Context: an optimization exercise on an open-source flow, tuned for small area, a short achievable clock period and few clock cycles per item. The choices shown serve that exercise and are no tape-out recipe. In this exercise RTL edits were held to simulation tests only and were not proved equivalent to the original. Not every run is shown, and edits may drop behaviour that the tests do not exercise.

$ cat config.mk
export PLATFORM = sky130hd
export DESIGN_NAME = murmur_multi
export DESIGN_NICKNAME = murmur_multi
export VERILOG_FILES = /design/flow/design.v
export SDC_FILE = /design/flow/constraint.sdc
export NUM_CORES = 4
export LEC_CHECK = 0
export CAP_MARGIN = 20
export CORE_MARGIN = 2
export CORE_UTILIZATION = 40
export SLEW_MARGIN = 20
$ cat constraint.sdc
create_clock -name core_clock -period 8.0 [get_ports {clk}]
set_input_delay 1.6000 -clock core_clock [delete_from_list [all_inputs] [get_ports {clk}]]
set_output_delay 1.6000 -clock core_clock [all_outputs]
set_load 0.01 [all_outputs]
$ cat design.v
module murmur (
    input logic clk,
    input logic resetn,
    output logic in_ready,
    input logic [63:0] in_data,
    input logic in_valid,
    input logic in_last_processed,
    input logic [63:0] in_serialnum,
    input logic out_ready,
    output logic [95:0] out_data,
    output logic out_valid,
    output logic out_last_processed,
    output logic [63:0] out_serialnum
);
logic [31:0] h0, h1, h2, h3, h4;
logic [31:0] h2_q;
logic [63:0] data_q;
assign h0 = in_data[31:0] ^ (in_data[31:0] >> 16);
assign h1 = h0 * 32'h85ebca6b;
assign h2 = h1 ^ (h1 >> 13);
always_ff @(posedge clk) begin
    if (~resetn)
        out_valid <= 1'b0;
    else if (out_ready)
        out_valid <= in_valid;
end
always_ff @(posedge clk) begin
    if (out_ready) begin
        h2_q <= h2;
        data_q <= in_data;
        out_last_processed <= in_last_processed;
        out_serialnum <= in_serialnum;
    end
end
assign h3 = h2_q * 32'hc2b2ae35;
assign h4 = h3 ^ (h3 >> 16);
assign in_ready = out_ready;
assign out_data = {h4, data_q};
endmodule
module murmur_multi#(
    parameter NUM_HASHER = 4
)(
    input logic clk,
    input logic resetn,
    output logic [NUM_HASHER-1:0] in_ready,
    input logic [NUM_HASHER-1:0] [63:0] in_data,
    input logic [NUM_HASHER-1:0] in_valid,
    input logic [NUM_HASHER-1:0] in_last_processed,
    input logic [NUM_HASHER-1:0] [63:0] in_serialnum,
    input logic [NUM_HASHER-1:0] out_ready,
    output logic [NUM_HASHER-1:0] [63:0] out_tuple,
    output logic [NUM_HASHER-1:0] [31:0] out_tag,
    output logic [NUM_HASHER-1:0] out_valid,
    output logic [NUM_HASHER-1:0] out_last_processed,
    output logic [NUM_HASHER-1:0] [63:0] out_serialnum
    );
for (genvar i = 0; i < NUM_HASHER; i = i + 1) begin : lane
    logic [95:0] out_data;
    murmur murmur_inst (
            .clk(clk),
            .resetn(resetn),
            .in_ready(in_ready[i]),
            .in_data(in_data[i]),
            .in_valid(in_valid[i]),
            .in_last_processed(in_last_processed[i]),
            .in_serialnum(in_serialnum[i]),
            .out_ready(out_ready[i]),
            .out_valid(out_valid[i]),
            .out_data(out_data),
            .out_last_processed(out_last_processed[i]),
            .out_serialnum(out_serialnum[i])
        );
    assign out_tuple[i] = out_data[63:0];
    assign out_tag[i] = out_data[95:64];
end
endmodule
$ cat run.sh
#!/bin/bash
# synth_recipe.tcl (not shown) runs the flow's synth.tcl, then flattens the netlist and writes it again
# the make line also repeats each setting of config.mk as NAME=value (left out here)
make -C /OpenROAD-flow-scripts/flow DESIGN_CONFIG=/design/flow/config.mk WORK_HOME=/design/flow/orfs CLKGATE_MAP_FILE= SYNTH_SCRIPT=/design/flow/synth_recipe.tcl finish
==> run_1/route_heat.png <==
The die is cut into 24 by 24 equal tiles; dark blue is low, red is high, scaled to the fullest tile. Values are wire area over tile area, all layers added.
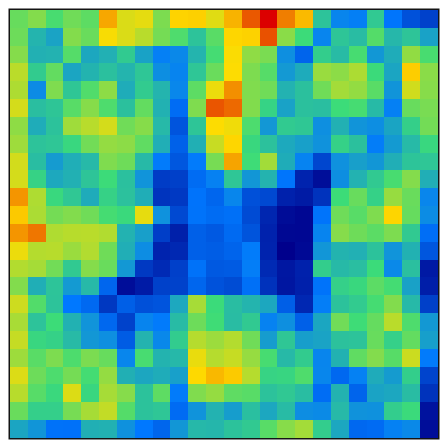
nearly empty tiles = 0.90%
fullest tile = 0.56
tiles over half the peak = 37%
mean over tiles = 0.24

==> run_1/gates.png <==
Scale bar: 100 microns.
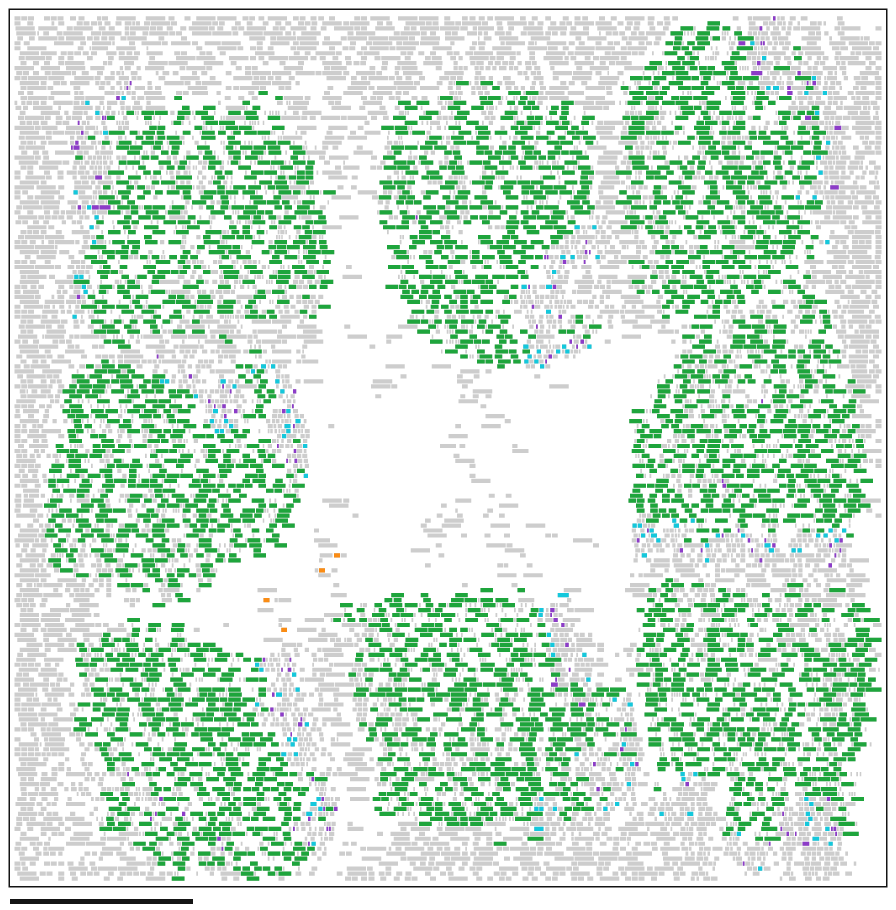
cyan -> non-inverting ao/oa cells  # cells 146, most used a21o_1, where widely spread
purple -> nand cells  # cells 136, most used nand2_1, where widely spread
green -> fa/ha/maj cells  # cells 3082, most used fa_1, where widely spread
orange -> mux cells  # cells 4, most used mux2i_1

==> run_1/congestion_map.png <==
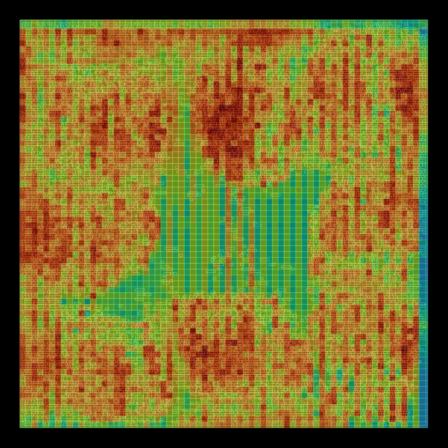
Routed WL per cell: 24.5 microns
GR Util met1: 35.6%
Global Route met3 Usage: 5.51%

==> run_1/m3.png <==
Scale bar: 100 microns.
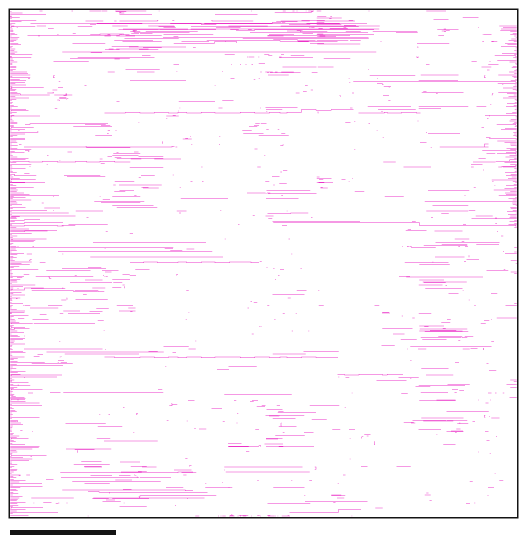
share of all routed wire = 5.6%
wire length on this layer = 19100 microns
main direction = horizontal
longest straight run = 297 microns

==> out/results.ini, run 1 <==
[floorplanning]
die_area_sq_um=230000
core_area_sq_um=225000
fp.dieW_microns=479
die_h_microns=479
start_util_pct=40.2
io_pins=1178
core.rowCount=174

[critical_path]
crit_path_end_kind=primary output
critPathLaunchType=register
crit_top_cell=fa_1
cp_slowest_cell=fa_1
critical_path.max_fanout=3
required_ns=6.40
max_stage_delay_ns=0.55
cp.arrival_ns=7.33
crit_buf_inv=8
worstSetupPathType=reg -> out
rrSetupSlack_ns=7.21
r2r_cells=2
r2r_end=lane[1].murmur_inst.out_valid$_SDFFE_PN0P_
reg2reg_from=lane[1].murmur_inst.out_valid$_SDFFE_PN0P_
cpLargestDelayFamily=adder cells

[route]
drt_pass1_iterations=5
routed_wl_mm=340
drc=0
drt_iter0_drc=3575
viasPerCell=4.76
via_count=66200
ant_nets=0

[placement]
hpwl_mm=302
place_congestion=0.994
port_buffers=1177

[final_layout]
drive_gt1_share_pct=25.2
nets=14400
filler_cell_count=19200
syn_to_final_growth_pct=40.5

[sta]
tightestPinTransition_ns=1.07
hold_viol=0
setup_viol=125
period_needed_ns=8.93
fmaxAchievable_mhz=112
maxSlewHeadroom_pct=28.7
setup_ws_ns=-0.934
drv_slew=0
rsz0062_at_grt=yes
whs_ns=0.520
skew_ns=0
period_share_pct=112

[global_route]
antenna_found_initial=56
grt_first_pass_wirelength_mm=492
gr-usage-all-layers_pct=29.6
grt_pass1_vias=74500
grt_overflow=0
grt_max_degree=81

[synth]
synthTopCellsByArea=fa_1 35%, edfxtp_1 21%, ha_1 21%
synthTopCellsByCount=2398 x inv_1, 1569 x fa_1, 1512 x ha_1
yosysWarnings=1
syn_inst=7732
synth_top_area_share_pct=34.8
yosys.area.top_type=fa_1
yosysMostFrequentCell=inv_1
synth_seq_area_share_pct=21.5
ys_ff_latch=648
ys_async_sr_fraction_pct=0
netlist_area_sq_um=90300
synth_ff_type=edfxtp_1
syn_avg_cell_area_sq_um=11.7
ys_types=79
synth_edf_count=644

[hold_path]
hold_path_depth=2
min_delay_worst_endpoint=lane[3].murmur_inst.out_valid$_SDFFE_PN0P_
min-delay-start=lane[3].murmur_inst.out_valid$_SDFFE_PN0P_
hp-class=reg -> reg

[clock_tree]
clk_path_buf_depth=3
cts_sinks=648
hold_buffers=0
clk_transition_reported_paths_ns=0.06
h-tree-depth=3
clk_latency_ns=0.72
cts_tree=yes
cts_buffers=82
cts_root_buffer=clkbuf_16

[job]
maxCapViolations=0

[status]
status=failed layout checks
so_faults=negative setup slack

Testbench counts for the RTL of run 1, summed over its fixed seeds: cycles 12,008, items 48,000.
==> run 1: metal layers <==
layer | GRT usage, % | routed length, microns | vias up
li1 | - | - | 30100
met2 | 50.3 | 167000 | 1824
met4 | 15.9 | 21100 | 24
met1 | 35.6 | 133000 | 33700
met5 | 0 | 154 | -
met3 | 5.51 | 19100 | 490
==> run 1: per-stage QoR <==
step	instance area [sq um]	util, %	worst slack [ns]	std cells	setup TNS, ns
floorplan	90500	-	-0.0625	7732	-0.0625
global placement	118000	52.5	-0.937	13500	-105.22
detailed placement	118000	52.5	-0.931	13500	-115.48
CTS	125000	55.6	-1.11	13800	-73.62
global route	127000	56.5	-1.20	13900	-97.25
finish	127000	56.5	-0.934	13900	-65.58
==> run 1: worst min-delay path: cells and delay by family (launching register included) <==
family           cells  cell delay (ns)
multiplexers         1             0.07
AND/OR/NAND/NOR      1             0.09
flip-flops           1             0.32
==> run 1: final cells by class <==
class	count	area [sq um]	area share, %
multi-input cells	4668	66100	52.0
diodes	32	80.1	0.0631
clock buffers	93	2110	1.67
well taps	2992	3740	2.95
inverters	2401	9030	7.11
repair buffers	3006	25900	20.4
flip-flops and latches	648	19400	15.3
clock inverters	54	593	0.467
==> run 1: cells in the final DEF (no fill, tap or decap), types with 27 or more instances in the layout <==
cell type	n
a21o_1	89
a21oi_1	105
a21oi_2	35
buf_2	56
buf_4	1693
buf_6	206
clkbuf_16	83
clkdlybuf4s50_1	1033
diode_2	32
edfxtp_1	644
fa_1	1488
fa_2	81
ha_1	1365
ha_4	135
inv_1	2301
inv_2	94
nand2_1	61
nor2_1	100
o21a_1	29
o21ai_0	55
xnor2_1	399
xnor2_2	63
xor2_1	184
xor2_2	27
==> run 1: flip-flops by register name, indices dropped and copies added (netlist names) <==
register                             flops
lane.murmur_inst.out_serialnum         256
lane.murmur_inst.data_q                256
lane.murmur_inst.out_last_processed      4
lane.murmur_inst.h2_q                  128
lane.murmur_inst.out_valid               4
==> run 1: worst max-delay path by stage <==
stage / startpoint / end / slack, ns / cells past startpoint
after floorplan: lane[2].murmur_inst.h2_q[14]$_DFFE_PP_ / out_tag[79] / -0.06 / 23
after global placement: lane[0].murmur_inst.h2_q[11]$_DFFE_PP_ / out_tag[14] / -0.94 / 25
after detailed placement: lane[0].murmur_inst.h2_q[5]$_DFFE_PP_ / out_tag[12] / -0.93 / 25
after CTS: lane[2].murmur_inst.h2_q[14]$_DFFE_PP_ / out_tag[79] / -1.11 / 25
after global routing: lane[1].murmur_inst.h2_q[3]$_DFFE_PP_ / out_tag[45] / -1.20 / 26
final: lane[2].murmur_inst.h2_q[14]$_DFFE_PP_ / out_tag[79] / -0.93 / 25
==> run 1: logic make-up (layout without fill, tap and decap cells) <==
group	Yosys count	count (layout)	share of synthesized area (%)
compound gates	526	526	3.84
xor+xnor	695	695	6.85
fa+ha+maj	3082	3082	55.7
buf+inv	2416	5554	10.1
flops	648	648	21.5
mux	4	4	0.0443
other cells	0	32	0
simple gates	361	361	1.97
==> run 1: timing repair <==
action	4_1_cts	5_1_grt
gates resized for setup	1171	359
cloned	0	0
pin swaps	361	282
buffers inserted	192	88
endpoints found under the setup margin	129	197
==> run_1/port_trees.png <==
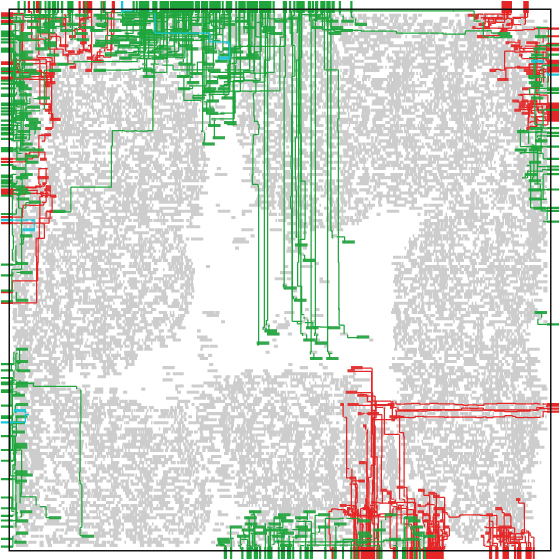

==> run 2: a larger rewrite; changed files in full <==
==> design.v <==
module murmur (
    input logic clk,
    input logic resetn,
    output logic in_ready,
    input logic [63:0] in_data,
    input logic in_valid,
    input logic in_last_processed,
    input logic [63:0] in_serialnum,
    input logic out_ready,
    output logic [95:0] out_data,
    output logic out_valid,
    output logic out_last_processed,
    output logic [63:0] out_serialnum
);
logic [31:0] h0, h1, h2, h3, h4;
logic [31:0] h2_q;
logic [63:0] data_q;
assign h0 = in_data[31:0] ^ (in_data[31:0] >> 16);
murmur_mul1 mul1 (.x(h0), .y(h1));
assign h2 = h1 ^ (h1 >> 13);
always_ff @(posedge clk) begin
    if (~resetn)
        out_valid <= 1'b0;
    else if (out_ready)
        out_valid <= in_valid;
end
always_ff @(posedge clk) begin
    if (out_ready) begin
        h2_q <= h2;
        data_q <= in_data;
        out_last_processed <= in_last_processed;
        out_serialnum <= in_serialnum;
    end
end
murmur_mul2 mul2 (.x(h2_q), .y(h3));
assign h4 = h3 ^ (h3 >> 16);
assign in_ready = out_ready;
assign out_data = {h4, data_q};
endmodule
module murmur_mul1 (
    input logic [31:0] x,
    output logic [31:0] y
);
logic [31:0] nx;
assign nx = ~x;
logic p_w1;
logic p_w2;
logic p_w4;
logic p_w5;
logic p_w7;
logic p_w8;
logic p_w10;
logic p_w11;
logic p_w13;
logic p_w14;
logic p_w16;
logic p_w17;
logic p_w19;
logic p_w20;
logic p_w22;
logic p_w23;
logic p_w25;
logic p_w26;
logic p_w28;
logic p_w29;
logic p_w31;
logic p_w32;
logic p_w34;
logic p_w35;
logic p_w37;
logic p_w38;
logic p_w40;
logic p_w41;
logic p_w43;
logic p_w44;
logic p_w46;
logic p_w47;
logic p_w49;
logic p_w50;
logic p_w52;
logic p_w53;
logic p_w55;
logic p_w56;
logic p_w58;
logic p_w59;
logic p_w61;
logic p_w62;
logic p_w64;
logic p_w65;
logic p_w67;
logic p_w68;
logic p_w70;
logic p_w71;
logic p_w73;
logic p_w74;
logic p_w76;
logic p_w77;
logic p_w79;
logic p_w80;
logic p_w82;
logic p_w83;
logic p_w85;
logic p_w86;
logic p_w88;
logic p_w89;
logic p_w91;
logic p_w92;
logic p_w94;
logic p_w95;
logic p_w97;
logic p_w98;
logic p_w100;
logic p_w101;
logic p_w103;
logic p_w104;
logic p_w106;
logic p_w107;
logic p_w109;
logic p_w110;
logic p_w112;
logic p_w113;
logic p_w115;
logic p_w116;
logic p_w118;
logic p_w119;
logic p_w121;
logic p_w122;
logic p_w124;
logic p_w125;
logic p_w127;
logic p_w128;
logic p_w130;
logic p_w131;
logic p_w133;
logic p_w134;
logic p_w136;
logic p_w137;
logic p_w139;
logic p_w140;
logic p_w142;
logic p_w143;
logic p_w145;
logic p_w146;
logic p_w148;
logic p_w149;
logic p_w151;
logic p_w152;
logic p_w154;
logic p_w155;
logic p_w157;
logic p_w158;
logic p_w160;
logic p_w161;
logic p_w163;
logic p_w164;
logic p_w166;
logic p_w167;
logic p_w169;
logic p_w170;
logic p_w172;
logic p_w173;
logic p_w175;
logic p_w176;
logic p_w178;
logic p_w179;
logic p_w181;
logic p_w182;
logic p_w184;
logic p_w185;
logic p_w187;
logic p_w188;
logic p_w190;
logic p_w191;
logic p_w193;
logic p_w194;
logic p_w196;
logic p_w197;
logic p_w199;
logic p_w200;
logic p_w202;
logic p_w203;
logic p_w205;
logic p_w206;
logic p_w208;
logic p_w209;
logic p_w211;
logic p_w212;
logic p_w214;
logic p_w215;
logic p_w217;
logic p_w218;
logic p_w220;
logic p_w221;
logic p_w223;
logic p_w224;
logic p_w226;
logic p_w227;
logic p_w229;
logic p_w230;
logic p_w232;
logic p_w233;
logic p_w235;
logic p_w236;
logic p_w238;
logic p_w239;
logic p_w241;
logic p_w242;
logic p_w244;
logic p_w245;
logic p_w247;
logic p_w248;
logic p_w250;
logic p_w251;
logic p_w253;
logic p_w254;
logic p_w256;
logic p_w257;
logic p_w259;
logic p_w260;
logic p_w262;
logic p_w263;
logic p_w265;
logic p_w266;
logic p_w268;
logic p_w269;
logic p_w271;
logic p_w272;
logic p_w274;
logic p_w275;
logic p_w277;
logic p_w278;
logic p_w280;
logic p_w281;
logic p_w283;
logic p_w284;
logic p_w286;
logic p_w287;
logic p_w289;
logic p_w290;
logic p_w292;
logic p_w293;
logic p_w295;
logic p_w296;
logic p_w298;
logic p_w299;
logic p_w301;
logic p_w302;
logic p_w304;
logic p_w305;
logic p_w307;
logic p_w308;
logic p_w310;
logic p_w311;
logic p_w313;
logic p_w314;
logic p_w316;
logic p_w317;
logic p_w319;
logic p_w320;
logic p_w322;
logic p_w323;
logic p_w325;
logic p_w326;
logic p_w328;
logic p_w329;
logic p_w331;
logic p_w332;
logic p_w334;
logic p_w335;
logic p_w337;
logic p_w338;
logic p_w340;
logic p_w341;
logic p_w343;
logic p_w344;
logic p_w346;
logic p_w347;
logic p_w349;
logic p_w350;
logic p_w352;
logic p_w353;
logic p_w355;
logic p_w356;
logic p_w358;
logic p_w359;
logic p_w361;
logic p_w362;
logic p_w364;
logic p_w365;
logic p_w367;
logic p_w368;
logic p_w370;
logic p_w371;
logic p_w373;
logic p_w374;
logic p_w376;
logic p_w377;
logic p_w379;
logic p_w380;
logic p_w382;
logic p_w383;
logic p_w385;
logic p_w386;
logic p_w388;
logic p_w389;
logic p_w391;
logic p_w392;
logic p_w394;
logic p_w395;
logic p_w397;
logic p_w398;
logic p_w400;
logic p_w401;
logic p_w403;
logic p_w404;
logic p_w406;
logic p_w407;
logic p_w409;
logic p_w410;
logic p_w412;
logic p_w413;
logic p_w415;
logic p_w416;
logic p_w418;
logic p_w419;
logic p_w421;
logic p_w422;
logic p_w424;
logic p_w425;
logic p_w427;
logic p_w428;
logic p_w430;
logic p_w431;
logic p_w433;
logic p_w434;
logic p_w436;
logic p_w437;
logic p_w439;
logic p_w440;
logic p_w442;
logic p_w443;
logic p_w445;
logic p_w446;
logic p_w448;
logic p_w449;
logic p_w451;
logic p_w452;
logic p_w454;
logic p_w455;
logic p_w457;
logic p_w458;
logic p_w460;
logic p_w461;
logic p_w463;
logic p_w464;
logic p_w466;
logic p_w467;
logic p_w469;
logic p_w470;
logic p_w472;
logic p_w473;
logic p_w475;
logic p_w476;
murmur_fa p_fa3 (.a(1'b1), .b(nx[2]), .c(nx[0]), .s(p_w1), .co(p_w2));
murmur_fa p_fa6 (.a(nx[3]), .b(nx[1]), .c(p_w2), .s(p_w4), .co(p_w5));
murmur_fa p_fa9 (.a(1'b1), .b(nx[4]), .c(nx[2]), .s(p_w7), .co(p_w8));
murmur_fa p_fa12 (.a(nx[0]), .b(p_w7), .c(p_w5), .s(p_w10), .co(p_w11));
murmur_fa p_fa15 (.a(nx[5]), .b(nx[3]), .c(nx[1]), .s(p_w13), .co(p_w14));
murmur_fa p_fa18 (.a(p_w8), .b(p_w13), .c(p_w11), .s(p_w16), .co(p_w17));
murmur_fa p_fa21 (.a(nx[6]), .b(nx[4]), .c(nx[2]), .s(p_w19), .co(p_w20));
murmur_fa p_fa24 (.a(p_w14), .b(p_w19), .c(p_w17), .s(p_w22), .co(p_w23));
murmur_fa p_fa27 (.a(nx[7]), .b(nx[5]), .c(nx[3]), .s(p_w25), .co(p_w26));
murmur_fa p_fa30 (.a(x[0]), .b(p_w20), .c(p_w25), .s(p_w28), .co(p_w29));
murmur_fa p_fa33 (.a(nx[8]), .b(nx[6]), .c(nx[4]), .s(p_w31), .co(p_w32));
murmur_fa p_fa36 (.a(x[1]), .b(p_w26), .c(p_w31), .s(p_w34), .co(p_w35));
murmur_fa p_fa39 (.a(nx[9]), .b(nx[7]), .c(nx[5]), .s(p_w37), .co(p_w38));
murmur_fa p_fa42 (.a(x[2]), .b(x[0]), .c(p_w32), .s(p_w40), .co(p_w41));
murmur_fa p_fa45 (.a(p_w37), .b(p_w35), .c(p_w40), .s(p_w43), .co(p_w44));
murmur_fa p_fa48 (.a(nx[10]), .b(nx[8]), .c(nx[6]), .s(p_w46), .co(p_w47));
murmur_fa p_fa51 (.a(x[3]), .b(x[1]), .c(p_w38), .s(p_w49), .co(p_w50));
murmur_fa p_fa54 (.a(p_w46), .b(p_w41), .c(p_w49), .s(p_w52), .co(p_w53));
murmur_fa p_fa57 (.a(nx[11]), .b(nx[9]), .c(nx[7]), .s(p_w55), .co(p_w56));
murmur_fa p_fa60 (.a(x[4]), .b(x[2]), .c(x[0]), .s(p_w58), .co(p_w59));
murmur_fa p_fa63 (.a(p_w47), .b(p_w55), .c(p_w58), .s(p_w61), .co(p_w62));
murmur_fa p_fa66 (.a(p_w50), .b(p_w61), .c(p_w53), .s(p_w64), .co(p_w65));
murmur_fa p_fa69 (.a(nx[12]), .b(nx[10]), .c(nx[8]), .s(p_w67), .co(p_w68));
murmur_fa p_fa72 (.a(x[5]), .b(x[3]), .c(x[1]), .s(p_w70), .co(p_w71));
murmur_fa p_fa75 (.a(p_w56), .b(p_w59), .c(p_w67), .s(p_w73), .co(p_w74));
murmur_fa p_fa78 (.a(p_w70), .b(p_w62), .c(p_w73), .s(p_w76), .co(p_w77));
murmur_fa p_fa81 (.a(nx[13]), .b(nx[11]), .c(nx[9]), .s(p_w79), .co(p_w80));
murmur_fa p_fa84 (.a(x[6]), .b(x[4]), .c(x[2]), .s(p_w82), .co(p_w83));
murmur_fa p_fa87 (.a(p_w68), .b(p_w71), .c(p_w79), .s(p_w85), .co(p_w86));
murmur_fa p_fa90 (.a(p_w82), .b(p_w74), .c(p_w85), .s(p_w88), .co(p_w89));
murmur_fa p_fa93 (.a(1'b1), .b(nx[14]), .c(nx[12]), .s(p_w91), .co(p_w92));
murmur_fa p_fa96 (.a(nx[10]), .b(x[7]), .c(x[5]), .s(p_w94), .co(p_w95));
murmur_fa p_fa99 (.a(x[3]), .b(nx[0]), .c(p_w80), .s(p_w97), .co(p_w98));
murmur_fa p_fa102 (.a(p_w83), .b(p_w91), .c(p_w94), .s(p_w100), .co(p_w101));
murmur_fa p_fa105 (.a(p_w86), .b(p_w97), .c(p_w100), .s(p_w103), .co(p_w104));
murmur_fa p_fa108 (.a(nx[15]), .b(nx[13]), .c(nx[11]), .s(p_w106), .co(p_w107));
murmur_fa p_fa111 (.a(x[8]), .b(x[6]), .c(x[4]), .s(p_w109), .co(p_w110));
murmur_fa p_fa114 (.a(nx[1]), .b(p_w92), .c(p_w95), .s(p_w112), .co(p_w113));
murmur_fa p_fa117 (.a(p_w106), .b(p_w109), .c(p_w98), .s(p_w115), .co(p_w116));
murmur_fa p_fa120 (.a(p_w101), .b(p_w112), .c(p_w115), .s(p_w118), .co(p_w119));
murmur_fa p_fa123 (.a(nx[16]), .b(nx[14]), .c(nx[12]), .s(p_w121), .co(p_w122));
murmur_fa p_fa126 (.a(x[9]), .b(x[7]), .c(x[5]), .s(p_w124), .co(p_w125));
murmur_fa p_fa129 (.a(nx[2]), .b(p_w107), .c(p_w110), .s(p_w127), .co(p_w128));
murmur_fa p_fa132 (.a(p_w121), .b(p_w124), .c(p_w113), .s(p_w130), .co(p_w131));
murmur_fa p_fa135 (.a(p_w127), .b(p_w116), .c(p_w130), .s(p_w133), .co(p_w134));
murmur_fa p_fa138 (.a(nx[17]), .b(nx[15]), .c(nx[13]), .s(p_w136), .co(p_w137));
murmur_fa p_fa141 (.a(x[10]), .b(x[8]), .c(x[6]), .s(p_w139), .co(p_w140));
murmur_fa p_fa144 (.a(nx[3]), .b(p_w122), .c(p_w125), .s(p_w142), .co(p_w143));
murmur_fa p_fa147 (.a(p_w136), .b(p_w139), .c(p_w128), .s(p_w145), .co(p_w146));
murmur_fa p_fa150 (.a(p_w142), .b(p_w131), .c(p_w145), .s(p_w148), .co(p_w149));
murmur_fa p_fa153 (.a(1'b1), .b(nx[18]), .c(nx[16]), .s(p_w151), .co(p_w152));
murmur_fa p_fa156 (.a(nx[14]), .b(x[11]), .c(x[9]), .s(p_w154), .co(p_w155));
murmur_fa p_fa159 (.a(x[7]), .b(nx[4]), .c(nx[0]), .s(p_w157), .co(p_w158));
murmur_fa p_fa162 (.a(p_w137), .b(p_w140), .c(p_w151), .s(p_w160), .co(p_w161));
murmur_fa p_fa165 (.a(p_w154), .b(p_w157), .c(p_w143), .s(p_w163), .co(p_w164));
murmur_fa p_fa168 (.a(p_w160), .b(p_w146), .c(p_w163), .s(p_w166), .co(p_w167));
murmur_fa p_fa171 (.a(nx[19]), .b(nx[17]), .c(nx[15]), .s(p_w169), .co(p_w170));
murmur_fa p_fa174 (.a(x[12]), .b(x[10]), .c(x[8]), .s(p_w172), .co(p_w173));
murmur_fa p_fa177 (.a(nx[5]), .b(nx[1]), .c(p_w152), .s(p_w175), .co(p_w176));
murmur_fa p_fa180 (.a(p_w155), .b(p_w158), .c(p_w169), .s(p_w178), .co(p_w179));
murmur_fa p_fa183 (.a(p_w172), .b(p_w161), .c(p_w175), .s(p_w181), .co(p_w182));
murmur_fa p_fa186 (.a(p_w178), .b(p_w164), .c(p_w181), .s(p_w184), .co(p_w185));
murmur_fa p_fa189 (.a(1'b1), .b(nx[20]), .c(nx[18]), .s(p_w187), .co(p_w188));
murmur_fa p_fa192 (.a(nx[16]), .b(x[13]), .c(x[11]), .s(p_w190), .co(p_w191));
murmur_fa p_fa195 (.a(x[9]), .b(nx[6]), .c(nx[2]), .s(p_w193), .co(p_w194));
murmur_fa p_fa198 (.a(nx[0]), .b(p_w170), .c(p_w173), .s(p_w196), .co(p_w197));
murmur_fa p_fa201 (.a(p_w187), .b(p_w190), .c(p_w193), .s(p_w199), .co(p_w200));
murmur_fa p_fa204 (.a(p_w176), .b(p_w179), .c(p_w196), .s(p_w202), .co(p_w203));
murmur_fa p_fa207 (.a(p_w199), .b(p_w182), .c(p_w202), .s(p_w205), .co(p_w206));
murmur_fa p_fa210 (.a(nx[21]), .b(nx[19]), .c(nx[17]), .s(p_w208), .co(p_w209));
murmur_fa p_fa213 (.a(x[14]), .b(x[12]), .c(x[10]), .s(p_w211), .co(p_w212));
murmur_fa p_fa216 (.a(nx[7]), .b(nx[3]), .c(nx[1]), .s(p_w214), .co(p_w215));
murmur_fa p_fa219 (.a(p_w188), .b(p_w191), .c(p_w194), .s(p_w217), .co(p_w218));
murmur_fa p_fa222 (.a(p_w208), .b(p_w211), .c(p_w214), .s(p_w220), .co(p_w221));
murmur_fa p_fa225 (.a(p_w197), .b(p_w200), .c(p_w217), .s(p_w223), .co(p_w224));
murmur_fa p_fa228 (.a(p_w220), .b(p_w203), .c(p_w223), .s(p_w226), .co(p_w227));
murmur_fa p_fa231 (.a(nx[22]), .b(nx[20]), .c(nx[18]), .s(p_w229), .co(p_w230));
murmur_fa p_fa234 (.a(x[15]), .b(x[13]), .c(x[11]), .s(p_w232), .co(p_w233));
murmur_fa p_fa237 (.a(nx[8]), .b(nx[4]), .c(nx[2]), .s(p_w235), .co(p_w236));
murmur_fa p_fa240 (.a(p_w209), .b(p_w212), .c(p_w215), .s(p_w238), .co(p_w239));
murmur_fa p_fa243 (.a(p_w229), .b(p_w232), .c(p_w235), .s(p_w241), .co(p_w242));
murmur_fa p_fa246 (.a(p_w218), .b(p_w221), .c(p_w238), .s(p_w244), .co(p_w245));
murmur_fa p_fa249 (.a(p_w241), .b(p_w224), .c(p_w244), .s(p_w247), .co(p_w248));
murmur_fa p_fa252 (.a(nx[23]), .b(nx[21]), .c(nx[19]), .s(p_w250), .co(p_w251));
murmur_fa p_fa255 (.a(x[16]), .b(x[14]), .c(x[12]), .s(p_w253), .co(p_w254));
murmur_fa p_fa258 (.a(nx[9]), .b(nx[5]), .c(nx[3]), .s(p_w256), .co(p_w257));
murmur_fa p_fa261 (.a(p_w230), .b(p_w233), .c(p_w236), .s(p_w259), .co(p_w260));
murmur_fa p_fa264 (.a(p_w250), .b(p_w253), .c(p_w256), .s(p_w262), .co(p_w263));
murmur_fa p_fa267 (.a(p_w239), .b(p_w242), .c(p_w259), .s(p_w265), .co(p_w266));
murmur_fa p_fa270 (.a(p_w262), .b(p_w245), .c(p_w265), .s(p_w268), .co(p_w269));
murmur_fa p_fa273 (.a(nx[24]), .b(nx[22]), .c(nx[20]), .s(p_w271), .co(p_w272));
murmur_fa p_fa276 (.a(x[17]), .b(x[15]), .c(x[13]), .s(p_w274), .co(p_w275));
murmur_fa p_fa279 (.a(nx[10]), .b(nx[6]), .c(nx[4]), .s(p_w277), .co(p_w278));
murmur_fa p_fa282 (.a(p_w251), .b(p_w254), .c(p_w257), .s(p_w280), .co(p_w281));
murmur_fa p_fa285 (.a(p_w271), .b(p_w274), .c(p_w277), .s(p_w283), .co(p_w284));
murmur_fa p_fa288 (.a(p_w260), .b(p_w263), .c(p_w280), .s(p_w286), .co(p_w287));
murmur_fa p_fa291 (.a(p_w283), .b(p_w266), .c(p_w286), .s(p_w289), .co(p_w290));
murmur_fa p_fa294 (.a(1'b1), .b(nx[25]), .c(nx[23]), .s(p_w292), .co(p_w293));
murmur_fa p_fa297 (.a(nx[21]), .b(x[18]), .c(x[16]), .s(p_w295), .co(p_w296));
murmur_fa p_fa300 (.a(x[14]), .b(nx[11]), .c(nx[7]), .s(p_w298), .co(p_w299));
murmur_fa p_fa303 (.a(nx[5]), .b(nx[0]), .c(p_w272), .s(p_w301), .co(p_w302));
murmur_fa p_fa306 (.a(p_w275), .b(p_w278), .c(p_w292), .s(p_w304), .co(p_w305));
murmur_fa p_fa309 (.a(p_w295), .b(p_w298), .c(p_w281), .s(p_w307), .co(p_w308));
murmur_fa p_fa312 (.a(p_w284), .b(p_w301), .c(p_w304), .s(p_w310), .co(p_w311));
murmur_fa p_fa315 (.a(p_w287), .b(p_w307), .c(p_w310), .s(p_w313), .co(p_w314));
murmur_fa p_fa318 (.a(nx[26]), .b(nx[24]), .c(nx[22]), .s(p_w316), .co(p_w317));
murmur_fa p_fa321 (.a(x[19]), .b(x[17]), .c(x[15]), .s(p_w319), .co(p_w320));
murmur_fa p_fa324 (.a(nx[12]), .b(nx[8]), .c(nx[6]), .s(p_w322), .co(p_w323));
murmur_fa p_fa327 (.a(nx[1]), .b(p_w293), .c(p_w296), .s(p_w325), .co(p_w326));
murmur_fa p_fa330 (.a(p_w299), .b(p_w316), .c(p_w319), .s(p_w328), .co(p_w329));
murmur_fa p_fa333 (.a(p_w322), .b(p_w302), .c(p_w305), .s(p_w331), .co(p_w332));
murmur_fa p_fa336 (.a(p_w325), .b(p_w328), .c(p_w308), .s(p_w334), .co(p_w335));
murmur_fa p_fa339 (.a(p_w311), .b(p_w331), .c(p_w334), .s(p_w337), .co(p_w338));
murmur_fa p_fa342 (.a(nx[27]), .b(nx[25]), .c(nx[23]), .s(p_w340), .co(p_w341));
murmur_fa p_fa345 (.a(x[20]), .b(x[18]), .c(x[16]), .s(p_w343), .co(p_w344));
murmur_fa p_fa348 (.a(nx[13]), .b(nx[9]), .c(nx[7]), .s(p_w346), .co(p_w347));
murmur_fa p_fa351 (.a(nx[2]), .b(x[0]), .c(p_w317), .s(p_w349), .co(p_w350));
murmur_fa p_fa354 (.a(p_w320), .b(p_w323), .c(p_w340), .s(p_w352), .co(p_w353));
murmur_fa p_fa357 (.a(p_w343), .b(p_w346), .c(p_w326), .s(p_w355), .co(p_w356));
murmur_fa p_fa360 (.a(p_w329), .b(p_w349), .c(p_w352), .s(p_w358), .co(p_w359));
murmur_fa p_fa363 (.a(p_w332), .b(p_w355), .c(p_w358), .s(p_w361), .co(p_w362));
murmur_fa p_fa366 (.a(p_w335), .b(p_w361), .c(p_w338), .s(p_w364), .co(p_w365));
murmur_fa p_fa369 (.a(nx[28]), .b(nx[26]), .c(nx[24]), .s(p_w367), .co(p_w368));
murmur_fa p_fa372 (.a(x[21]), .b(x[19]), .c(x[17]), .s(p_w370), .co(p_w371));
murmur_fa p_fa375 (.a(nx[14]), .b(nx[10]), .c(nx[8]), .s(p_w373), .co(p_w374));
murmur_fa p_fa378 (.a(nx[3]), .b(x[1]), .c(p_w341), .s(p_w376), .co(p_w377));
murmur_fa p_fa381 (.a(p_w344), .b(p_w347), .c(p_w367), .s(p_w379), .co(p_w380));
murmur_fa p_fa384 (.a(p_w370), .b(p_w373), .c(p_w350), .s(p_w382), .co(p_w383));
murmur_fa p_fa387 (.a(p_w353), .b(p_w376), .c(p_w379), .s(p_w385), .co(p_w386));
murmur_fa p_fa390 (.a(p_w356), .b(p_w382), .c(p_w359), .s(p_w388), .co(p_w389));
murmur_fa p_fa393 (.a(p_w385), .b(p_w362), .c(p_w388), .s(p_w391), .co(p_w392));
murmur_fa p_fa396 (.a(nx[29]), .b(nx[27]), .c(nx[25]), .s(p_w394), .co(p_w395));
murmur_fa p_fa399 (.a(x[22]), .b(x[20]), .c(x[18]), .s(p_w397), .co(p_w398));
murmur_fa p_fa402 (.a(nx[15]), .b(nx[11]), .c(nx[9]), .s(p_w400), .co(p_w401));
murmur_fa p_fa405 (.a(nx[4]), .b(x[2]), .c(p_w368), .s(p_w403), .co(p_w404));
murmur_fa p_fa408 (.a(p_w371), .b(p_w374), .c(p_w394), .s(p_w406), .co(p_w407));
murmur_fa p_fa411 (.a(p_w397), .b(p_w400), .c(p_w377), .s(p_w409), .co(p_w410));
murmur_fa p_fa414 (.a(p_w380), .b(p_w403), .c(p_w406), .s(p_w412), .co(p_w413));
murmur_fa p_fa417 (.a(p_w383), .b(p_w409), .c(p_w386), .s(p_w415), .co(p_w416));
murmur_fa p_fa420 (.a(p_w412), .b(p_w389), .c(p_w415), .s(p_w418), .co(p_w419));
murmur_fa p_fa423 (.a(nx[30]), .b(nx[28]), .c(nx[26]), .s(p_w421), .co(p_w422));
murmur_fa p_fa426 (.a(x[23]), .b(x[21]), .c(x[19]), .s(p_w424), .co(p_w425));
murmur_fa p_fa429 (.a(nx[16]), .b(nx[12]), .c(nx[10]), .s(p_w427), .co(p_w428));
murmur_fa p_fa432 (.a(nx[5]), .b(x[3]), .c(p_w395), .s(p_w430), .co(p_w431));
murmur_fa p_fa435 (.a(p_w398), .b(p_w401), .c(p_w421), .s(p_w433), .co(p_w434));
murmur_fa p_fa438 (.a(p_w424), .b(p_w427), .c(p_w404), .s(p_w436), .co(p_w437));
murmur_fa p_fa441 (.a(p_w407), .b(p_w430), .c(p_w433), .s(p_w439), .co(p_w440));
murmur_fa p_fa444 (.a(p_w410), .b(p_w436), .c(p_w413), .s(p_w442), .co(p_w443));
murmur_fa p_fa447 (.a(p_w439), .b(p_w416), .c(p_w442), .s(p_w445), .co(p_w446));
murmur_fa p_fa450 (.a(nx[31]), .b(nx[29]), .c(nx[27]), .s(p_w448), .co(p_w449));
murmur_fa p_fa453 (.a(x[24]), .b(x[22]), .c(x[20]), .s(p_w451), .co(p_w452));
murmur_fa p_fa456 (.a(nx[17]), .b(nx[13]), .c(nx[11]), .s(p_w454), .co(p_w455));
murmur_fa p_fa459 (.a(nx[6]), .b(x[4]), .c(x[0]), .s(p_w457), .co(p_w458));
murmur_fa p_fa462 (.a(p_w422), .b(p_w425), .c(p_w428), .s(p_w460), .co(p_w461));
murmur_fa p_fa465 (.a(p_w448), .b(p_w451), .c(p_w454), .s(p_w463), .co(p_w464));
murmur_fa p_fa468 (.a(p_w457), .b(p_w431), .c(p_w434), .s(p_w466), .co(p_w467));
murmur_fa p_fa471 (.a(p_w460), .b(p_w463), .c(p_w437), .s(p_w469), .co(p_w470));
murmur_fa p_fa474 (.a(p_w440), .b(p_w466), .c(p_w469), .s(p_w472), .co(p_w473));
murmur_fa p_fa477 (.a(p_w443), .b(p_w472), .c(p_w446), .s(p_w475), .co(p_w476));
assign y = {p_w475, p_w419, p_w392, p_w391, p_w364, p_w314, p_w290, p_w269, p_w248, p_w227, p_w206, p_w185, p_w167, p_w149, p_w134, p_w119, p_w104, p_w89, p_w77, p_w76, p_w64, p_w44, p_w43, p_w29, p_w28, p_w22, p_w16, p_w10, p_w4, p_w1, nx[1], 1'b1} + {1'b0, p_w445, p_w418, p_w365, 1'b0, p_w337, p_w313, p_w289, p_w268, p_w247, p_w226, p_w205, p_w184, p_w166, p_w148, p_w133, p_w118, p_w103, p_w88, p_w65, 1'b0, p_w52, 1'b0, p_w34, p_w23, 1'b0, 1'b0, 1'b0, 1'b0, 1'b0, 1'b0, nx[0]};
endmodule
module murmur_mul2 (
    input logic [31:0] x,
    output logic [31:0] y
);
logic [31:0] nx;
assign nx = ~x;
logic p_w1;
logic p_w2;
logic p_w4;
logic p_w5;
logic p_w7;
logic p_w8;
logic p_w10;
logic p_w11;
logic p_w13;
logic p_w14;
logic p_w16;
logic p_w17;
logic p_w19;
logic p_w20;
logic p_w22;
logic p_w23;
logic p_w25;
logic p_w26;
logic p_w28;
logic p_w29;
logic p_w31;
logic p_w32;
logic p_w34;
logic p_w35;
logic p_w37;
logic p_w38;
logic p_w40;
logic p_w41;
logic p_w43;
logic p_w44;
logic p_w46;
logic p_w47;
logic p_w49;
logic p_w50;
logic p_w52;
logic p_w53;
logic p_w55;
logic p_w56;
logic p_w58;
logic p_w59;
logic p_w61;
logic p_w62;
logic p_w64;
logic p_w65;
logic p_w67;
logic p_w68;
logic p_w70;
logic p_w71;
logic p_w73;
logic p_w74;
logic p_w76;
logic p_w77;
logic p_w79;
logic p_w80;
logic p_w82;
logic p_w83;
logic p_w85;
logic p_w86;
logic p_w88;
logic p_w89;
logic p_w91;
logic p_w92;
logic p_w94;
logic p_w95;
logic p_w97;
logic p_w98;
logic p_w100;
logic p_w101;
logic p_w103;
logic p_w104;
logic p_w106;
logic p_w107;
logic p_w109;
logic p_w110;
logic p_w112;
logic p_w113;
logic p_w115;
logic p_w116;
logic p_w118;
logic p_w119;
logic p_w121;
logic p_w122;
logic p_w124;
logic p_w125;
logic p_w127;
logic p_w128;
logic p_w130;
logic p_w131;
logic p_w133;
logic p_w134;
logic p_w136;
logic p_w137;
logic p_w139;
logic p_w140;
logic p_w142;
logic p_w143;
logic p_w145;
logic p_w146;
logic p_w148;
logic p_w149;
logic p_w151;
logic p_w152;
logic p_w154;
logic p_w155;
logic p_w157;
logic p_w158;
logic p_w160;
logic p_w161;
logic p_w163;
logic p_w164;
logic p_w166;
logic p_w167;
logic p_w169;
logic p_w170;
logic p_w172;
logic p_w173;
logic p_w175;
logic p_w176;
logic p_w178;
logic p_w179;
logic p_w181;
logic p_w182;
logic p_w184;
logic p_w185;
logic p_w187;
logic p_w188;
logic p_w190;
logic p_w191;
logic p_w193;
logic p_w194;
logic p_w196;
logic p_w197;
logic p_w199;
logic p_w200;
logic p_w202;
logic p_w203;
logic p_w205;
logic p_w206;
logic p_w208;
logic p_w209;
logic p_w211;
logic p_w212;
logic p_w214;
logic p_w215;
logic p_w217;
logic p_w218;
logic p_w220;
logic p_w221;
logic p_w223;
logic p_w224;
logic p_w226;
logic p_w227;
logic p_w229;
logic p_w230;
logic p_w232;
logic p_w233;
logic p_w235;
logic p_w236;
logic p_w238;
logic p_w239;
logic p_w241;
logic p_w242;
logic p_w244;
logic p_w245;
logic p_w247;
logic p_w248;
logic p_w250;
logic p_w251;
logic p_w253;
logic p_w254;
logic p_w256;
logic p_w257;
logic p_w259;
logic p_w260;
logic p_w262;
logic p_w263;
logic p_w265;
logic p_w266;
logic p_w268;
logic p_w269;
logic p_w271;
logic p_w272;
logic p_w274;
logic p_w275;
logic p_w277;
logic p_w278;
logic p_w280;
logic p_w281;
logic p_w283;
logic p_w284;
logic p_w286;
logic p_w287;
logic p_w289;
logic p_w290;
logic p_w292;
logic p_w293;
logic p_w295;
logic p_w296;
logic p_w298;
logic p_w299;
logic p_w301;
logic p_w302;
logic p_w304;
logic p_w305;
logic p_w307;
logic p_w308;
logic p_w310;
logic p_w311;
logic p_w313;
logic p_w314;
logic p_w316;
logic p_w317;
logic p_w319;
logic p_w320;
logic p_w322;
logic p_w323;
logic p_w325;
logic p_w326;
logic p_w328;
logic p_w329;
logic p_w331;
logic p_w332;
logic p_w334;
logic p_w335;
logic p_w337;
logic p_w338;
logic p_w340;
logic p_w341;
logic p_w343;
logic p_w344;
logic p_w346;
logic p_w347;
logic p_w349;
logic p_w350;
logic p_w352;
logic p_w353;
logic p_w355;
logic p_w356;
logic p_w358;
logic p_w359;
logic p_w361;
logic p_w362;
logic p_w364;
logic p_w365;
logic p_w367;
logic p_w368;
logic p_w370;
logic p_w371;
logic p_w373;
logic p_w374;
logic p_w376;
logic p_w377;
logic p_w379;
logic p_w380;
logic p_w382;
logic p_w383;
logic p_w385;
logic p_w386;
logic p_w388;
logic p_w389;
logic p_w391;
logic p_w392;
logic p_w394;
logic p_w395;
logic p_w397;
logic p_w398;
logic p_w400;
logic p_w401;
logic p_w403;
logic p_w404;
logic p_w406;
logic p_w407;
logic p_w409;
logic p_w410;
logic p_w412;
logic p_w413;
logic p_w415;
logic p_w416;
logic p_w418;
logic p_w419;
logic p_w421;
logic p_w422;
logic p_w424;
logic p_w425;
logic p_w427;
logic p_w428;
logic p_w430;
logic p_w431;
logic p_w433;
logic p_w434;
logic p_w436;
logic p_w437;
logic p_w439;
logic p_w440;
logic p_w442;
logic p_w443;
logic p_w445;
logic p_w446;
logic p_w448;
logic p_w449;
logic p_w451;
logic p_w452;
logic p_w454;
logic p_w455;
logic p_w457;
logic p_w458;
logic p_w460;
logic p_w461;
logic p_w463;
logic p_w464;
logic p_w466;
logic p_w467;
logic p_w469;
logic p_w470;
logic p_w472;
logic p_w473;
logic p_w475;
logic p_w476;
logic p_w478;
logic p_w479;
logic p_w481;
logic p_w482;
logic p_w484;
logic p_w485;
logic p_w487;
logic p_w488;
logic p_w490;
logic p_w491;
logic p_w493;
logic p_w494;
logic p_w496;
logic p_w497;
logic p_w499;
logic p_w500;
logic p_w502;
logic p_w503;
logic p_w505;
logic p_w506;
logic p_w508;
logic p_w509;
logic p_w511;
logic p_w512;
logic p_w514;
logic p_w515;
logic p_w517;
logic p_w518;
logic p_w520;
logic p_w521;
logic p_w523;
logic p_w524;
logic p_w526;
logic p_w527;
logic p_w529;
logic p_w530;
logic p_w532;
logic p_w533;
logic p_w535;
logic p_w536;
logic p_w538;
logic p_w539;
logic p_w541;
logic p_w542;
logic p_w544;
logic p_w545;
logic p_w547;
logic p_w548;
murmur_fa p_fa3 (.a(1'b1), .b(x[4]), .c(x[2]), .s(p_w1), .co(p_w2));
murmur_fa p_fa6 (.a(x[5]), .b(x[3]), .c(nx[1]), .s(p_w4), .co(p_w5));
murmur_fa p_fa9 (.a(x[6]), .b(x[4]), .c(nx[2]), .s(p_w7), .co(p_w8));
murmur_fa p_fa12 (.a(x[0]), .b(p_w5), .c(p_w7), .s(p_w10), .co(p_w11));
murmur_fa p_fa15 (.a(x[7]), .b(x[5]), .c(nx[3]), .s(p_w13), .co(p_w14));
murmur_fa p_fa18 (.a(x[1]), .b(p_w8), .c(p_w13), .s(p_w16), .co(p_w17));
murmur_fa p_fa21 (.a(x[8]), .b(x[6]), .c(nx[4]), .s(p_w19), .co(p_w20));
murmur_fa p_fa24 (.a(x[2]), .b(p_w14), .c(p_w19), .s(p_w22), .co(p_w23));
murmur_fa p_fa27 (.a(1'b1), .b(x[9]), .c(x[7]), .s(p_w25), .co(p_w26));
murmur_fa p_fa30 (.a(nx[5]), .b(x[3]), .c(nx[0]), .s(p_w28), .co(p_w29));
murmur_fa p_fa33 (.a(p_w20), .b(p_w25), .c(p_w28), .s(p_w31), .co(p_w32));
murmur_fa p_fa36 (.a(x[10]), .b(x[8]), .c(nx[6]), .s(p_w34), .co(p_w35));
murmur_fa p_fa39 (.a(x[4]), .b(nx[1]), .c(p_w26), .s(p_w37), .co(p_w38));
murmur_fa p_fa42 (.a(p_w29), .b(p_w34), .c(p_w32), .s(p_w40), .co(p_w41));
murmur_fa p_fa45 (.a(x[11]), .b(x[9]), .c(nx[7]), .s(p_w43), .co(p_w44));
murmur_fa p_fa48 (.a(x[5]), .b(nx[2]), .c(p_w35), .s(p_w46), .co(p_w47));
murmur_fa p_fa51 (.a(p_w43), .b(p_w38), .c(p_w46), .s(p_w49), .co(p_w50));
murmur_fa p_fa54 (.a(1'b1), .b(x[12]), .c(x[10]), .s(p_w52), .co(p_w53));
murmur_fa p_fa57 (.a(nx[8]), .b(x[6]), .c(nx[3]), .s(p_w55), .co(p_w56));
murmur_fa p_fa60 (.a(nx[0]), .b(p_w44), .c(p_w52), .s(p_w58), .co(p_w59));
murmur_fa p_fa63 (.a(p_w55), .b(p_w47), .c(p_w58), .s(p_w61), .co(p_w62));
murmur_fa p_fa66 (.a(x[13]), .b(x[11]), .c(nx[9]), .s(p_w64), .co(p_w65));
murmur_fa p_fa69 (.a(x[7]), .b(nx[4]), .c(nx[1]), .s(p_w67), .co(p_w68));
murmur_fa p_fa72 (.a(p_w53), .b(p_w56), .c(p_w64), .s(p_w70), .co(p_w71));
murmur_fa p_fa75 (.a(p_w67), .b(p_w59), .c(p_w70), .s(p_w73), .co(p_w74));
murmur_fa p_fa78 (.a(1'b1), .b(x[14]), .c(x[12]), .s(p_w76), .co(p_w77));
murmur_fa p_fa81 (.a(nx[10]), .b(x[8]), .c(nx[5]), .s(p_w79), .co(p_w80));
murmur_fa p_fa84 (.a(nx[2]), .b(nx[0]), .c(p_w65), .s(p_w82), .co(p_w83));
murmur_fa p_fa87 (.a(p_w68), .b(p_w76), .c(p_w79), .s(p_w85), .co(p_w86));
murmur_fa p_fa90 (.a(p_w71), .b(p_w82), .c(p_w85), .s(p_w88), .co(p_w89));
murmur_fa p_fa93 (.a(x[15]), .b(x[13]), .c(nx[11]), .s(p_w91), .co(p_w92));
murmur_fa p_fa96 (.a(x[9]), .b(nx[6]), .c(nx[3]), .s(p_w94), .co(p_w95));
murmur_fa p_fa99 (.a(nx[1]), .b(p_w77), .c(p_w80), .s(p_w97), .co(p_w98));
murmur_fa p_fa102 (.a(p_w91), .b(p_w94), .c(p_w83), .s(p_w100), .co(p_w101));
murmur_fa p_fa105 (.a(p_w86), .b(p_w97), .c(p_w100), .s(p_w103), .co(p_w104));
murmur_fa p_fa108 (.a(1'b1), .b(x[16]), .c(x[14]), .s(p_w106), .co(p_w107));
murmur_fa p_fa111 (.a(nx[12]), .b(x[10]), .c(nx[7]), .s(p_w109), .co(p_w110));
murmur_fa p_fa114 (.a(nx[4]), .b(nx[2]), .c(nx[0]), .s(p_w112), .co(p_w113));
murmur_fa p_fa117 (.a(p_w92), .b(p_w95), .c(p_w106), .s(p_w115), .co(p_w116));
murmur_fa p_fa120 (.a(p_w109), .b(p_w112), .c(p_w98), .s(p_w118), .co(p_w119));
murmur_fa p_fa123 (.a(p_w115), .b(p_w101), .c(p_w118), .s(p_w121), .co(p_w122));
murmur_fa p_fa126 (.a(x[17]), .b(x[15]), .c(nx[13]), .s(p_w124), .co(p_w125));
murmur_fa p_fa129 (.a(x[11]), .b(nx[8]), .c(nx[5]), .s(p_w127), .co(p_w128));
murmur_fa p_fa132 (.a(nx[3]), .b(nx[1]), .c(p_w107), .s(p_w130), .co(p_w131));
murmur_fa p_fa135 (.a(p_w110), .b(p_w113), .c(p_w124), .s(p_w133), .co(p_w134));
murmur_fa p_fa138 (.a(p_w127), .b(p_w116), .c(p_w130), .s(p_w136), .co(p_w137));
murmur_fa p_fa141 (.a(p_w133), .b(p_w119), .c(p_w136), .s(p_w139), .co(p_w140));
murmur_fa p_fa144 (.a(x[18]), .b(x[16]), .c(nx[14]), .s(p_w142), .co(p_w143));
murmur_fa p_fa147 (.a(x[12]), .b(nx[9]), .c(nx[6]), .s(p_w145), .co(p_w146));
murmur_fa p_fa150 (.a(nx[4]), .b(nx[2]), .c(x[0]), .s(p_w148), .co(p_w149));
murmur_fa p_fa153 (.a(p_w125), .b(p_w128), .c(p_w142), .s(p_w151), .co(p_w152));
murmur_fa p_fa156 (.a(p_w145), .b(p_w148), .c(p_w131), .s(p_w154), .co(p_w155));
murmur_fa p_fa159 (.a(p_w134), .b(p_w151), .c(p_w137), .s(p_w157), .co(p_w158));
murmur_fa p_fa162 (.a(p_w154), .b(p_w157), .c(p_w140), .s(p_w160), .co(p_w161));
murmur_fa p_fa165 (.a(x[19]), .b(x[17]), .c(nx[15]), .s(p_w163), .co(p_w164));
murmur_fa p_fa168 (.a(x[13]), .b(nx[10]), .c(nx[7]), .s(p_w166), .co(p_w167));
murmur_fa p_fa171 (.a(nx[5]), .b(nx[3]), .c(x[1]), .s(p_w169), .co(p_w170));
murmur_fa p_fa174 (.a(p_w143), .b(p_w146), .c(p_w149), .s(p_w172), .co(p_w173));
murmur_fa p_fa177 (.a(p_w163), .b(p_w166), .c(p_w169), .s(p_w175), .co(p_w176));
murmur_fa p_fa180 (.a(p_w152), .b(p_w172), .c(p_w175), .s(p_w178), .co(p_w179));
murmur_fa p_fa183 (.a(p_w155), .b(p_w178), .c(p_w158), .s(p_w181), .co(p_w182));
murmur_fa p_fa186 (.a(1'b1), .b(x[20]), .c(x[18]), .s(p_w184), .co(p_w185));
murmur_fa p_fa189 (.a(nx[16]), .b(x[14]), .c(nx[11]), .s(p_w187), .co(p_w188));
murmur_fa p_fa192 (.a(nx[8]), .b(nx[6]), .c(nx[4]), .s(p_w190), .co(p_w191));
murmur_fa p_fa195 (.a(x[2]), .b(nx[0]), .c(p_w164), .s(p_w193), .co(p_w194));
murmur_fa p_fa198 (.a(p_w167), .b(p_w170), .c(p_w184), .s(p_w196), .co(p_w197));
murmur_fa p_fa201 (.a(p_w187), .b(p_w190), .c(p_w173), .s(p_w199), .co(p_w200));
murmur_fa p_fa204 (.a(p_w176), .b(p_w193), .c(p_w196), .s(p_w202), .co(p_w203));
murmur_fa p_fa207 (.a(p_w199), .b(p_w179), .c(p_w202), .s(p_w205), .co(p_w206));
murmur_fa p_fa210 (.a(x[21]), .b(x[19]), .c(nx[17]), .s(p_w208), .co(p_w209));
murmur_fa p_fa213 (.a(x[15]), .b(nx[12]), .c(nx[9]), .s(p_w211), .co(p_w212));
murmur_fa p_fa216 (.a(nx[7]), .b(nx[5]), .c(x[3]), .s(p_w214), .co(p_w215));
murmur_fa p_fa219 (.a(nx[1]), .b(p_w185), .c(p_w188), .s(p_w217), .co(p_w218));
murmur_fa p_fa222 (.a(p_w191), .b(p_w208), .c(p_w211), .s(p_w220), .co(p_w221));
murmur_fa p_fa225 (.a(p_w214), .b(p_w194), .c(p_w197), .s(p_w223), .co(p_w224));
murmur_fa p_fa228 (.a(p_w217), .b(p_w220), .c(p_w200), .s(p_w226), .co(p_w227));
murmur_fa p_fa231 (.a(p_w203), .b(p_w223), .c(p_w226), .s(p_w229), .co(p_w230));
murmur_fa p_fa234 (.a(1'b1), .b(x[22]), .c(x[20]), .s(p_w232), .co(p_w233));
murmur_fa p_fa237 (.a(nx[18]), .b(x[16]), .c(nx[13]), .s(p_w235), .co(p_w236));
murmur_fa p_fa240 (.a(nx[10]), .b(nx[8]), .c(nx[6]), .s(p_w238), .co(p_w239));
murmur_fa p_fa243 (.a(x[4]), .b(nx[2]), .c(nx[0]), .s(p_w241), .co(p_w242));
murmur_fa p_fa246 (.a(p_w209), .b(p_w212), .c(p_w215), .s(p_w244), .co(p_w245));
murmur_fa p_fa249 (.a(p_w232), .b(p_w235), .c(p_w238), .s(p_w247), .co(p_w248));
murmur_fa p_fa252 (.a(p_w241), .b(p_w218), .c(p_w221), .s(p_w250), .co(p_w251));
murmur_fa p_fa255 (.a(p_w244), .b(p_w247), .c(p_w224), .s(p_w253), .co(p_w254));
murmur_fa p_fa258 (.a(p_w250), .b(p_w227), .c(p_w253), .s(p_w256), .co(p_w257));
murmur_fa p_fa261 (.a(x[23]), .b(x[21]), .c(nx[19]), .s(p_w259), .co(p_w260));
murmur_fa p_fa264 (.a(x[17]), .b(nx[14]), .c(nx[11]), .s(p_w262), .co(p_w263));
murmur_fa p_fa267 (.a(nx[9]), .b(nx[7]), .c(x[5]), .s(p_w265), .co(p_w266));
murmur_fa p_fa270 (.a(nx[3]), .b(nx[1]), .c(p_w233), .s(p_w268), .co(p_w269));
murmur_fa p_fa273 (.a(p_w236), .b(p_w239), .c(p_w242), .s(p_w271), .co(p_w272));
murmur_fa p_fa276 (.a(p_w259), .b(p_w262), .c(p_w265), .s(p_w274), .co(p_w275));
murmur_fa p_fa279 (.a(p_w245), .b(p_w248), .c(p_w268), .s(p_w277), .co(p_w278));
murmur_fa p_fa282 (.a(p_w271), .b(p_w274), .c(p_w251), .s(p_w280), .co(p_w281));
murmur_fa p_fa285 (.a(p_w277), .b(p_w254), .c(p_w280), .s(p_w283), .co(p_w284));
murmur_fa p_fa288 (.a(1'b1), .b(x[24]), .c(x[22]), .s(p_w286), .co(p_w287));
murmur_fa p_fa291 (.a(nx[20]), .b(x[18]), .c(nx[15]), .s(p_w289), .co(p_w290));
murmur_fa p_fa294 (.a(nx[12]), .b(nx[10]), .c(nx[8]), .s(p_w292), .co(p_w293));
murmur_fa p_fa297 (.a(x[6]), .b(nx[4]), .c(nx[2]), .s(p_w295), .co(p_w296));
murmur_fa p_fa300 (.a(nx[0]), .b(p_w260), .c(p_w263), .s(p_w298), .co(p_w299));
murmur_fa p_fa303 (.a(p_w266), .b(p_w286), .c(p_w289), .s(p_w301), .co(p_w302));
murmur_fa p_fa306 (.a(p_w292), .b(p_w295), .c(p_w269), .s(p_w304), .co(p_w305));
murmur_fa p_fa309 (.a(p_w272), .b(p_w275), .c(p_w298), .s(p_w307), .co(p_w308));
murmur_fa p_fa312 (.a(p_w301), .b(p_w278), .c(p_w304), .s(p_w310), .co(p_w311));
murmur_fa p_fa315 (.a(p_w307), .b(p_w281), .c(p_w310), .s(p_w313), .co(p_w314));
murmur_fa p_fa318 (.a(x[25]), .b(x[23]), .c(nx[21]), .s(p_w316), .co(p_w317));
murmur_fa p_fa321 (.a(x[19]), .b(nx[16]), .c(nx[13]), .s(p_w319), .co(p_w320));
murmur_fa p_fa324 (.a(nx[11]), .b(nx[9]), .c(x[7]), .s(p_w322), .co(p_w323));
murmur_fa p_fa327 (.a(nx[5]), .b(nx[3]), .c(nx[1]), .s(p_w325), .co(p_w326));
murmur_fa p_fa330 (.a(p_w287), .b(p_w290), .c(p_w293), .s(p_w328), .co(p_w329));
murmur_fa p_fa333 (.a(p_w296), .b(p_w316), .c(p_w319), .s(p_w331), .co(p_w332));
murmur_fa p_fa336 (.a(p_w322), .b(p_w325), .c(p_w299), .s(p_w334), .co(p_w335));
murmur_fa p_fa339 (.a(p_w302), .b(p_w328), .c(p_w331), .s(p_w337), .co(p_w338));
murmur_fa p_fa342 (.a(p_w305), .b(p_w308), .c(p_w334), .s(p_w340), .co(p_w341));
murmur_fa p_fa345 (.a(p_w337), .b(p_w311), .c(p_w340), .s(p_w343), .co(p_w344));
murmur_fa p_fa348 (.a(x[26]), .b(x[24]), .c(nx[22]), .s(p_w346), .co(p_w347));
murmur_fa p_fa351 (.a(x[20]), .b(nx[17]), .c(nx[14]), .s(p_w349), .co(p_w350));
murmur_fa p_fa354 (.a(nx[12]), .b(nx[10]), .c(x[8]), .s(p_w352), .co(p_w353));
murmur_fa p_fa357 (.a(nx[6]), .b(nx[4]), .c(nx[2]), .s(p_w355), .co(p_w356));
murmur_fa p_fa360 (.a(x[0]), .b(p_w317), .c(p_w320), .s(p_w358), .co(p_w359));
murmur_fa p_fa363 (.a(p_w323), .b(p_w326), .c(p_w346), .s(p_w361), .co(p_w362));
murmur_fa p_fa366 (.a(p_w349), .b(p_w352), .c(p_w355), .s(p_w364), .co(p_w365));
murmur_fa p_fa369 (.a(p_w329), .b(p_w332), .c(p_w358), .s(p_w367), .co(p_w368));
murmur_fa p_fa372 (.a(p_w361), .b(p_w364), .c(p_w335), .s(p_w370), .co(p_w371));
murmur_fa p_fa375 (.a(p_w338), .b(p_w367), .c(p_w341), .s(p_w373), .co(p_w374));
murmur_fa p_fa378 (.a(p_w370), .b(p_w344), .c(p_w373), .s(p_w376), .co(p_w377));
murmur_fa p_fa381 (.a(x[27]), .b(x[25]), .c(nx[23]), .s(p_w379), .co(p_w380));
murmur_fa p_fa384 (.a(x[21]), .b(nx[18]), .c(nx[15]), .s(p_w382), .co(p_w383));
murmur_fa p_fa387 (.a(nx[13]), .b(nx[11]), .c(x[9]), .s(p_w385), .co(p_w386));
murmur_fa p_fa390 (.a(nx[7]), .b(nx[5]), .c(nx[3]), .s(p_w388), .co(p_w389));
murmur_fa p_fa393 (.a(x[1]), .b(p_w347), .c(p_w350), .s(p_w391), .co(p_w392));
murmur_fa p_fa396 (.a(p_w353), .b(p_w356), .c(p_w379), .s(p_w394), .co(p_w395));
murmur_fa p_fa399 (.a(p_w382), .b(p_w385), .c(p_w388), .s(p_w397), .co(p_w398));
murmur_fa p_fa402 (.a(p_w359), .b(p_w362), .c(p_w365), .s(p_w400), .co(p_w401));
murmur_fa p_fa405 (.a(p_w391), .b(p_w394), .c(p_w397), .s(p_w403), .co(p_w404));
murmur_fa p_fa408 (.a(p_w368), .b(p_w400), .c(p_w403), .s(p_w406), .co(p_w407));
murmur_fa p_fa411 (.a(p_w371), .b(p_w406), .c(p_w374), .s(p_w409), .co(p_w410));
murmur_fa p_fa414 (.a(x[28]), .b(x[26]), .c(nx[24]), .s(p_w412), .co(p_w413));
murmur_fa p_fa417 (.a(x[22]), .b(nx[19]), .c(nx[16]), .s(p_w415), .co(p_w416));
murmur_fa p_fa420 (.a(nx[14]), .b(nx[12]), .c(x[10]), .s(p_w418), .co(p_w419));
murmur_fa p_fa423 (.a(nx[8]), .b(nx[6]), .c(nx[4]), .s(p_w421), .co(p_w422));
murmur_fa p_fa426 (.a(x[2]), .b(p_w380), .c(p_w383), .s(p_w424), .co(p_w425));
murmur_fa p_fa429 (.a(p_w386), .b(p_w389), .c(p_w412), .s(p_w427), .co(p_w428));
murmur_fa p_fa432 (.a(p_w415), .b(p_w418), .c(p_w421), .s(p_w430), .co(p_w431));
murmur_fa p_fa435 (.a(p_w392), .b(p_w395), .c(p_w398), .s(p_w433), .co(p_w434));
murmur_fa p_fa438 (.a(p_w424), .b(p_w427), .c(p_w430), .s(p_w436), .co(p_w437));
murmur_fa p_fa441 (.a(p_w401), .b(p_w404), .c(p_w433), .s(p_w439), .co(p_w440));
murmur_fa p_fa444 (.a(p_w436), .b(p_w407), .c(p_w439), .s(p_w442), .co(p_w443));
murmur_fa p_fa447 (.a(x[29]), .b(x[27]), .c(nx[25]), .s(p_w445), .co(p_w446));
murmur_fa p_fa450 (.a(x[23]), .b(nx[20]), .c(nx[17]), .s(p_w448), .co(p_w449));
murmur_fa p_fa453 (.a(nx[15]), .b(nx[13]), .c(x[11]), .s(p_w451), .co(p_w452));
murmur_fa p_fa456 (.a(nx[9]), .b(nx[7]), .c(nx[5]), .s(p_w454), .co(p_w455));
murmur_fa p_fa459 (.a(x[3]), .b(p_w413), .c(p_w416), .s(p_w457), .co(p_w458));
murmur_fa p_fa462 (.a(p_w419), .b(p_w422), .c(p_w445), .s(p_w460), .co(p_w461));
murmur_fa p_fa465 (.a(p_w448), .b(p_w451), .c(p_w454), .s(p_w463), .co(p_w464));
murmur_fa p_fa468 (.a(p_w425), .b(p_w428), .c(p_w431), .s(p_w466), .co(p_w467));
murmur_fa p_fa471 (.a(p_w457), .b(p_w460), .c(p_w463), .s(p_w469), .co(p_w470));
murmur_fa p_fa474 (.a(p_w434), .b(p_w437), .c(p_w466), .s(p_w472), .co(p_w473));
murmur_fa p_fa477 (.a(p_w469), .b(p_w440), .c(p_w472), .s(p_w475), .co(p_w476));
murmur_fa p_fa480 (.a(1'b1), .b(x[30]), .c(x[28]), .s(p_w478), .co(p_w479));
murmur_fa p_fa483 (.a(nx[26]), .b(x[24]), .c(nx[21]), .s(p_w481), .co(p_w482));
murmur_fa p_fa486 (.a(nx[18]), .b(nx[16]), .c(nx[14]), .s(p_w484), .co(p_w485));
murmur_fa p_fa489 (.a(x[12]), .b(nx[10]), .c(nx[8]), .s(p_w487), .co(p_w488));
murmur_fa p_fa492 (.a(nx[6]), .b(x[4]), .c(nx[0]), .s(p_w490), .co(p_w491));
murmur_fa p_fa495 (.a(p_w446), .b(p_w449), .c(p_w452), .s(p_w493), .co(p_w494));
murmur_fa p_fa498 (.a(p_w455), .b(p_w478), .c(p_w481), .s(p_w496), .co(p_w497));
murmur_fa p_fa501 (.a(p_w484), .b(p_w487), .c(p_w490), .s(p_w499), .co(p_w500));
murmur_fa p_fa504 (.a(p_w458), .b(p_w461), .c(p_w464), .s(p_w502), .co(p_w503));
murmur_fa p_fa507 (.a(p_w493), .b(p_w496), .c(p_w499), .s(p_w505), .co(p_w506));
murmur_fa p_fa510 (.a(p_w467), .b(p_w470), .c(p_w502), .s(p_w508), .co(p_w509));
murmur_fa p_fa513 (.a(p_w505), .b(p_w473), .c(p_w508), .s(p_w511), .co(p_w512));
murmur_fa p_fa516 (.a(x[31]), .b(x[29]), .c(nx[27]), .s(p_w514), .co(p_w515));
murmur_fa p_fa519 (.a(x[25]), .b(nx[22]), .c(nx[19]), .s(p_w517), .co(p_w518));
murmur_fa p_fa522 (.a(nx[17]), .b(nx[15]), .c(x[13]), .s(p_w520), .co(p_w521));
murmur_fa p_fa525 (.a(nx[11]), .b(nx[9]), .c(nx[7]), .s(p_w523), .co(p_w524));
murmur_fa p_fa528 (.a(x[5]), .b(nx[1]), .c(p_w479), .s(p_w526), .co(p_w527));
murmur_fa p_fa531 (.a(p_w482), .b(p_w485), .c(p_w488), .s(p_w529), .co(p_w530));
murmur_fa p_fa534 (.a(p_w491), .b(p_w514), .c(p_w517), .s(p_w532), .co(p_w533));
murmur_fa p_fa537 (.a(p_w520), .b(p_w523), .c(p_w494), .s(p_w535), .co(p_w536));
murmur_fa p_fa540 (.a(p_w497), .b(p_w500), .c(p_w526), .s(p_w538), .co(p_w539));
murmur_fa p_fa543 (.a(p_w529), .b(p_w532), .c(p_w503), .s(p_w541), .co(p_w542));
murmur_fa p_fa546 (.a(p_w535), .b(p_w506), .c(p_w538), .s(p_w544), .co(p_w545));
murmur_fa p_fa549 (.a(p_w541), .b(p_w509), .c(p_w544), .s(p_w547), .co(p_w548));
assign y = {p_w512, p_w476, p_w443, p_w442, p_w377, p_w376, p_w314, p_w284, p_w257, p_w230, p_w206, p_w205, p_w161, p_w160, p_w122, p_w104, p_w89, p_w74, p_w62, p_w50, p_w41, p_w37, p_w23, p_w17, p_w11, p_w10, p_w2, nx[0], x[3], x[2], x[1], x[0]} + {p_w547, p_w511, p_w475, p_w410, p_w409, 1'b0, p_w343, p_w313, p_w283, p_w256, p_w229, p_w182, p_w181, 1'b0, p_w139, p_w121, p_w103, p_w88, p_w73, p_w61, p_w49, p_w40, p_w31, p_w22, p_w16, 1'b0, p_w4, p_w1, x[1], x[0], 1'b0, 1'b0};
endmodule
module murmur_fa (
    input logic a,
    input logic b,
    input logic c,
    output logic s,
    output logic co
);
assign s = a ^ b ^ c;
assign co = (a & b) | (a & c) | (b & c);
endmodule
module murmur_multi#(
    parameter NUM_HASHER = 4
)(
    input logic clk,
    input logic resetn,
    output logic [NUM_HASHER-1:0] in_ready,
    input logic [NUM_HASHER-1:0] [63:0] in_data,
    input logic [NUM_HASHER-1:0] in_valid,
    input logic [NUM_HASHER-1:0] in_last_processed,
    input logic [NUM_HASHER-1:0] [63:0] in_serialnum,
    input logic [NUM_HASHER-1:0] out_ready,
    output logic [NUM_HASHER-1:0] [63:0] out_tuple,
    output logic [NUM_HASHER-1:0] [31:0] out_tag,
    output logic [NUM_HASHER-1:0] out_valid,
    output logic [NUM_HASHER-1:0] out_last_processed,
    output logic [NUM_HASHER-1:0] [63:0] out_serialnum
    );
for (genvar i = 0; i < NUM_HASHER; i = i + 1) begin : lane
    logic [95:0] out_data;
    murmur murmur_inst (
            .clk(clk),
            .resetn(resetn),
            .in_ready(in_ready[i]),
            .in_data(in_data[i]),
            .in_valid(in_valid[i]),
            .in_last_processed(in_last_processed[i]),
            .in_serialnum(in_serialnum[i]),
            .out_ready(out_ready[i]),
            .out_valid(out_valid[i]),
            .out_data(out_data),
            .out_last_processed(out_last_processed[i]),
            .out_serialnum(out_serialnum[i])
        );
    assign out_tuple[i] = out_data[63:0];
    assign out_tag[i] = out_data[95:64];
end
endmodule
==> config.mk <==
export PLATFORM = sky130hd
export DESIGN_NAME = murmur_multi
export DESIGN_NICKNAME = murmur_multi
export VERILOG_FILES = /design/flow/design.v
export SDC_FILE = /design/flow/constraint.sdc
export NUM_CORES = 4
export LEC_CHECK = 0
export CAP_MARGIN = 20
export CORE_MARGIN = 2
export CORE_UTILIZATION = 40
export SLEW_MARGIN = 20
export SYNTH_HIERARCHICAL = 1
export SYNTH_MINIMUM_KEEP_SIZE = 0
==> run_2/port_trees.png <==
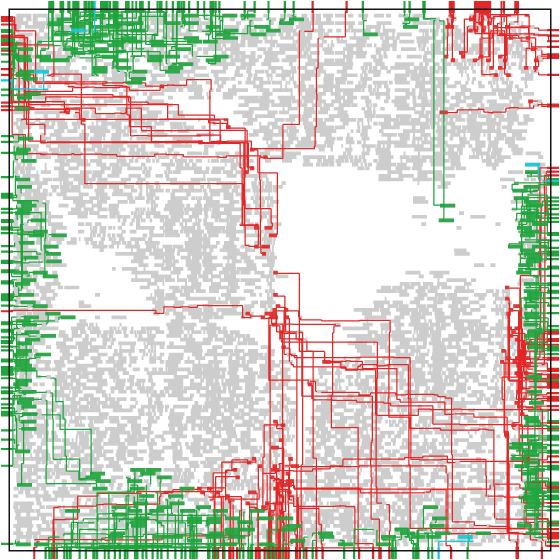
green -> in_serialnum  # direction input, end cells 256, buffers 256, wire 10300 microns
cyan -> out_last_processed  # direction output, end cells 4, buffers 4, wire 122 microns
red -> out_tag  # direction output, end cells 128, buffers 148, wire 14500 microns
num ports: 1178
port buffer count: 1177

==> run_2/route_heat.png <==
The die is cut into 39 by 39 equal tiles; dark blue is low, red is high, scaled to the fullest tile. Values are wire area over tile area, all layers added.
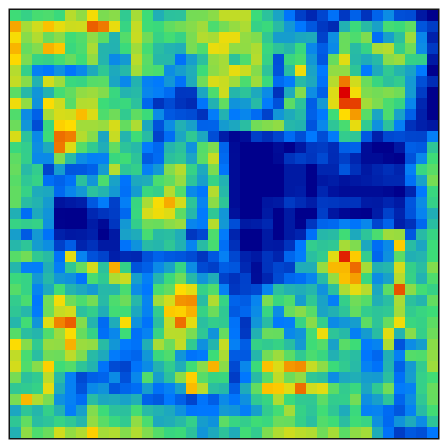
tiles over half the peak = 31%
nearly empty tiles = 3.8%
emptiest ninth of the die = centre
fullest tile = 0.56
mean over tiles = 0.22

==> run_2/placed.png <==
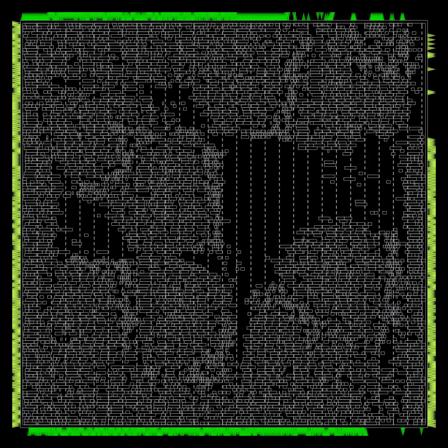
Cell Rows: 143
Tap Cells: 2030

==> run_2/gates.png <==
Scale bar: 100 microns.
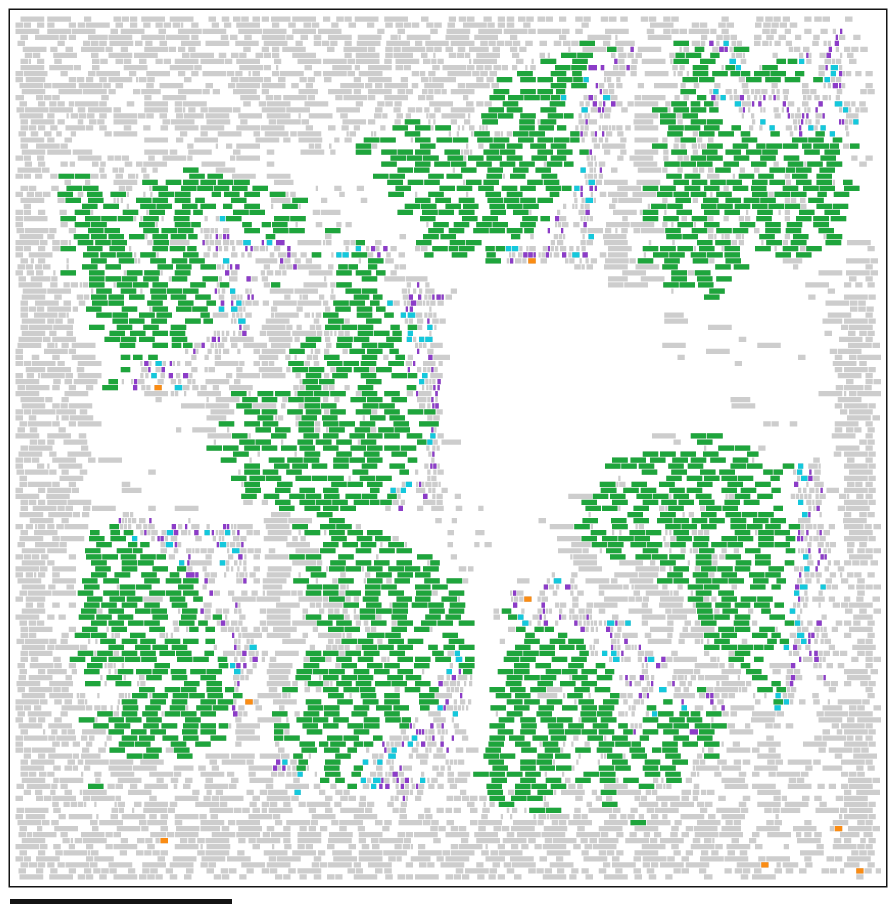
green -> fa/ha/maj cells  # cells 1564, most used fa_1, where widely spread
orange -> mux cells  # cells 8, most used mux2i_1
purple -> nand cells  # cells 276, most used nand2_1, where widely spread
cyan -> non-inverting ao/oa cells  # cells 120, most used a21o_1, where widely spread

==> run 2 against run 1 <==
Compared with the run above:
- now clean on timing, DRC and antenna
- count of clock-buffer cells in the layout fell by 3
- via count decreased by 39%
- maximum frequency grew 14%
- worst setup slack gained 1.1 ns
==> out/results.ini, run 2 <==
[status]
status=timing/DRC/antenna clean  ; was failed layout checks

[floorplanning]
die_area_sq_um=156000  ; was 230000 sq um
die_h_microns=394  ; was 479 microns
core_area_sq_um=152000  ; was 225000 sq um
start_util_pct=40.2  ; about the same
fp.dieW_microns=394  ; was 479 microns

[critical_path]
worstSetupPathType=reg -> out  ; unchanged
critPathLaunchType=register  ; unchanged
cp.arrival_ns=6.24  ; was 7.33 ns
endpoint=out_tag[47]  ; was out_tag[79]
reg2reg_from=lane[3].murmur_inst.out_valid$_SDFFE_PN0P_  ; was lane[1].murmur_inst.out_valid$_SDFFE_PN0P_
rrSetupSlack_ns=7.38  ; was 7.21 ns
crit_path_end_kind=primary output  ; unchanged
crit_path_start=lane[1].murmur_inst.h2_q[9]$_DFFE_PP_  ; was lane[2].murmur_inst.h2_q[14]$_DFFE_PP_
r2r_end=lane[3].murmur_inst.out_valid$_SDFFE_PN0P_  ; was lane[1].murmur_inst.out_valid$_SDFFE_PN0P_
r2r_cells=2  ; unchanged
required_ns=6.40  ; about the same
critical_path.max_fanout=6  ; was 3

[sta]
period_needed_ns=7.84  ; was 8.93 ns
setup_viol=0  ; was 125
setup-tns-final_ns=0  ; was -65.58 ns
period_share_pct=97.9  ; was 112%
whs_ns=0.527  ; was 0.520 ns
hold_viol=0  ; unchanged
rsz0062_at_grt=yes  ; unchanged
fmaxAchievable_mhz=128  ; was 112 MHz
maxSlewHeadroom_pct=26.6  ; was 28.7%
skew_ns=0  ; unchanged
drv_slew=0  ; unchanged

[clock_tree]
hold_buffers=0  ; unchanged
clk_latency_ns=0.68  ; was 0.72 ns
h-tree-depth=3  ; unchanged
cts_sinks=648  ; unchanged
clk_transition_reported_paths_ns=0.06  ; about the same
cts_root_buffer=clkbuf_16  ; unchanged
cts_buffers=77  ; was 82
cts_tree=yes  ; unchanged
clk_path_buf_depth=3  ; unchanged

[final_layout]
final_cell_mix=1371 x fa_1, 1163 x clkdlybuf4s50_1, 644 x edfxtp_1  ; was 2301 x inv_1, 1693 x buf_4, 1488 x fa_1
reg.largest.list=lane.murmur_inst.data_q x256, lane.murmur_inst.out_serialnum x256, lane.murmur_inst.h2_q x128  ; unchanged
finalNonFillerCells=7757  ; was 13900
stdcell_area_sq_um=80500  ; was 127000 sq um
drive_gt1_share_pct=9.89  ; was 25.2%
layout_commonest_cell=fa_1  ; was inv_1

[route]
routed_wl_mm=209  ; was 340 mm
drt_pass1_iterations=6  ; was 5
drt_iter0_drc=3035  ; was 3575
via_count=40500  ; was 66200
wl_per_cell_microns=27.0  ; was 24.5 microns
drc=0  ; unchanged
viasPerCell=5.23  ; was 4.76
ant_nets=0  ; unchanged

[job]
maxCapViolations=0  ; unchanged

[synth]
syn_avg_cell_area_sq_um=15.0  ; was 11.7 sq um
ys_async_sr_fraction_pct=0  ; unchanged
ys_ff_latch=648  ; unchanged
syn_inst=4076  ; was 7732
synth_edf_count=644  ; unchanged
synthTopCellsByCount=1372 x fa_1, 644 x edfxtp_1, 312 x inv_1  ; was 2398 x inv_1, 1569 x fa_1, 1512 x ha_1
ys_types=63  ; was 79
netlist_area_sq_um=61000  ; was 90300 sq um
yosys.area.top_type=fa_1  ; unchanged
yosysMostFrequentCell=fa_1  ; was inv_1
yosysWarnings=7  ; was 1
synth_ff_type=edfxtp_1  ; unchanged
synthTopCellsByArea=fa_1 45%, edfxtp_1 32%, xor2_1 4.0%  ; was fa_1 35%, edfxtp_1 21%, ha_1 21%

[global_route]
gr-usage-all-layers_pct=27.0  ; was 29.6%
antenna_found_initial=22  ; was 56
grt_overflow=0  ; unchanged
grt_first_pass_wirelength_mm=305  ; was 492 mm
grt_pass1_vias=44300  ; was 74500

[placement]
placed_area_sq_um=76600  ; was 118000 sq um
dp.cells=7475  ; was 13500
hpwl_mm=179  ; was 302 mm
place_congestion=0.980  ; was 0.994

[hold_path]
hp-class=reg -> reg  ; unchanged

Testbench counts for the RTL of run 2, summed over its fixed seeds: cycles 12,008, items 48,000.
==> run 2: changes by cell type after synthesis, sizes merged, moves of 34 or more <==
cell,before,now
inv,2398,312
xor2,217,280
fa,1569,1372
nand2,72,144
xnor2,472,136
nand3,26,60
ha,1512,192
==> run 2: routing by layer <==
metal / track usage, % / share of wire (%) / vias up
met5: 0 / 0.054 / -
li1: - / - / 17000
met4: 7.12 / 2.9 / 16
met3: 5.98 / 7.4 / 294
met1: 35.7 / 41 / 21500
met2: 45.1 / 49 / 1776
==> run 2: layout make-up <==
| cell class | instances | area (sq um) |
|---|---|---|
| antenna | 2 | 5.00 |
| timing repair buffer | 1487 | 14100 |
| inverter | 312 | 1280 |
| sequential | 648 | 19400 |
| multi-input combinational | 3136 | 40700 |
| fill | 12900 | 71200 |
| clock inverter | 52 | 499 |
| tap | 2030 | 2540 |
| clock buffer | 90 | 2000 |
==> run 2: kinds of logic (layout without fill, tap and decap cells) <==
family,count (synthesis),count (layout),share of synthesized area [%]
flip-flops,648,648,31.8
other,8,62,0.0492
AO/OA/AOI/OAI,552,552,6.25
multiplexers,8,8,0.131
AND/OR/NAND/NOR,536,536,4.56
buffers and inverters,344,1941,2.22
XOR/XNOR,416,416,5.97
adder cells (fa/ha/maj),1564,1564,49.0
==> run 2: worst min-delay path by stage <==
| stage | startpoint | endpoint | slack, ns | depth (start not counted) |
|---|---|---|---|---|
| 5_1_grt | lane[3].murmur_inst.out_valid$_SDFFE_PN0P_ | lane[3].murmur_inst.out_valid$_SDFFE_PN0P_ | 0.57 | 2 |
| 3_3_place_gp | lane[2].murmur_inst.out_valid$_SDFFE_PN0P_ | lane[2].murmur_inst.out_valid$_SDFFE_PN0P_ | 0.50 | 2 |
| 2_1_floorplan | lane[0].murmur_inst.out_valid$_SDFFE_PN0P_ | lane[0].murmur_inst.out_valid$_SDFFE_PN0P_ | 0.54 | 2 |
| 4_1_cts | lane[1].murmur_inst.out_valid$_SDFFE_PN0P_ | lane[1].murmur_inst.out_valid$_SDFFE_PN0P_ | 0.53 | 2 |
| 6_report | lane[0].murmur_inst.out_valid$_SDFFE_PN0P_ | lane[0].murmur_inst.out_valid$_SDFFE_PN0P_ | 0.53 | 2 |
| 3_5_place_dp | lane[1].murmur_inst.out_valid$_SDFFE_PN0P_ | lane[1].murmur_inst.out_valid$_SDFFE_PN0P_ | 0.51 | 2 |
==> run 2: repair_timing <==
item,CTS,global route
setup buffers,73,65
gates resized for setup,40,57
setup endpoints to repair,38,30
pin swaps,2,8
==> run 2: metrics by stage <==
| stage | setup WS, ns | utilization, % |
|---|---|---|
| 4_1_cts | 0.000806 | 52.6 |
| 3_5_place_dp | 0.351 | 50.5 |
| 5_1_grt | -0.0987 | 53.1 |
| 6_report | 0.165 | 53.1 |
| 2_1_floorplan | 1.48 | - |
| 3_3_place_gp | 0.397 | 50.5 |
==> run 2: modules after synthesis, one instance, submodules excluded, a selection <==
module       flip-flops and latches  copies in the design  area, sq um  cells inside
murmur                          162                     4         5330           216
murmur_mul1                       0                     4         1510           230
murmur_mul2                       0                     4         1570           231
murmur_fa                         0                  1368         20.0             1
==> run 2: worst max-delay path: stages, from the launching register on <==
cell and delay (ns):
edfxtp_1 0.45, clkinvlp_4 0.10, buf_4 0.18, fa_1 0.51, fa_1 0.40, fa_1 0.42, fa_1 0.42, fa_1 0.40
fa_1 0.40, ha_2 0.36, a21o_1 0.18, a21oi_1 0.21, o211ai_1 0.15, a31oi_1 0.22, xnor2_1 0.19, xor2_1 0.21
buf_4 0.19, clkdlybuf4s50_1 0.56
==> run_2/m3.png <==
Scale bar: 100 microns.
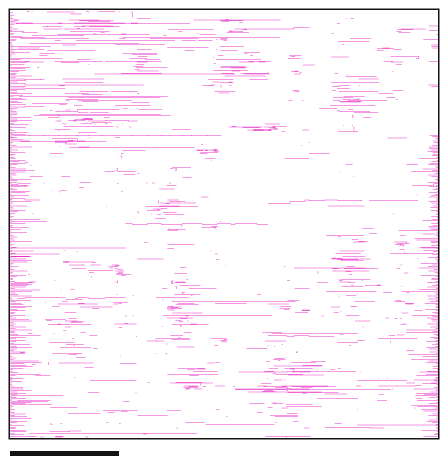

==> run 3, diff against run 2 <==
==> flow/run.sh (new file) <==
#!/bin/bash
# The standard layout, with plain buf_1 cells as the port buffers (buffer_ports
# otherwise picks clkdlybuf4s50_1 delay cells). Every port is still buffered.
set -euo pipefail
export BUFFER_PORTS_ARGS="-buffer_cell sky130_fd_sc_hd__buf_1"
bash standard.sh > standard.log 2>&1
==> standard.sh (new file) <==
#!/bin/bash
# synth_recipe.tcl (not shown) runs the flow's synth.tcl, then flattens the netlist and writes it again
# the make line also repeats each setting of config.mk as NAME=value (left out here)
make -C /OpenROAD-flow-scripts/flow DESIGN_CONFIG=/design/flow/config.mk WORK_HOME=/design/flow/orfs CLKGATE_MAP_FILE= SYNTH_SCRIPT=/design/flow/synth_recipe.tcl "${@:-finish}"
--- a/config.mk
+++ b/config.mk
@@ -7,7 +7,8 @@
 export LEC_CHECK = 0
 export CAP_MARGIN = 20
 export CORE_MARGIN = 2
-export CORE_UTILIZATION = 40
+export CORE_UTILIZATION = 55
+export SETUP_SLACK_MARGIN = 0.8
 export SLEW_MARGIN = 20
 export SYNTH_HIERARCHICAL = 1
 export SYNTH_MINIMUM_KEEP_SIZE = 0
removed: run.sh
==> run_3/m3.png <==
Scale bar: 100 microns.
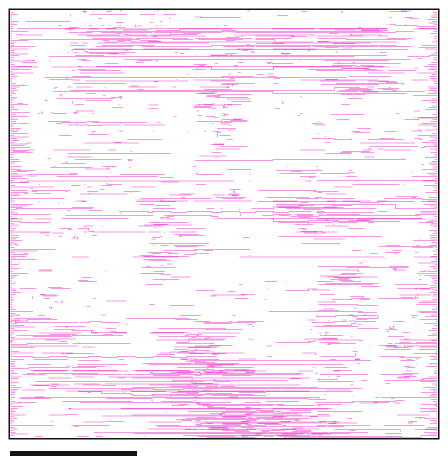
nets with wire on the layer = 1267
main direction = horizontal
wire length on this layer = 27.7 mm

==> run_3/gates.png <==
Scale bar: 100 microns.
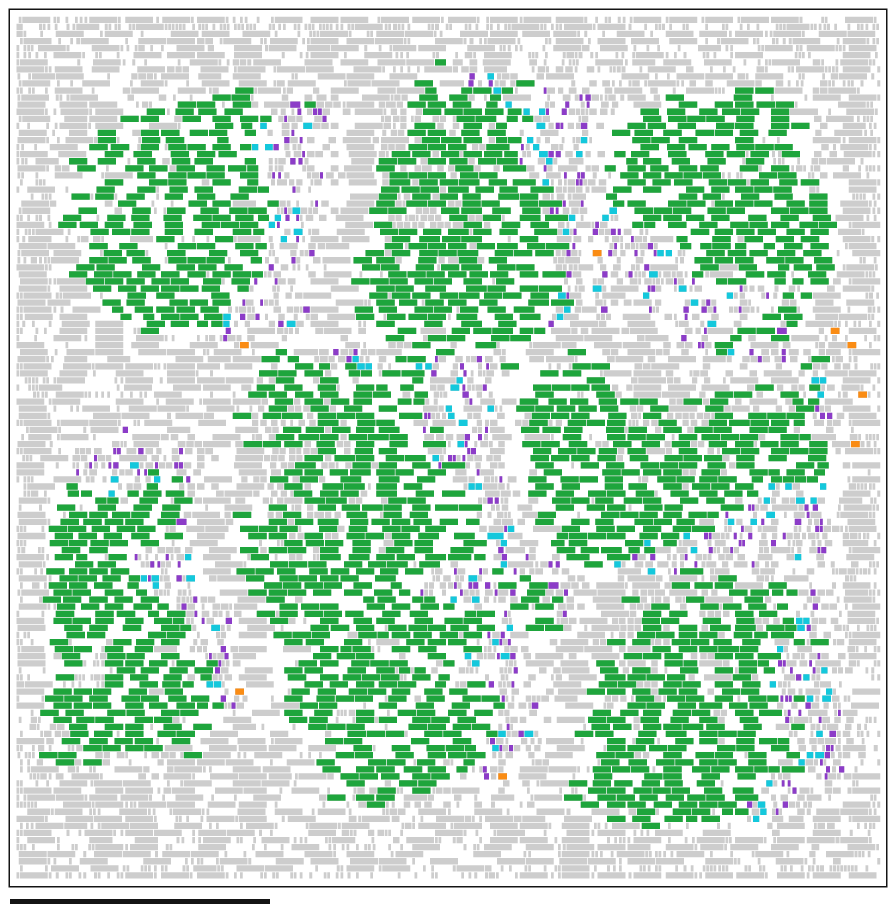
orange -> mux cells  # cells 8, most used mux2i_1
cyan -> non-inverting ao/oa cells  # cells 120, most used a21o_1, where widely spread
green -> fa/ha/maj cells  # cells 1564, most used fa_1, where widely spread
purple -> nand cells  # cells 276, most used nand2_1, where widely spread

==> run 3 against run 2 <==
Compared with the run above:
- still clean on timing, DRC and antenna
- critical path depth is 3 lower
- flip-flop and latch count stayed put
- maximum frequency grew 8.7%
- clock skew did not move
==> out/results.ini, run 3 <==
[critical_path]
crit_buf_inv=3  ; was 4
cpLargestDelayFamily=adder cells  ; unchanged
cp_slowest_cell=fa_1  ; was clkdlybuf4s50_1
critical_path.max_fanout=6  ; unchanged
critPathLaunchType=register  ; unchanged
cp.arrival_ns=5.61  ; was 6.24 ns
required_ns=6.40  ; about the same
worstSetupPathType=reg -> out  ; unchanged
crit_top_cell=fa_1  ; unchanged
crit_path_end_kind=primary output  ; unchanged
cp_cell_sequence=clkinvlp_4, buf_4, fa_1, fa_1, fa_1, fa_1, ha_1, nand2_1, o31ai_1, or3_1, a31oi_1, xnor2_2, xor2_1, buf_1  ; was clkinvlp_4, buf_4, fa_1, fa_1, fa_1, fa_1, fa_1, fa_1, ha_2, a21o_1, a21oi_1, o211ai_1, a31oi_1, xnor2_1, xor2_1, buf_4, clkdlybuf4s50_1
max_stage_delay_ns=0.52  ; was 0.56 ns

[global_route]
grt_first_pass_wirelength_mm=306  ; was 305 mm
grt_overflow=0  ; unchanged
use_met1_pct=51.2  ; was 35.7%
grt_max_degree=146  ; was 84
grt_pass1_vias=43700  ; was 44300
antenna_found_initial=32  ; was 22

[floorplanning]
fp.dieW_microns=337  ; was 394 microns
core.rowCount=122  ; was 143
die_area_sq_um=114000  ; was 156000 sq um
start_util_pct=55.3  ; was 40.2%
die_h_microns=337  ; was 394 microns
core_area_sq_um=110000  ; was 152000 sq um
io_pins=1178  ; unchanged

[synth]
synthTopCellsByArea=fa_1 45%, edfxtp_1 32%, xor2_1 4.0%  ; unchanged
synth_seq_area_share_pct=31.8  ; unchanged
ys_types=63  ; unchanged
synth_edf_count=644  ; unchanged
synth_top_area_share_pct=45.0  ; unchanged
syn_inst=4076  ; unchanged
synthTopCellsByCount=1372 x fa_1, 644 x edfxtp_1, 312 x inv_1  ; unchanged
ys_ff_latch=648  ; unchanged
synth_ff_type=edfxtp_1  ; unchanged
ys_async_sr_fraction_pct=0  ; unchanged
yosysMostFrequentCell=fa_1  ; unchanged
yosysWarnings=7  ; unchanged
yosys.area.top_type=fa_1  ; unchanged
netlist_area_sq_um=61000  ; unchanged
syn_avg_cell_area_sq_um=15.0  ; unchanged

[route]
routed_wl_mm=217  ; was 209 mm
ant_nets=0  ; unchanged
via_count=42100  ; was 40500
viasPerCell=5.77  ; was 5.23
drc=0  ; unchanged
drt_iter0_drc=3690  ; was 3035
drt_pass1_iterations=5  ; was 6

[hold_path]
hp-class=reg -> reg  ; unchanged

[clock_tree]
cts_buffers=72  ; was 77
cts_root_buffer=clkbuf_16  ; unchanged
cts_sinks=648  ; unchanged
cts_tree=yes  ; unchanged
clk_path_buf_depth=3  ; unchanged
clk_latency_ns=0.67  ; was 0.68 ns
hold_buffers=0  ; unchanged
clk_transition_reported_paths_ns=0.06  ; about the same
h-tree-depth=3  ; unchanged

[final_layout]
final_cell_mix=1306 x fa_1, 1148 x buf_1, 644 x edfxtp_1  ; was 1371 x fa_1, 1163 x clkdlybuf4s50_1, 644 x edfxtp_1
nets=7825  ; was 7752
syn_to_final_growth_pct=22.0  ; was 32.1%
layout_commonest_cell=fa_1  ; unchanged
reg.largest.list=lane.murmur_inst.data_q x256, lane.murmur_inst.out_serialnum x256, lane.murmur_inst.h2_q x128  ; unchanged
drive_gt1_share_pct=15.0  ; was 9.89%
finalNonFillerCells=7300  ; was 7757

[placement]
dp.cells=6886  ; was 7475
hpwl_mm=185  ; was 179 mm
place_congestion=1.02  ; was 0.980
port_buffers=1177  ; unchanged

[sta]
drv_slew=0  ; unchanged
setup-tns-final_ns=0  ; unchanged
fmaxAchievable_mhz=139  ; was 128 MHz
hold_viol=0  ; unchanged
maxSlewHeadroom_pct=27.5  ; was 26.6%
skew_ns=0  ; unchanged
rsz0062_at_grt=yes  ; unchanged
tightestPinTransition_ns=1.08  ; was 1.10 ns
period_share_pct=90.1  ; was 97.9%
period_needed_ns=7.21  ; was 7.84 ns
whs_ns=0.541  ; was 0.527 ns
setup_viol=0  ; unchanged

[status]
status=timing/DRC/antenna clean  ; unchanged

[job]
maxCapViolations=0  ; unchanged

==> run_3/port_trees.png <==
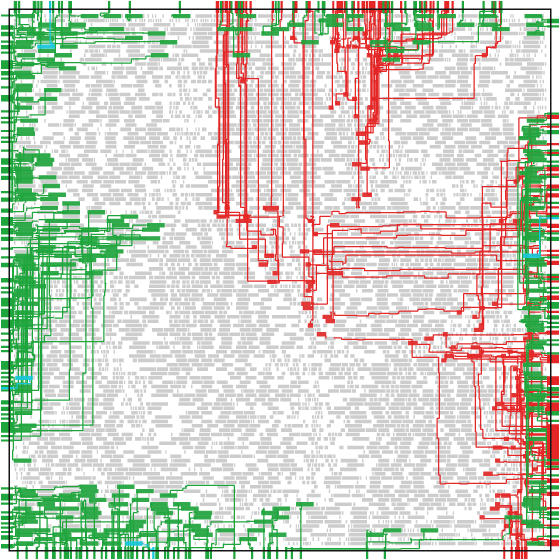
green -> in_serialnum  # direction input, end cells 256, buffers 256, wire 10100 microns
red -> out_tag  # direction output, end cells 128, buffers 149, wire 11200 microns
cyan -> out_last_processed  # direction output, end cells 4, buffers 4, wire 83.2 microns

==> run_3/congestion_map.png <==
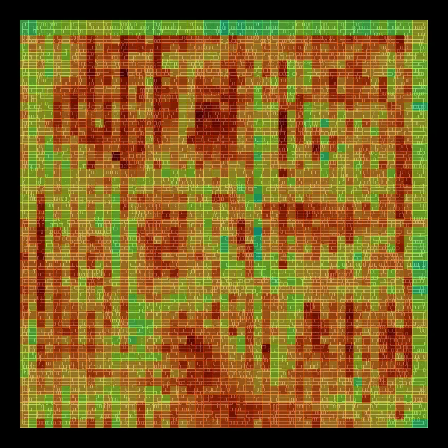
global routing usage on met2: 56.2%
GRT Overall Usage: 38.5%
Global Route met3 Usage: 15.3%
Routed WL per cell: 29.8 microns
layer with the highest usage: met2

[run 3: cell families after synthesis]
group | count (synthesis) | share of synthesized area [%]
adders and majority gates | 1564 | 49.0
and+or+nand+nor | 536 | 4.56
other | 8 | 0.0492
AOI/OAI and AO/OA | 552 | 6.25
muxes | 8 | 0.131
DFF | 648 | 31.8
buffers and inverters | 344 | 2.22
xor gates and xnor gates | 416 | 5.97
[run 3: timing repair]
action                                  4_1_cts  5_1_grt
setup buffers                               193       70
gates resized for setup                     174      226
pin swaps                                    25       69
endpoints found under the setup margin       88       71
cloned                                        0        0
[run 3: Yosys stat by module, one instance, submodules excluded, a selection]
| module | flops+latches | cell area, sq um |
|---|---|---|
| murmur | 162 | 5330 |
| murmur_fa | 0 | 20.0 |
| murmur_mul1 | 0 | 1510 |
| murmur_mul2 | 0 | 1570 |
[run 3: layout make-up]
type / instances / area [sq um]
inverters: 312 / 1350
diodes: 21 / 52.6
repair buffers: 1565 / 7530
multi-input cells: 3136 / 41800
flip-flops and latches: 648 / 19400
well taps: 1488 / 1860
fillers: 8262 / 35900
clock inverters: 46 / 548
clock buffers: 84 / 1870
[run 3: worst paths after layout]
path | slack, ns | endpoint | depth (start not counted) | start
worst max-delay path | 0.79 | out_tag[98] | 14 | lane[3].murmur_inst.h2_q[9]$_DFFE_PP_
worst min-delay path | 0.54 | lane[3].murmur_inst.out_valid$_SDFFE_PN0P_ | 2 | lane[3].murmur_inst.out_valid$_SDFFE_PN0P_
worst max register to register | 7.30 | lane[0].murmur_inst.out_valid$_SDFFE_PN0P_ | 2 | lane[0].murmur_inst.out_valid$_SDFFE_PN0P_
worst min register to register | 0.54 | lane[3].murmur_inst.out_valid$_SDFFE_PN0P_ | 2 | lane[3].murmur_inst.out_valid$_SDFFE_PN0P_
[run 3: routing by layer]
metal	vias to the layer above	part of all wire, %
li1	17100	-
met1	22000	37
met2	2579	45
met3	412	13
met4	8	5.2
met5	-	0.14
[run 3: metrics by stage]
step | area [sq um] | setup slack (ns) | util, %
3_3_place_gp | 68300 | 0.705 | 61.9
4_1_cts | 72900 | 0.762 | 66.0
6_report | 74400 | 0.789 | 67.4
5_1_grt | 74400 | 0.711 | 67.4
2_1_floorplan | 61200 | 1.48 | -
3_5_place_dp | 68300 | 0.657 | 61.9
[run 3: tightest hold or removal path, stage by stage, from the launching register on]
cell,delay (ns)
dfxtp_1,0.33
mux2i_1,0.07
nor2b_1,0.10
==> run_3/route_heat.png <==
The die is cut into 34 by 34 equal tiles; dark blue is low, red is high, scaled to the fullest tile. Values are wire area over tile area, all layers added.
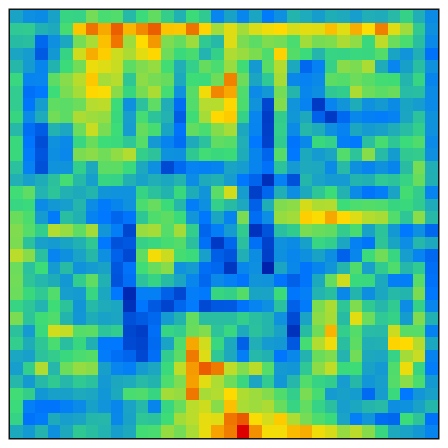

==> run 4, diff against run 3 <==
--- a/config.mk
+++ b/config.mk
@@ -8,7 +8,7 @@
 export CAP_MARGIN = 20
 export CORE_MARGIN = 2
 export CORE_UTILIZATION = 55
-export SETUP_SLACK_MARGIN = 0.8
+export SETUP_SLACK_MARGIN = 1.6
 export SLEW_MARGIN = 20
 export SYNTH_HIERARCHICAL = 1
 export SYNTH_MINIMUM_KEEP_SIZE = 0
==> run_4/route_heat.png <==
The die is cut into 34 by 34 equal tiles; dark blue is low, red is high, scaled to the fullest tile. Values are wire area over tile area, all layers added.
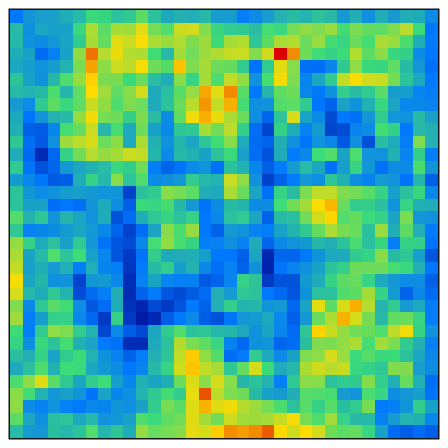
fullest tile = 0.83
mean over tiles = 0.36
tiles over half the peak = 32%

==> run_4/congestion_map.png <==
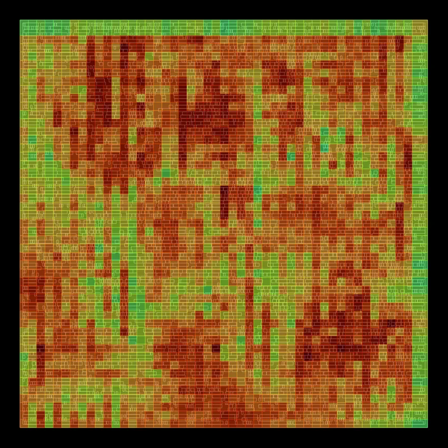
GRT Overall Usage: 39.4%
global routing usage on met2: 57.1%
end-of-flow core utilization: 71.9%

==> run 4 against run 3 <==
Compared with the run above:
- still clean
- cell count grew 2.9%
- synthesized area is the same
- synthesized cell count is the same
- first-iteration DRC count grew 17%
- worst setup slack gained 0.076 ns
- critical path depth grew 3
- clock skew is the same
- register-to-register slack gained 0.07 ns
- maximum frequency grew 1.1%
- count of clock-buffer cells in the layout grew 7
==> out/results.ini, run 4 <==
[status]
status=timing/DRC/antenna clean  ; unchanged

[floorplanning]
fp.dieW_microns=337  ; unchanged
start_util_pct=55.3  ; unchanged
core_area_sq_um=110000  ; unchanged
core.rowCount=122  ; unchanged
io_pins=1178  ; unchanged
die_h_microns=337  ; unchanged
die_area_sq_um=114000  ; unchanged

[sta]
period_needed_ns=7.14  ; was 7.21 ns
setup_ws_ns=0.864  ; was 0.789 ns
period_share_pct=89.2  ; was 90.1%
hold_viol=0  ; unchanged
maxSlewHeadroom_pct=28.4  ; was 27.5%
setup_viol=0  ; unchanged
rsz0062_at_grt=yes  ; unchanged
drv_slew=0  ; unchanged
setup-tns-final_ns=0  ; unchanged
fmaxAchievable_mhz=140  ; was 139 MHz
tightestPinTransition_ns=1.07  ; was 1.08 ns
skew_ns=0  ; unchanged

[synth]
yosysMostFrequentCell=fa_1  ; unchanged
synth_edf_count=644  ; unchanged
synth_ff_type=edfxtp_1  ; unchanged
ys_types=63  ; unchanged
yosysWarnings=7  ; unchanged
netlist_area_sq_um=61000  ; unchanged
yosys.area.top_type=fa_1  ; unchanged
ys_ff_latch=648  ; unchanged
ys_async_sr_fraction_pct=0  ; unchanged
synth_top_area_share_pct=45.0  ; unchanged
synthTopCellsByCount=1372 x fa_1, 644 x edfxtp_1, 312 x inv_1  ; unchanged
syn_avg_cell_area_sq_um=15.0  ; unchanged
synthTopCellsByArea=fa_1 45%, edfxtp_1 32%, xor2_1 4.0%  ; unchanged
syn_inst=4076  ; unchanged
synth_seq_area_share_pct=31.8  ; unchanged

[critical_path]
reg2reg_from=lane[2].murmur_inst.out_valid$_SDFFE_PN0P_  ; was lane[0].murmur_inst.out_valid$_SDFFE_PN0P_
required_ns=6.40  ; about the same
critical_path.max_fanout=5  ; was 6
worstSetupPathType=reg -> out  ; unchanged
r2r_cells=2  ; unchanged
crit_path_end_kind=primary output  ; unchanged
r2r_end=lane[2].murmur_inst.out_valid$_SDFFE_PN0P_  ; was lane[0].murmur_inst.out_valid$_SDFFE_PN0P_
rrSetupSlack_ns=7.37  ; was 7.30 ns
critPathLaunchType=register  ; unchanged
cp.arrival_ns=5.54  ; was 5.61 ns

[final_layout]
nets=8049  ; was 7825
filler_cell_count=7499  ; was 8262
final_cell_mix=1183 x fa_1, 1045 x buf_1, 644 x edfxtp_1  ; was 1306 x fa_1, 1148 x buf_1, 644 x edfxtp_1
reg.largest.list=lane.murmur_inst.data_q x256, lane.murmur_inst.out_serialnum x256, lane.murmur_inst.h2_q x128  ; unchanged
layout_commonest_cell=fa_1  ; unchanged
drive_gt1_share_pct=25.6  ; was 15.0%
syn_to_final_growth_pct=30.0  ; was 22.0%
stdcell_area_sq_um=79300  ; was 74400 sq um

[route]
ant_nets=0  ; unchanged
drt_iter0_drc=4307  ; was 3690
drc=0  ; unchanged
via_count=43600  ; was 42100
viasPerCell=5.80  ; was 5.77
drt_pass1_iterations=6  ; was 5
wl_per_cell_microns=30.4  ; was 29.8 microns
routed_wl_mm=228  ; was 217 mm

[clock_tree]
cts_buffers=72  ; unchanged
h-tree-depth=3  ; unchanged
clk_path_buf_depth=3  ; unchanged
clk_transition_reported_paths_ns=0.05  ; was 0.06 ns
cts_sinks=648  ; unchanged
hold_buffers=0  ; unchanged
cts_root_buffer=clkbuf_16  ; unchanged
clk_latency_ns=0.66  ; was 0.67 ns
cts_tree=yes  ; unchanged

[placement]
place_ws_ns=0.552  ; was 0.657 ns
hpwl_mm=187  ; was 185 mm
port_buffers=1177  ; unchanged
placed_area_sq_um=68300  ; about the same
place_congestion=1.05  ; was 1.02

[global_route]
grt_max_degree=143  ; was 146
grt_pass1_vias=44700  ; was 43700
grt_first_pass_wirelength_mm=313  ; was 306 mm
grt_overflow=0  ; unchanged
antenna_found_initial=14  ; was 32

[hold_path]
min_delay_worst_endpoint=lane[3].murmur_inst.out_valid$_SDFFE_PN0P_  ; unchanged
hp-class=reg -> reg  ; unchanged
hold_path_depth=2  ; unchanged
min-delay-start=lane[3].murmur_inst.out_valid$_SDFFE_PN0P_  ; unchanged

[job]
maxCapViolations=0  ; unchanged

==> run_4/port_trees.png <==
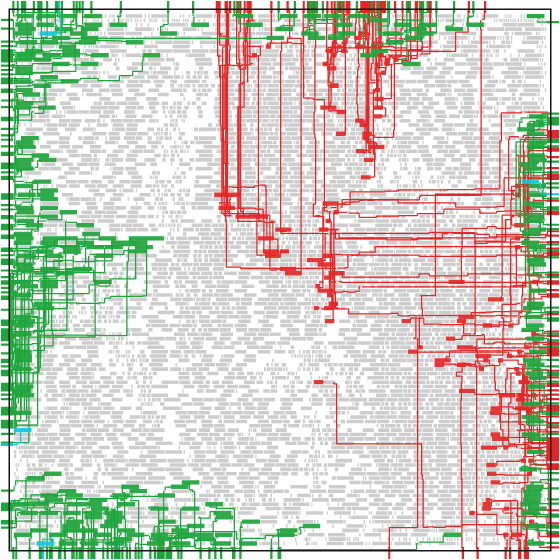
red -> out_tag  # direction output, end cells 128, buffers 174, wire 11300 microns
cyan -> out_last_processed  # direction output, end cells 4, buffers 4, wire 67.2 microns
green -> in_serialnum  # direction input, end cells 256, buffers 256, wire 9400 microns

==> run_4/gates.png <==
Scale bar: 100 microns.
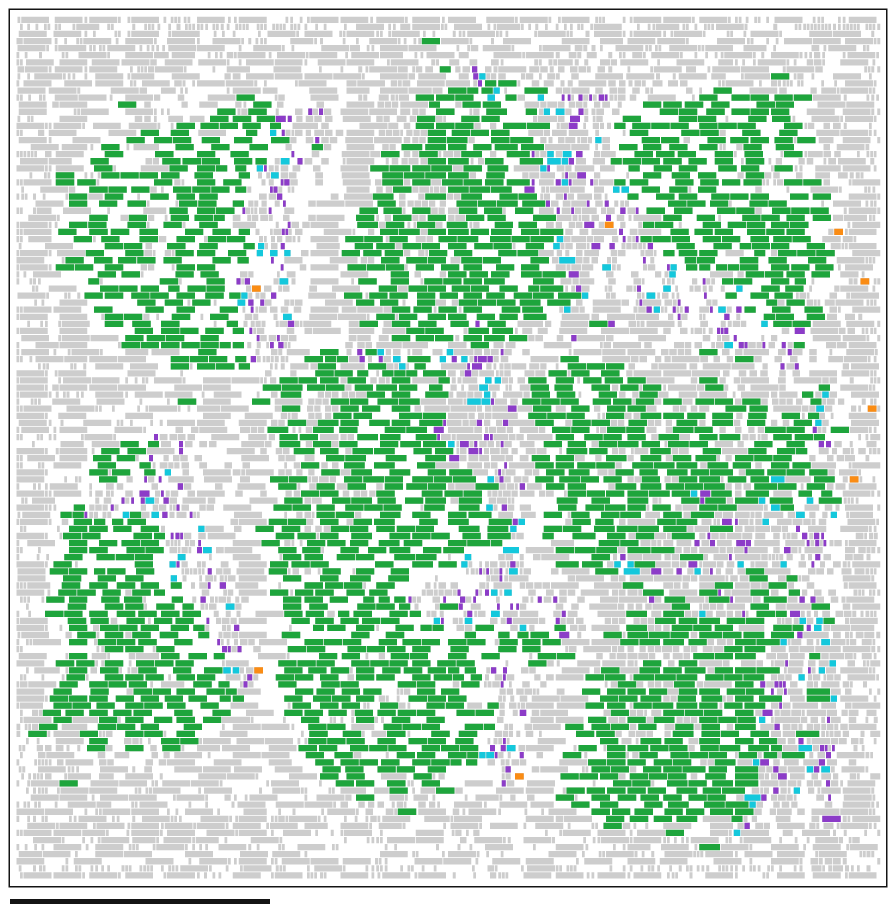
orange -> mux cells  # cells 8, most used mux2i_1
green -> fa/ha/maj cells  # cells 1564, most used fa_1, where widely spread
purple -> nand cells  # cells 276, most used nand2_1
cyan -> non-inverting ao/oa cells  # cells 120, most used a21o_1, where widely spread

[run 4: changes by cell type in the layout (fill, tap and decap cells not counted), moves of 34 or more]
cell	change
ha_4	+34
buf_6	+126
buf_1	-103
buf_2	+44
xor2_1	-50
fa_1	-123
fa_2	+123
buf_4	+141
[run 4: critical path, cell delays in order (launching register included)]
cell        delay [ns]
edfxtp_1          0.44
clkinvlp_4        0.19
buf_4             0.17
fa_1              0.43
fa_2              0.41
fa_2              0.42
fa_1              0.44
fa_2              0.39
fa_2              0.39
ha_4              0.19
a21o_1            0.18
a21oi_2           0.17
buf_4             0.14
o21ai_2           0.05
a21oi_2           0.15
xnor2_2           0.16
xor2_2            0.36
buf_2             0.21
[run 4: worst max-delay path by stage]
stage	start	to	slack, ns	cells past startpoint
2_1_floorplan	lane[3].murmur_inst.h2_q[6]$_DFFE_PP_	out_tag[111]	1.59	14
3_3_place_gp	lane[3].murmur_inst.h2_q[4]$_DFFE_PP_	out_tag[111]	0.65	15
3_5_place_dp	lane[3].murmur_inst.h2_q[4]$_DFFE_PP_	out_tag[111]	0.55	15
4_1_cts	lane[3].murmur_inst.h2_q[3]$_DFFE_PP_	out_tag[109]	0.86	15
5_1_grt	lane[3].murmur_inst.h2_q[12]$_DFFE_PP_	out_tag[109]	0.72	16
6_report	lane[3].murmur_inst.h2_q[12]$_DFFE_PP_	out_tag[110]	0.86	17
[run 4: kinds of logic after synthesis]
| kind of cell | count (synthesis) | synth area share, % |
|---|---|---|
| compound gates | 552 | 6.25 |
| xor+xnor | 416 | 5.97 |
| fa+ha+maj | 1564 | 49.0 |
| buf+inv | 344 | 2.22 |
| flops | 648 | 31.8 |
| mux | 8 | 0.131 |
| other cells | 8 | 0.0492 |
| simple gates | 536 | 4.56 |
[run 4: routing by layer]
metal | up-vias | share of wire (%) | global-route usage (%)
met5 | - | 0.029 | 0
li1 | 17500 | - | -
met1 | 22800 | 36 | 51.6
met3 | 528 | 14 | 17.8
met2 | 2732 | 44 | 57.1
met4 | 10 | 5.8 | 17.0
[run 4: Yosys stat by module, one instance, submodules excluded, a selection]
| module | cells inside | times used |
|---|---|---|
| murmur_mul2 | 231 | 4 |
| murmur_mul1 | 230 | 4 |
| murmur | 216 | 4 |
| murmur_fa | 1 | 1368 |
[run 4: what timing repair did]
item | 4_1_cts | 5_1_grt
setup buffers | 288 | 201
gates resized for setup | 528 | 700
setup endpoints to repair | 143 | 196
pin swaps | 179 | 326
gates cloned | 0 | 0
[run 4: area by class of cell]
class / count / area [sq um] / share of cell area, %
multi-input cells: 3136 / 44300 / 55.9
flip-flops and latches: 648 / 19400 / 24.5
repair buffers: 1789 / 10100 / 12.7
clock buffers: 91 / 1890 / 2.39
well taps: 1488 / 1860 / 2.35
inverters: 312 / 1390 / 1.75
clock inverters: 33 / 349 / 0.440
diodes: 13 / 32.5 / 0.0410
[run 4: stage by stage]
step | std cells | hold slack (ns)
after floorplan | 4128 | 0.538
after global placement | 6884 | 0.502
after detailed placement | 6884 | 0.503
after CTS | 7296 | 0.520
after global routing | 7501 | 0.558
final | 7510 | 0.515
==> run_4/placed.png <==
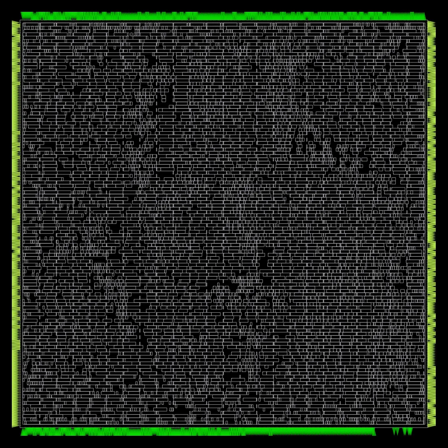

==> run 5, diff against run 4 <==
--- a/config.mk
+++ b/config.mk
@@ -7,8 +7,7 @@
 export LEC_CHECK = 0
 export CAP_MARGIN = 20
 export CORE_MARGIN = 2
-export CORE_UTILIZATION = 55
-export SETUP_SLACK_MARGIN = 1.6
+export CORE_UTILIZATION = 40
 export SLEW_MARGIN = 20
 export SYNTH_HIERARCHICAL = 1
 export SYNTH_MINIMUM_KEEP_SIZE = 0
==> run_5/placed.png <==
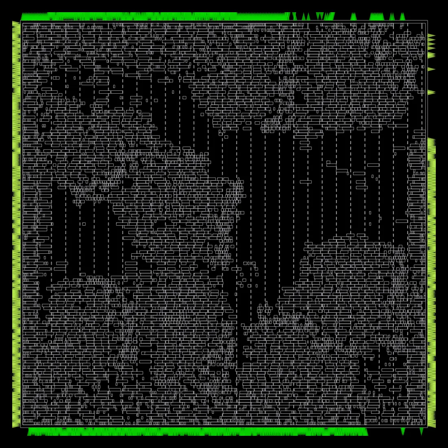
Seq cells: 648
fraction of area in registers: 26.7%
end-of-flow core utilization: 47.9%
Fill cells: 13600
core area: 152000 sq um

==> run_5/m3.png <==
Scale bar: 100 microns.
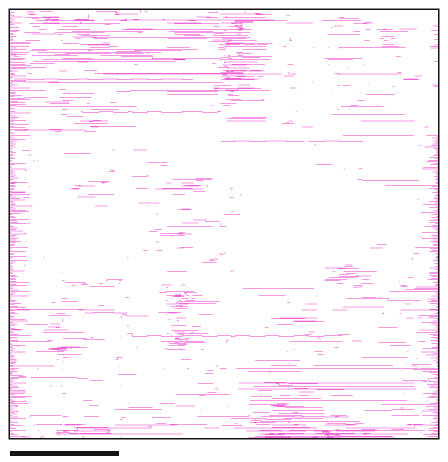
nets with wire on the layer = 1017
main direction = horizontal
share of all routed wire = 8.4%
final WL: 201 mm
Global Route met3 Usage: 6.63%

==> run 5 against run 4 <==
Compared with the run above:
- count of clock-buffer cells in the layout decreased by 5
- global-route usage shrank 14 points
- synthesized cell count unchanged
- largest cell class unchanged
- utilization is 24 points lower
- first-iteration DRC count shrank 27%
- critical path depth decreased by 1
- highest routed layer unchanged
- still clean on timing, DRC and antenna
==> out/results.ini, run 5 <==
[clock_tree]
cts_root_buffer=clkbuf_16  ; unchanged
clk_latency_ns=0.70  ; was 0.66 ns
clk_path_buf_depth=3  ; unchanged
cts_tree=yes  ; unchanged
h-tree-depth=3  ; unchanged
cts_sinks=648  ; unchanged
clk_transition_reported_paths_ns=0.06  ; was 0.05 ns
cts_buffers=77  ; was 72
hold_buffers=0  ; unchanged

[global_route]
antenna_found_initial=25  ; was 14
grt_overflow=0  ; unchanged
grt_max_degree=81  ; was 143
grt_pass1_vias=43300  ; was 44700

[sta]
skew_ns=0  ; unchanged
maxSlewHeadroom_pct=30.0  ; was 28.4%
fmaxAchievable_mhz=129  ; was 140 MHz
setup_viol=0  ; unchanged
setup_ws_ns=0.221  ; was 0.864 ns
tightestPinTransition_ns=1.05  ; was 1.07 ns
rsz0062_at_grt=yes  ; unchanged
period_needed_ns=7.78  ; was 7.14 ns
period_share_pct=97.2  ; was 89.2%

[synth]
synth_edf_count=644  ; unchanged
ys_ff_latch=648  ; unchanged
synthTopCellsByArea=fa_1 45%, edfxtp_1 32%, xor2_1 4.0%  ; unchanged
ys_async_sr_fraction_pct=0  ; unchanged
syn_avg_cell_area_sq_um=15.0  ; unchanged
yosys.area.top_type=fa_1  ; unchanged
yosysMostFrequentCell=fa_1  ; unchanged
synth_seq_area_share_pct=31.8  ; unchanged
yosysWarnings=7  ; unchanged
syn_inst=4076  ; unchanged
synth_ff_type=edfxtp_1  ; unchanged

[hold_path]
hp-class=reg -> reg  ; unchanged
min_delay_worst_endpoint=lane[2].murmur_inst.out_valid$_SDFFE_PN0P_  ; was lane[3].murmur_inst.out_valid$_SDFFE_PN0P_
hold_path_depth=2  ; unchanged

[status]
status=timing/DRC/antenna clean  ; unchanged

[critical_path]
worstSetupPathType=reg -> out  ; unchanged
critPathLaunchType=register  ; unchanged
cp_slowest_cell=edfxtp_1  ; unchanged
required_ns=6.40  ; about the same
crit_top_cell=fa_1  ; was fa_2
r2r_end=lane[1].murmur_inst.out_valid$_SDFFE_PN0P_  ; was lane[2].murmur_inst.out_valid$_SDFFE_PN0P_
max_stage_delay_ns=0.67  ; was 0.44 ns
rrSetupSlack_ns=7.22  ; was 7.37 ns
reg2reg_from=lane[1].murmur_inst.out_valid$_SDFFE_PN0P_  ; was lane[2].murmur_inst.out_valid$_SDFFE_PN0P_
crit_path_end_kind=primary output  ; unchanged
critical_path.max_fanout=6  ; was 5
r2r_cells=2  ; unchanged

[placement]
place_ws_ns=0.455  ; was 0.552 ns
port_buffers=1177  ; unchanged
place_congestion=0.970  ; was 1.05
hpwl_mm=172  ; was 187 mm

[route]
drt_pass1_iterations=5  ; was 6
drc=0  ; unchanged
viasPerCell=5.21  ; was 5.80
ant_nets=0  ; unchanged
met2WireLength_mm=96.1  ; was 101 mm
wl_met1_mm=80.8  ; was 82.4 mm
via_count=40100  ; was 43600
drt_iter0_drc=3161  ; was 4307
routed.top_layer=met5  ; unchanged

[floorplanning]
start_util_pct=40.2  ; was 55.3%
die_h_microns=394  ; was 337 microns

[final_layout]
syn_to_final_growth_pct=19.1  ; was 30.0%
reg.largest.list=lane.murmur_inst.data_q x256, lane.murmur_inst.out_serialnum x256, lane.murmur_inst.h2_q x128  ; unchanged
drive_gt1_share_pct=8.32  ; was 25.6%

[job]
maxCapViolations=0  ; unchanged

==> run_5/gates.png <==
Scale bar: 100 microns.
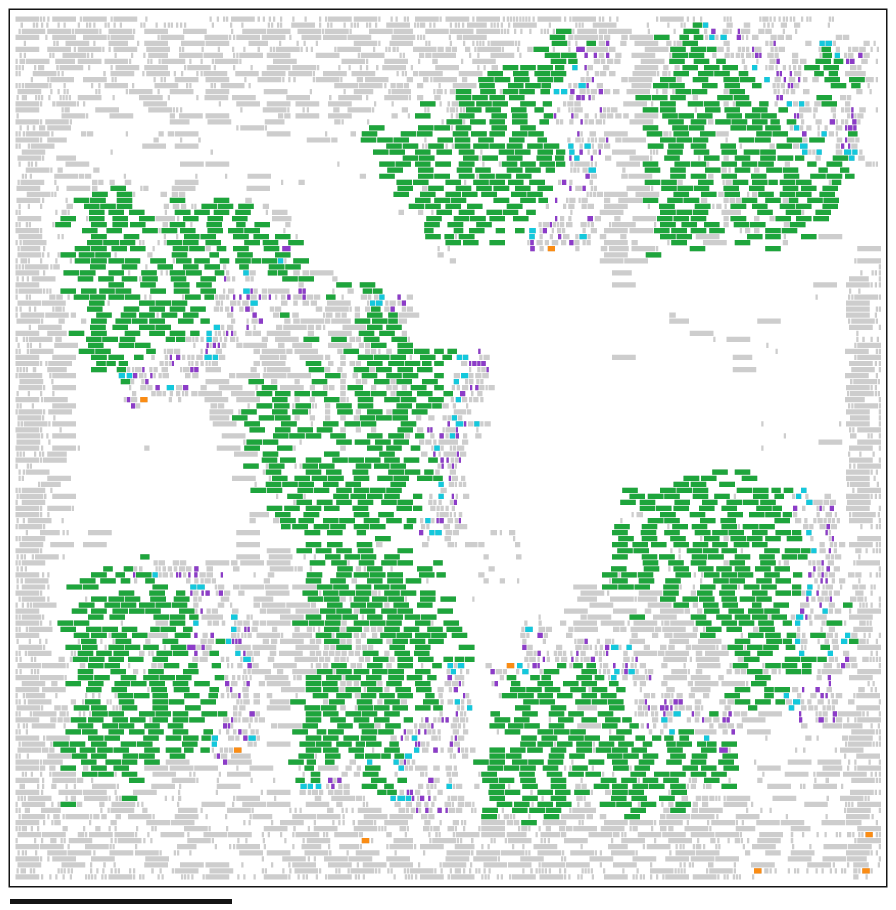
purple -> nand cells  # cells 276, most used nand2_1, where widely spread
cyan -> non-inverting ao/oa cells  # cells 120, most used a21o_1, where widely spread
orange -> mux cells  # cells 8, most used mux2i_1
green -> fa/ha/maj cells  # cells 1564, most used fa_1, where widely spread
multi-input logic portion of the cell area: 55.7%
commonest non-fill, non-tap cell in the layout: fa_1
Finished Layout Cells: 7707

==> run_5/congestion_map.png <==
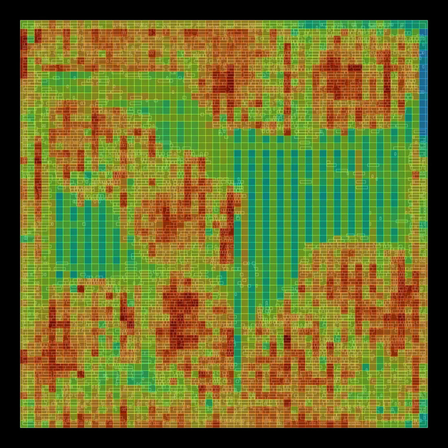
GRT Overall Usage: 25.7%
GR Util met1: 34.1%
global routing usage on met2: 41.7%
Routed WL per cell: 26.0 microns

run 5: metal layers:
layer | up-vias | global-route usage (%)
met4 | 14 | 7.82
li1 | 16900 | -
met5 | - | 0
met2 | 1857 | 41.7
met3 | 271 | 6.63
met1 | 21100 | 34.1
run 5: what timing repair did:
item,4_1_cts,5_1_grt
gates cloned,0,0
resized for setup,6,24
setup endpoints to repair,6,26
buffers inserted,5,118
run 5: layout make-up:
class	instances	area, sq um
fill	13600	79100
tap	2030	2540
clock buffer	86	1960
antenna	7	17.5
timing repair buffer	1433	6360
multi-input combinational	3136	40500
clock inverter	55	637
sequential	648	19400
inverter	312	1260
run 5: worst max-delay path by stage:
stage,from,to,slack [ns],cells after the start
3_5_place_dp,lane[1].murmur_inst.h2_q[6]$_DFFE_PP_,out_tag[42],0.46,14
3_3_place_gp,lane[1].murmur_inst.h2_q[6]$_DFFE_PP_,out_tag[38],0.51,14
4_1_cts,lane[3].murmur_inst.h2_q[7]$_DFFE_PP_,out_tag[111],0.02,16
5_1_grt,lane[1].murmur_inst.h2_q[13]$_DFFE_PP_,out_tag[45],-0.1,16
6_report,lane[3].murmur_inst.h2_q[0]$_DFFE_PP_,out_tag[111],0.22,16
2_1_floorplan,in_data[16],lane[0].murmur_inst.h2_q[13]$_DFFE_PP_,1.48,14
run 5: modules after synthesis, one instance, submodules excluded, excerpt:
module / area, sq um / flip-flops and latches
murmur_mul2: 1570 / 0
murmur_fa: 20.0 / 0
murmur_mul1: 1510 / 0
murmur: 5330 / 162
run 5: cell families (layout without fill, tap and decap cells):
kind of cell	Yosys count	after routing	synth area share, %
fa+ha+maj	1564	1564	49.0
flops	648	648	31.8
compound gates	552	552	6.25
simple gates	536	536	4.56
xor+xnor	416	416	5.97
buf+inv	344	1886	2.22
other cells	8	67	0.0492
mux	8	8	0.131
run 5: through the flow:
stage          area, sq um  std cells  hold slack (ns)  setup TNS [ns]
3_5_place_dp         69000       7436            0.502               0
6_report             72700       7707            0.512               0
3_3_place_gp         69000       7436            0.492               0
2_1_floorplan        61200       4128            0.538               0
5_1_grt              72600       7703            0.587          -0.136
4_1_cts              71700       7582            0.517               0
run 5: critical path, delay by kind of cell, from the launching register on:
kind                       cells  cell delay, ns
AOI/OAI and AO/OA              3            0.58
xor gates and xnor gates       2            0.45
adders and majority gates      7            3.13
buffers and inverters          3            0.60
DFF                            1            0.67
and+or+nand+nor                1            0.08

[re-timing with driven ports]
In the flow no input, the clock included, has a driving cell. The finished layouts below were timed again as built, in two steps.
Step 1: set_driving_cell puts a clkbuf_16 on clk and a buf_2 on each other input, an assumption about the parent block.
Step 2 adds t to the input delays and takes it off the output delays; t is the mean of the earliest and latest rising clock arrival at the registers after step 1. Input paths then give back, and output paths get back, about the clock's delay inside the block.
a / b / c = ideal ports / drivers / drivers and shift; a / b = the first two.
run	shift t [ns]	slack for setup (ns)	worst slew at a driven data input, ns
run 1	0.832	-0.934 / -1.040 / -0.644	0.25
run 2	0.772	0.165 / 0.071 / 0.313	0.17
run 3	0.736	0.789 / 0.719 / 0.539	0.17
run 4	0.736	0.864 / 0.797 / 1.040	0.19
run 5	0.780	0.221 / 0.134 / 0.603	0.16
The setup slack of run 3, which loses most, moves by -0.070 ns with the drivers and by -0.250 ns with both steps.
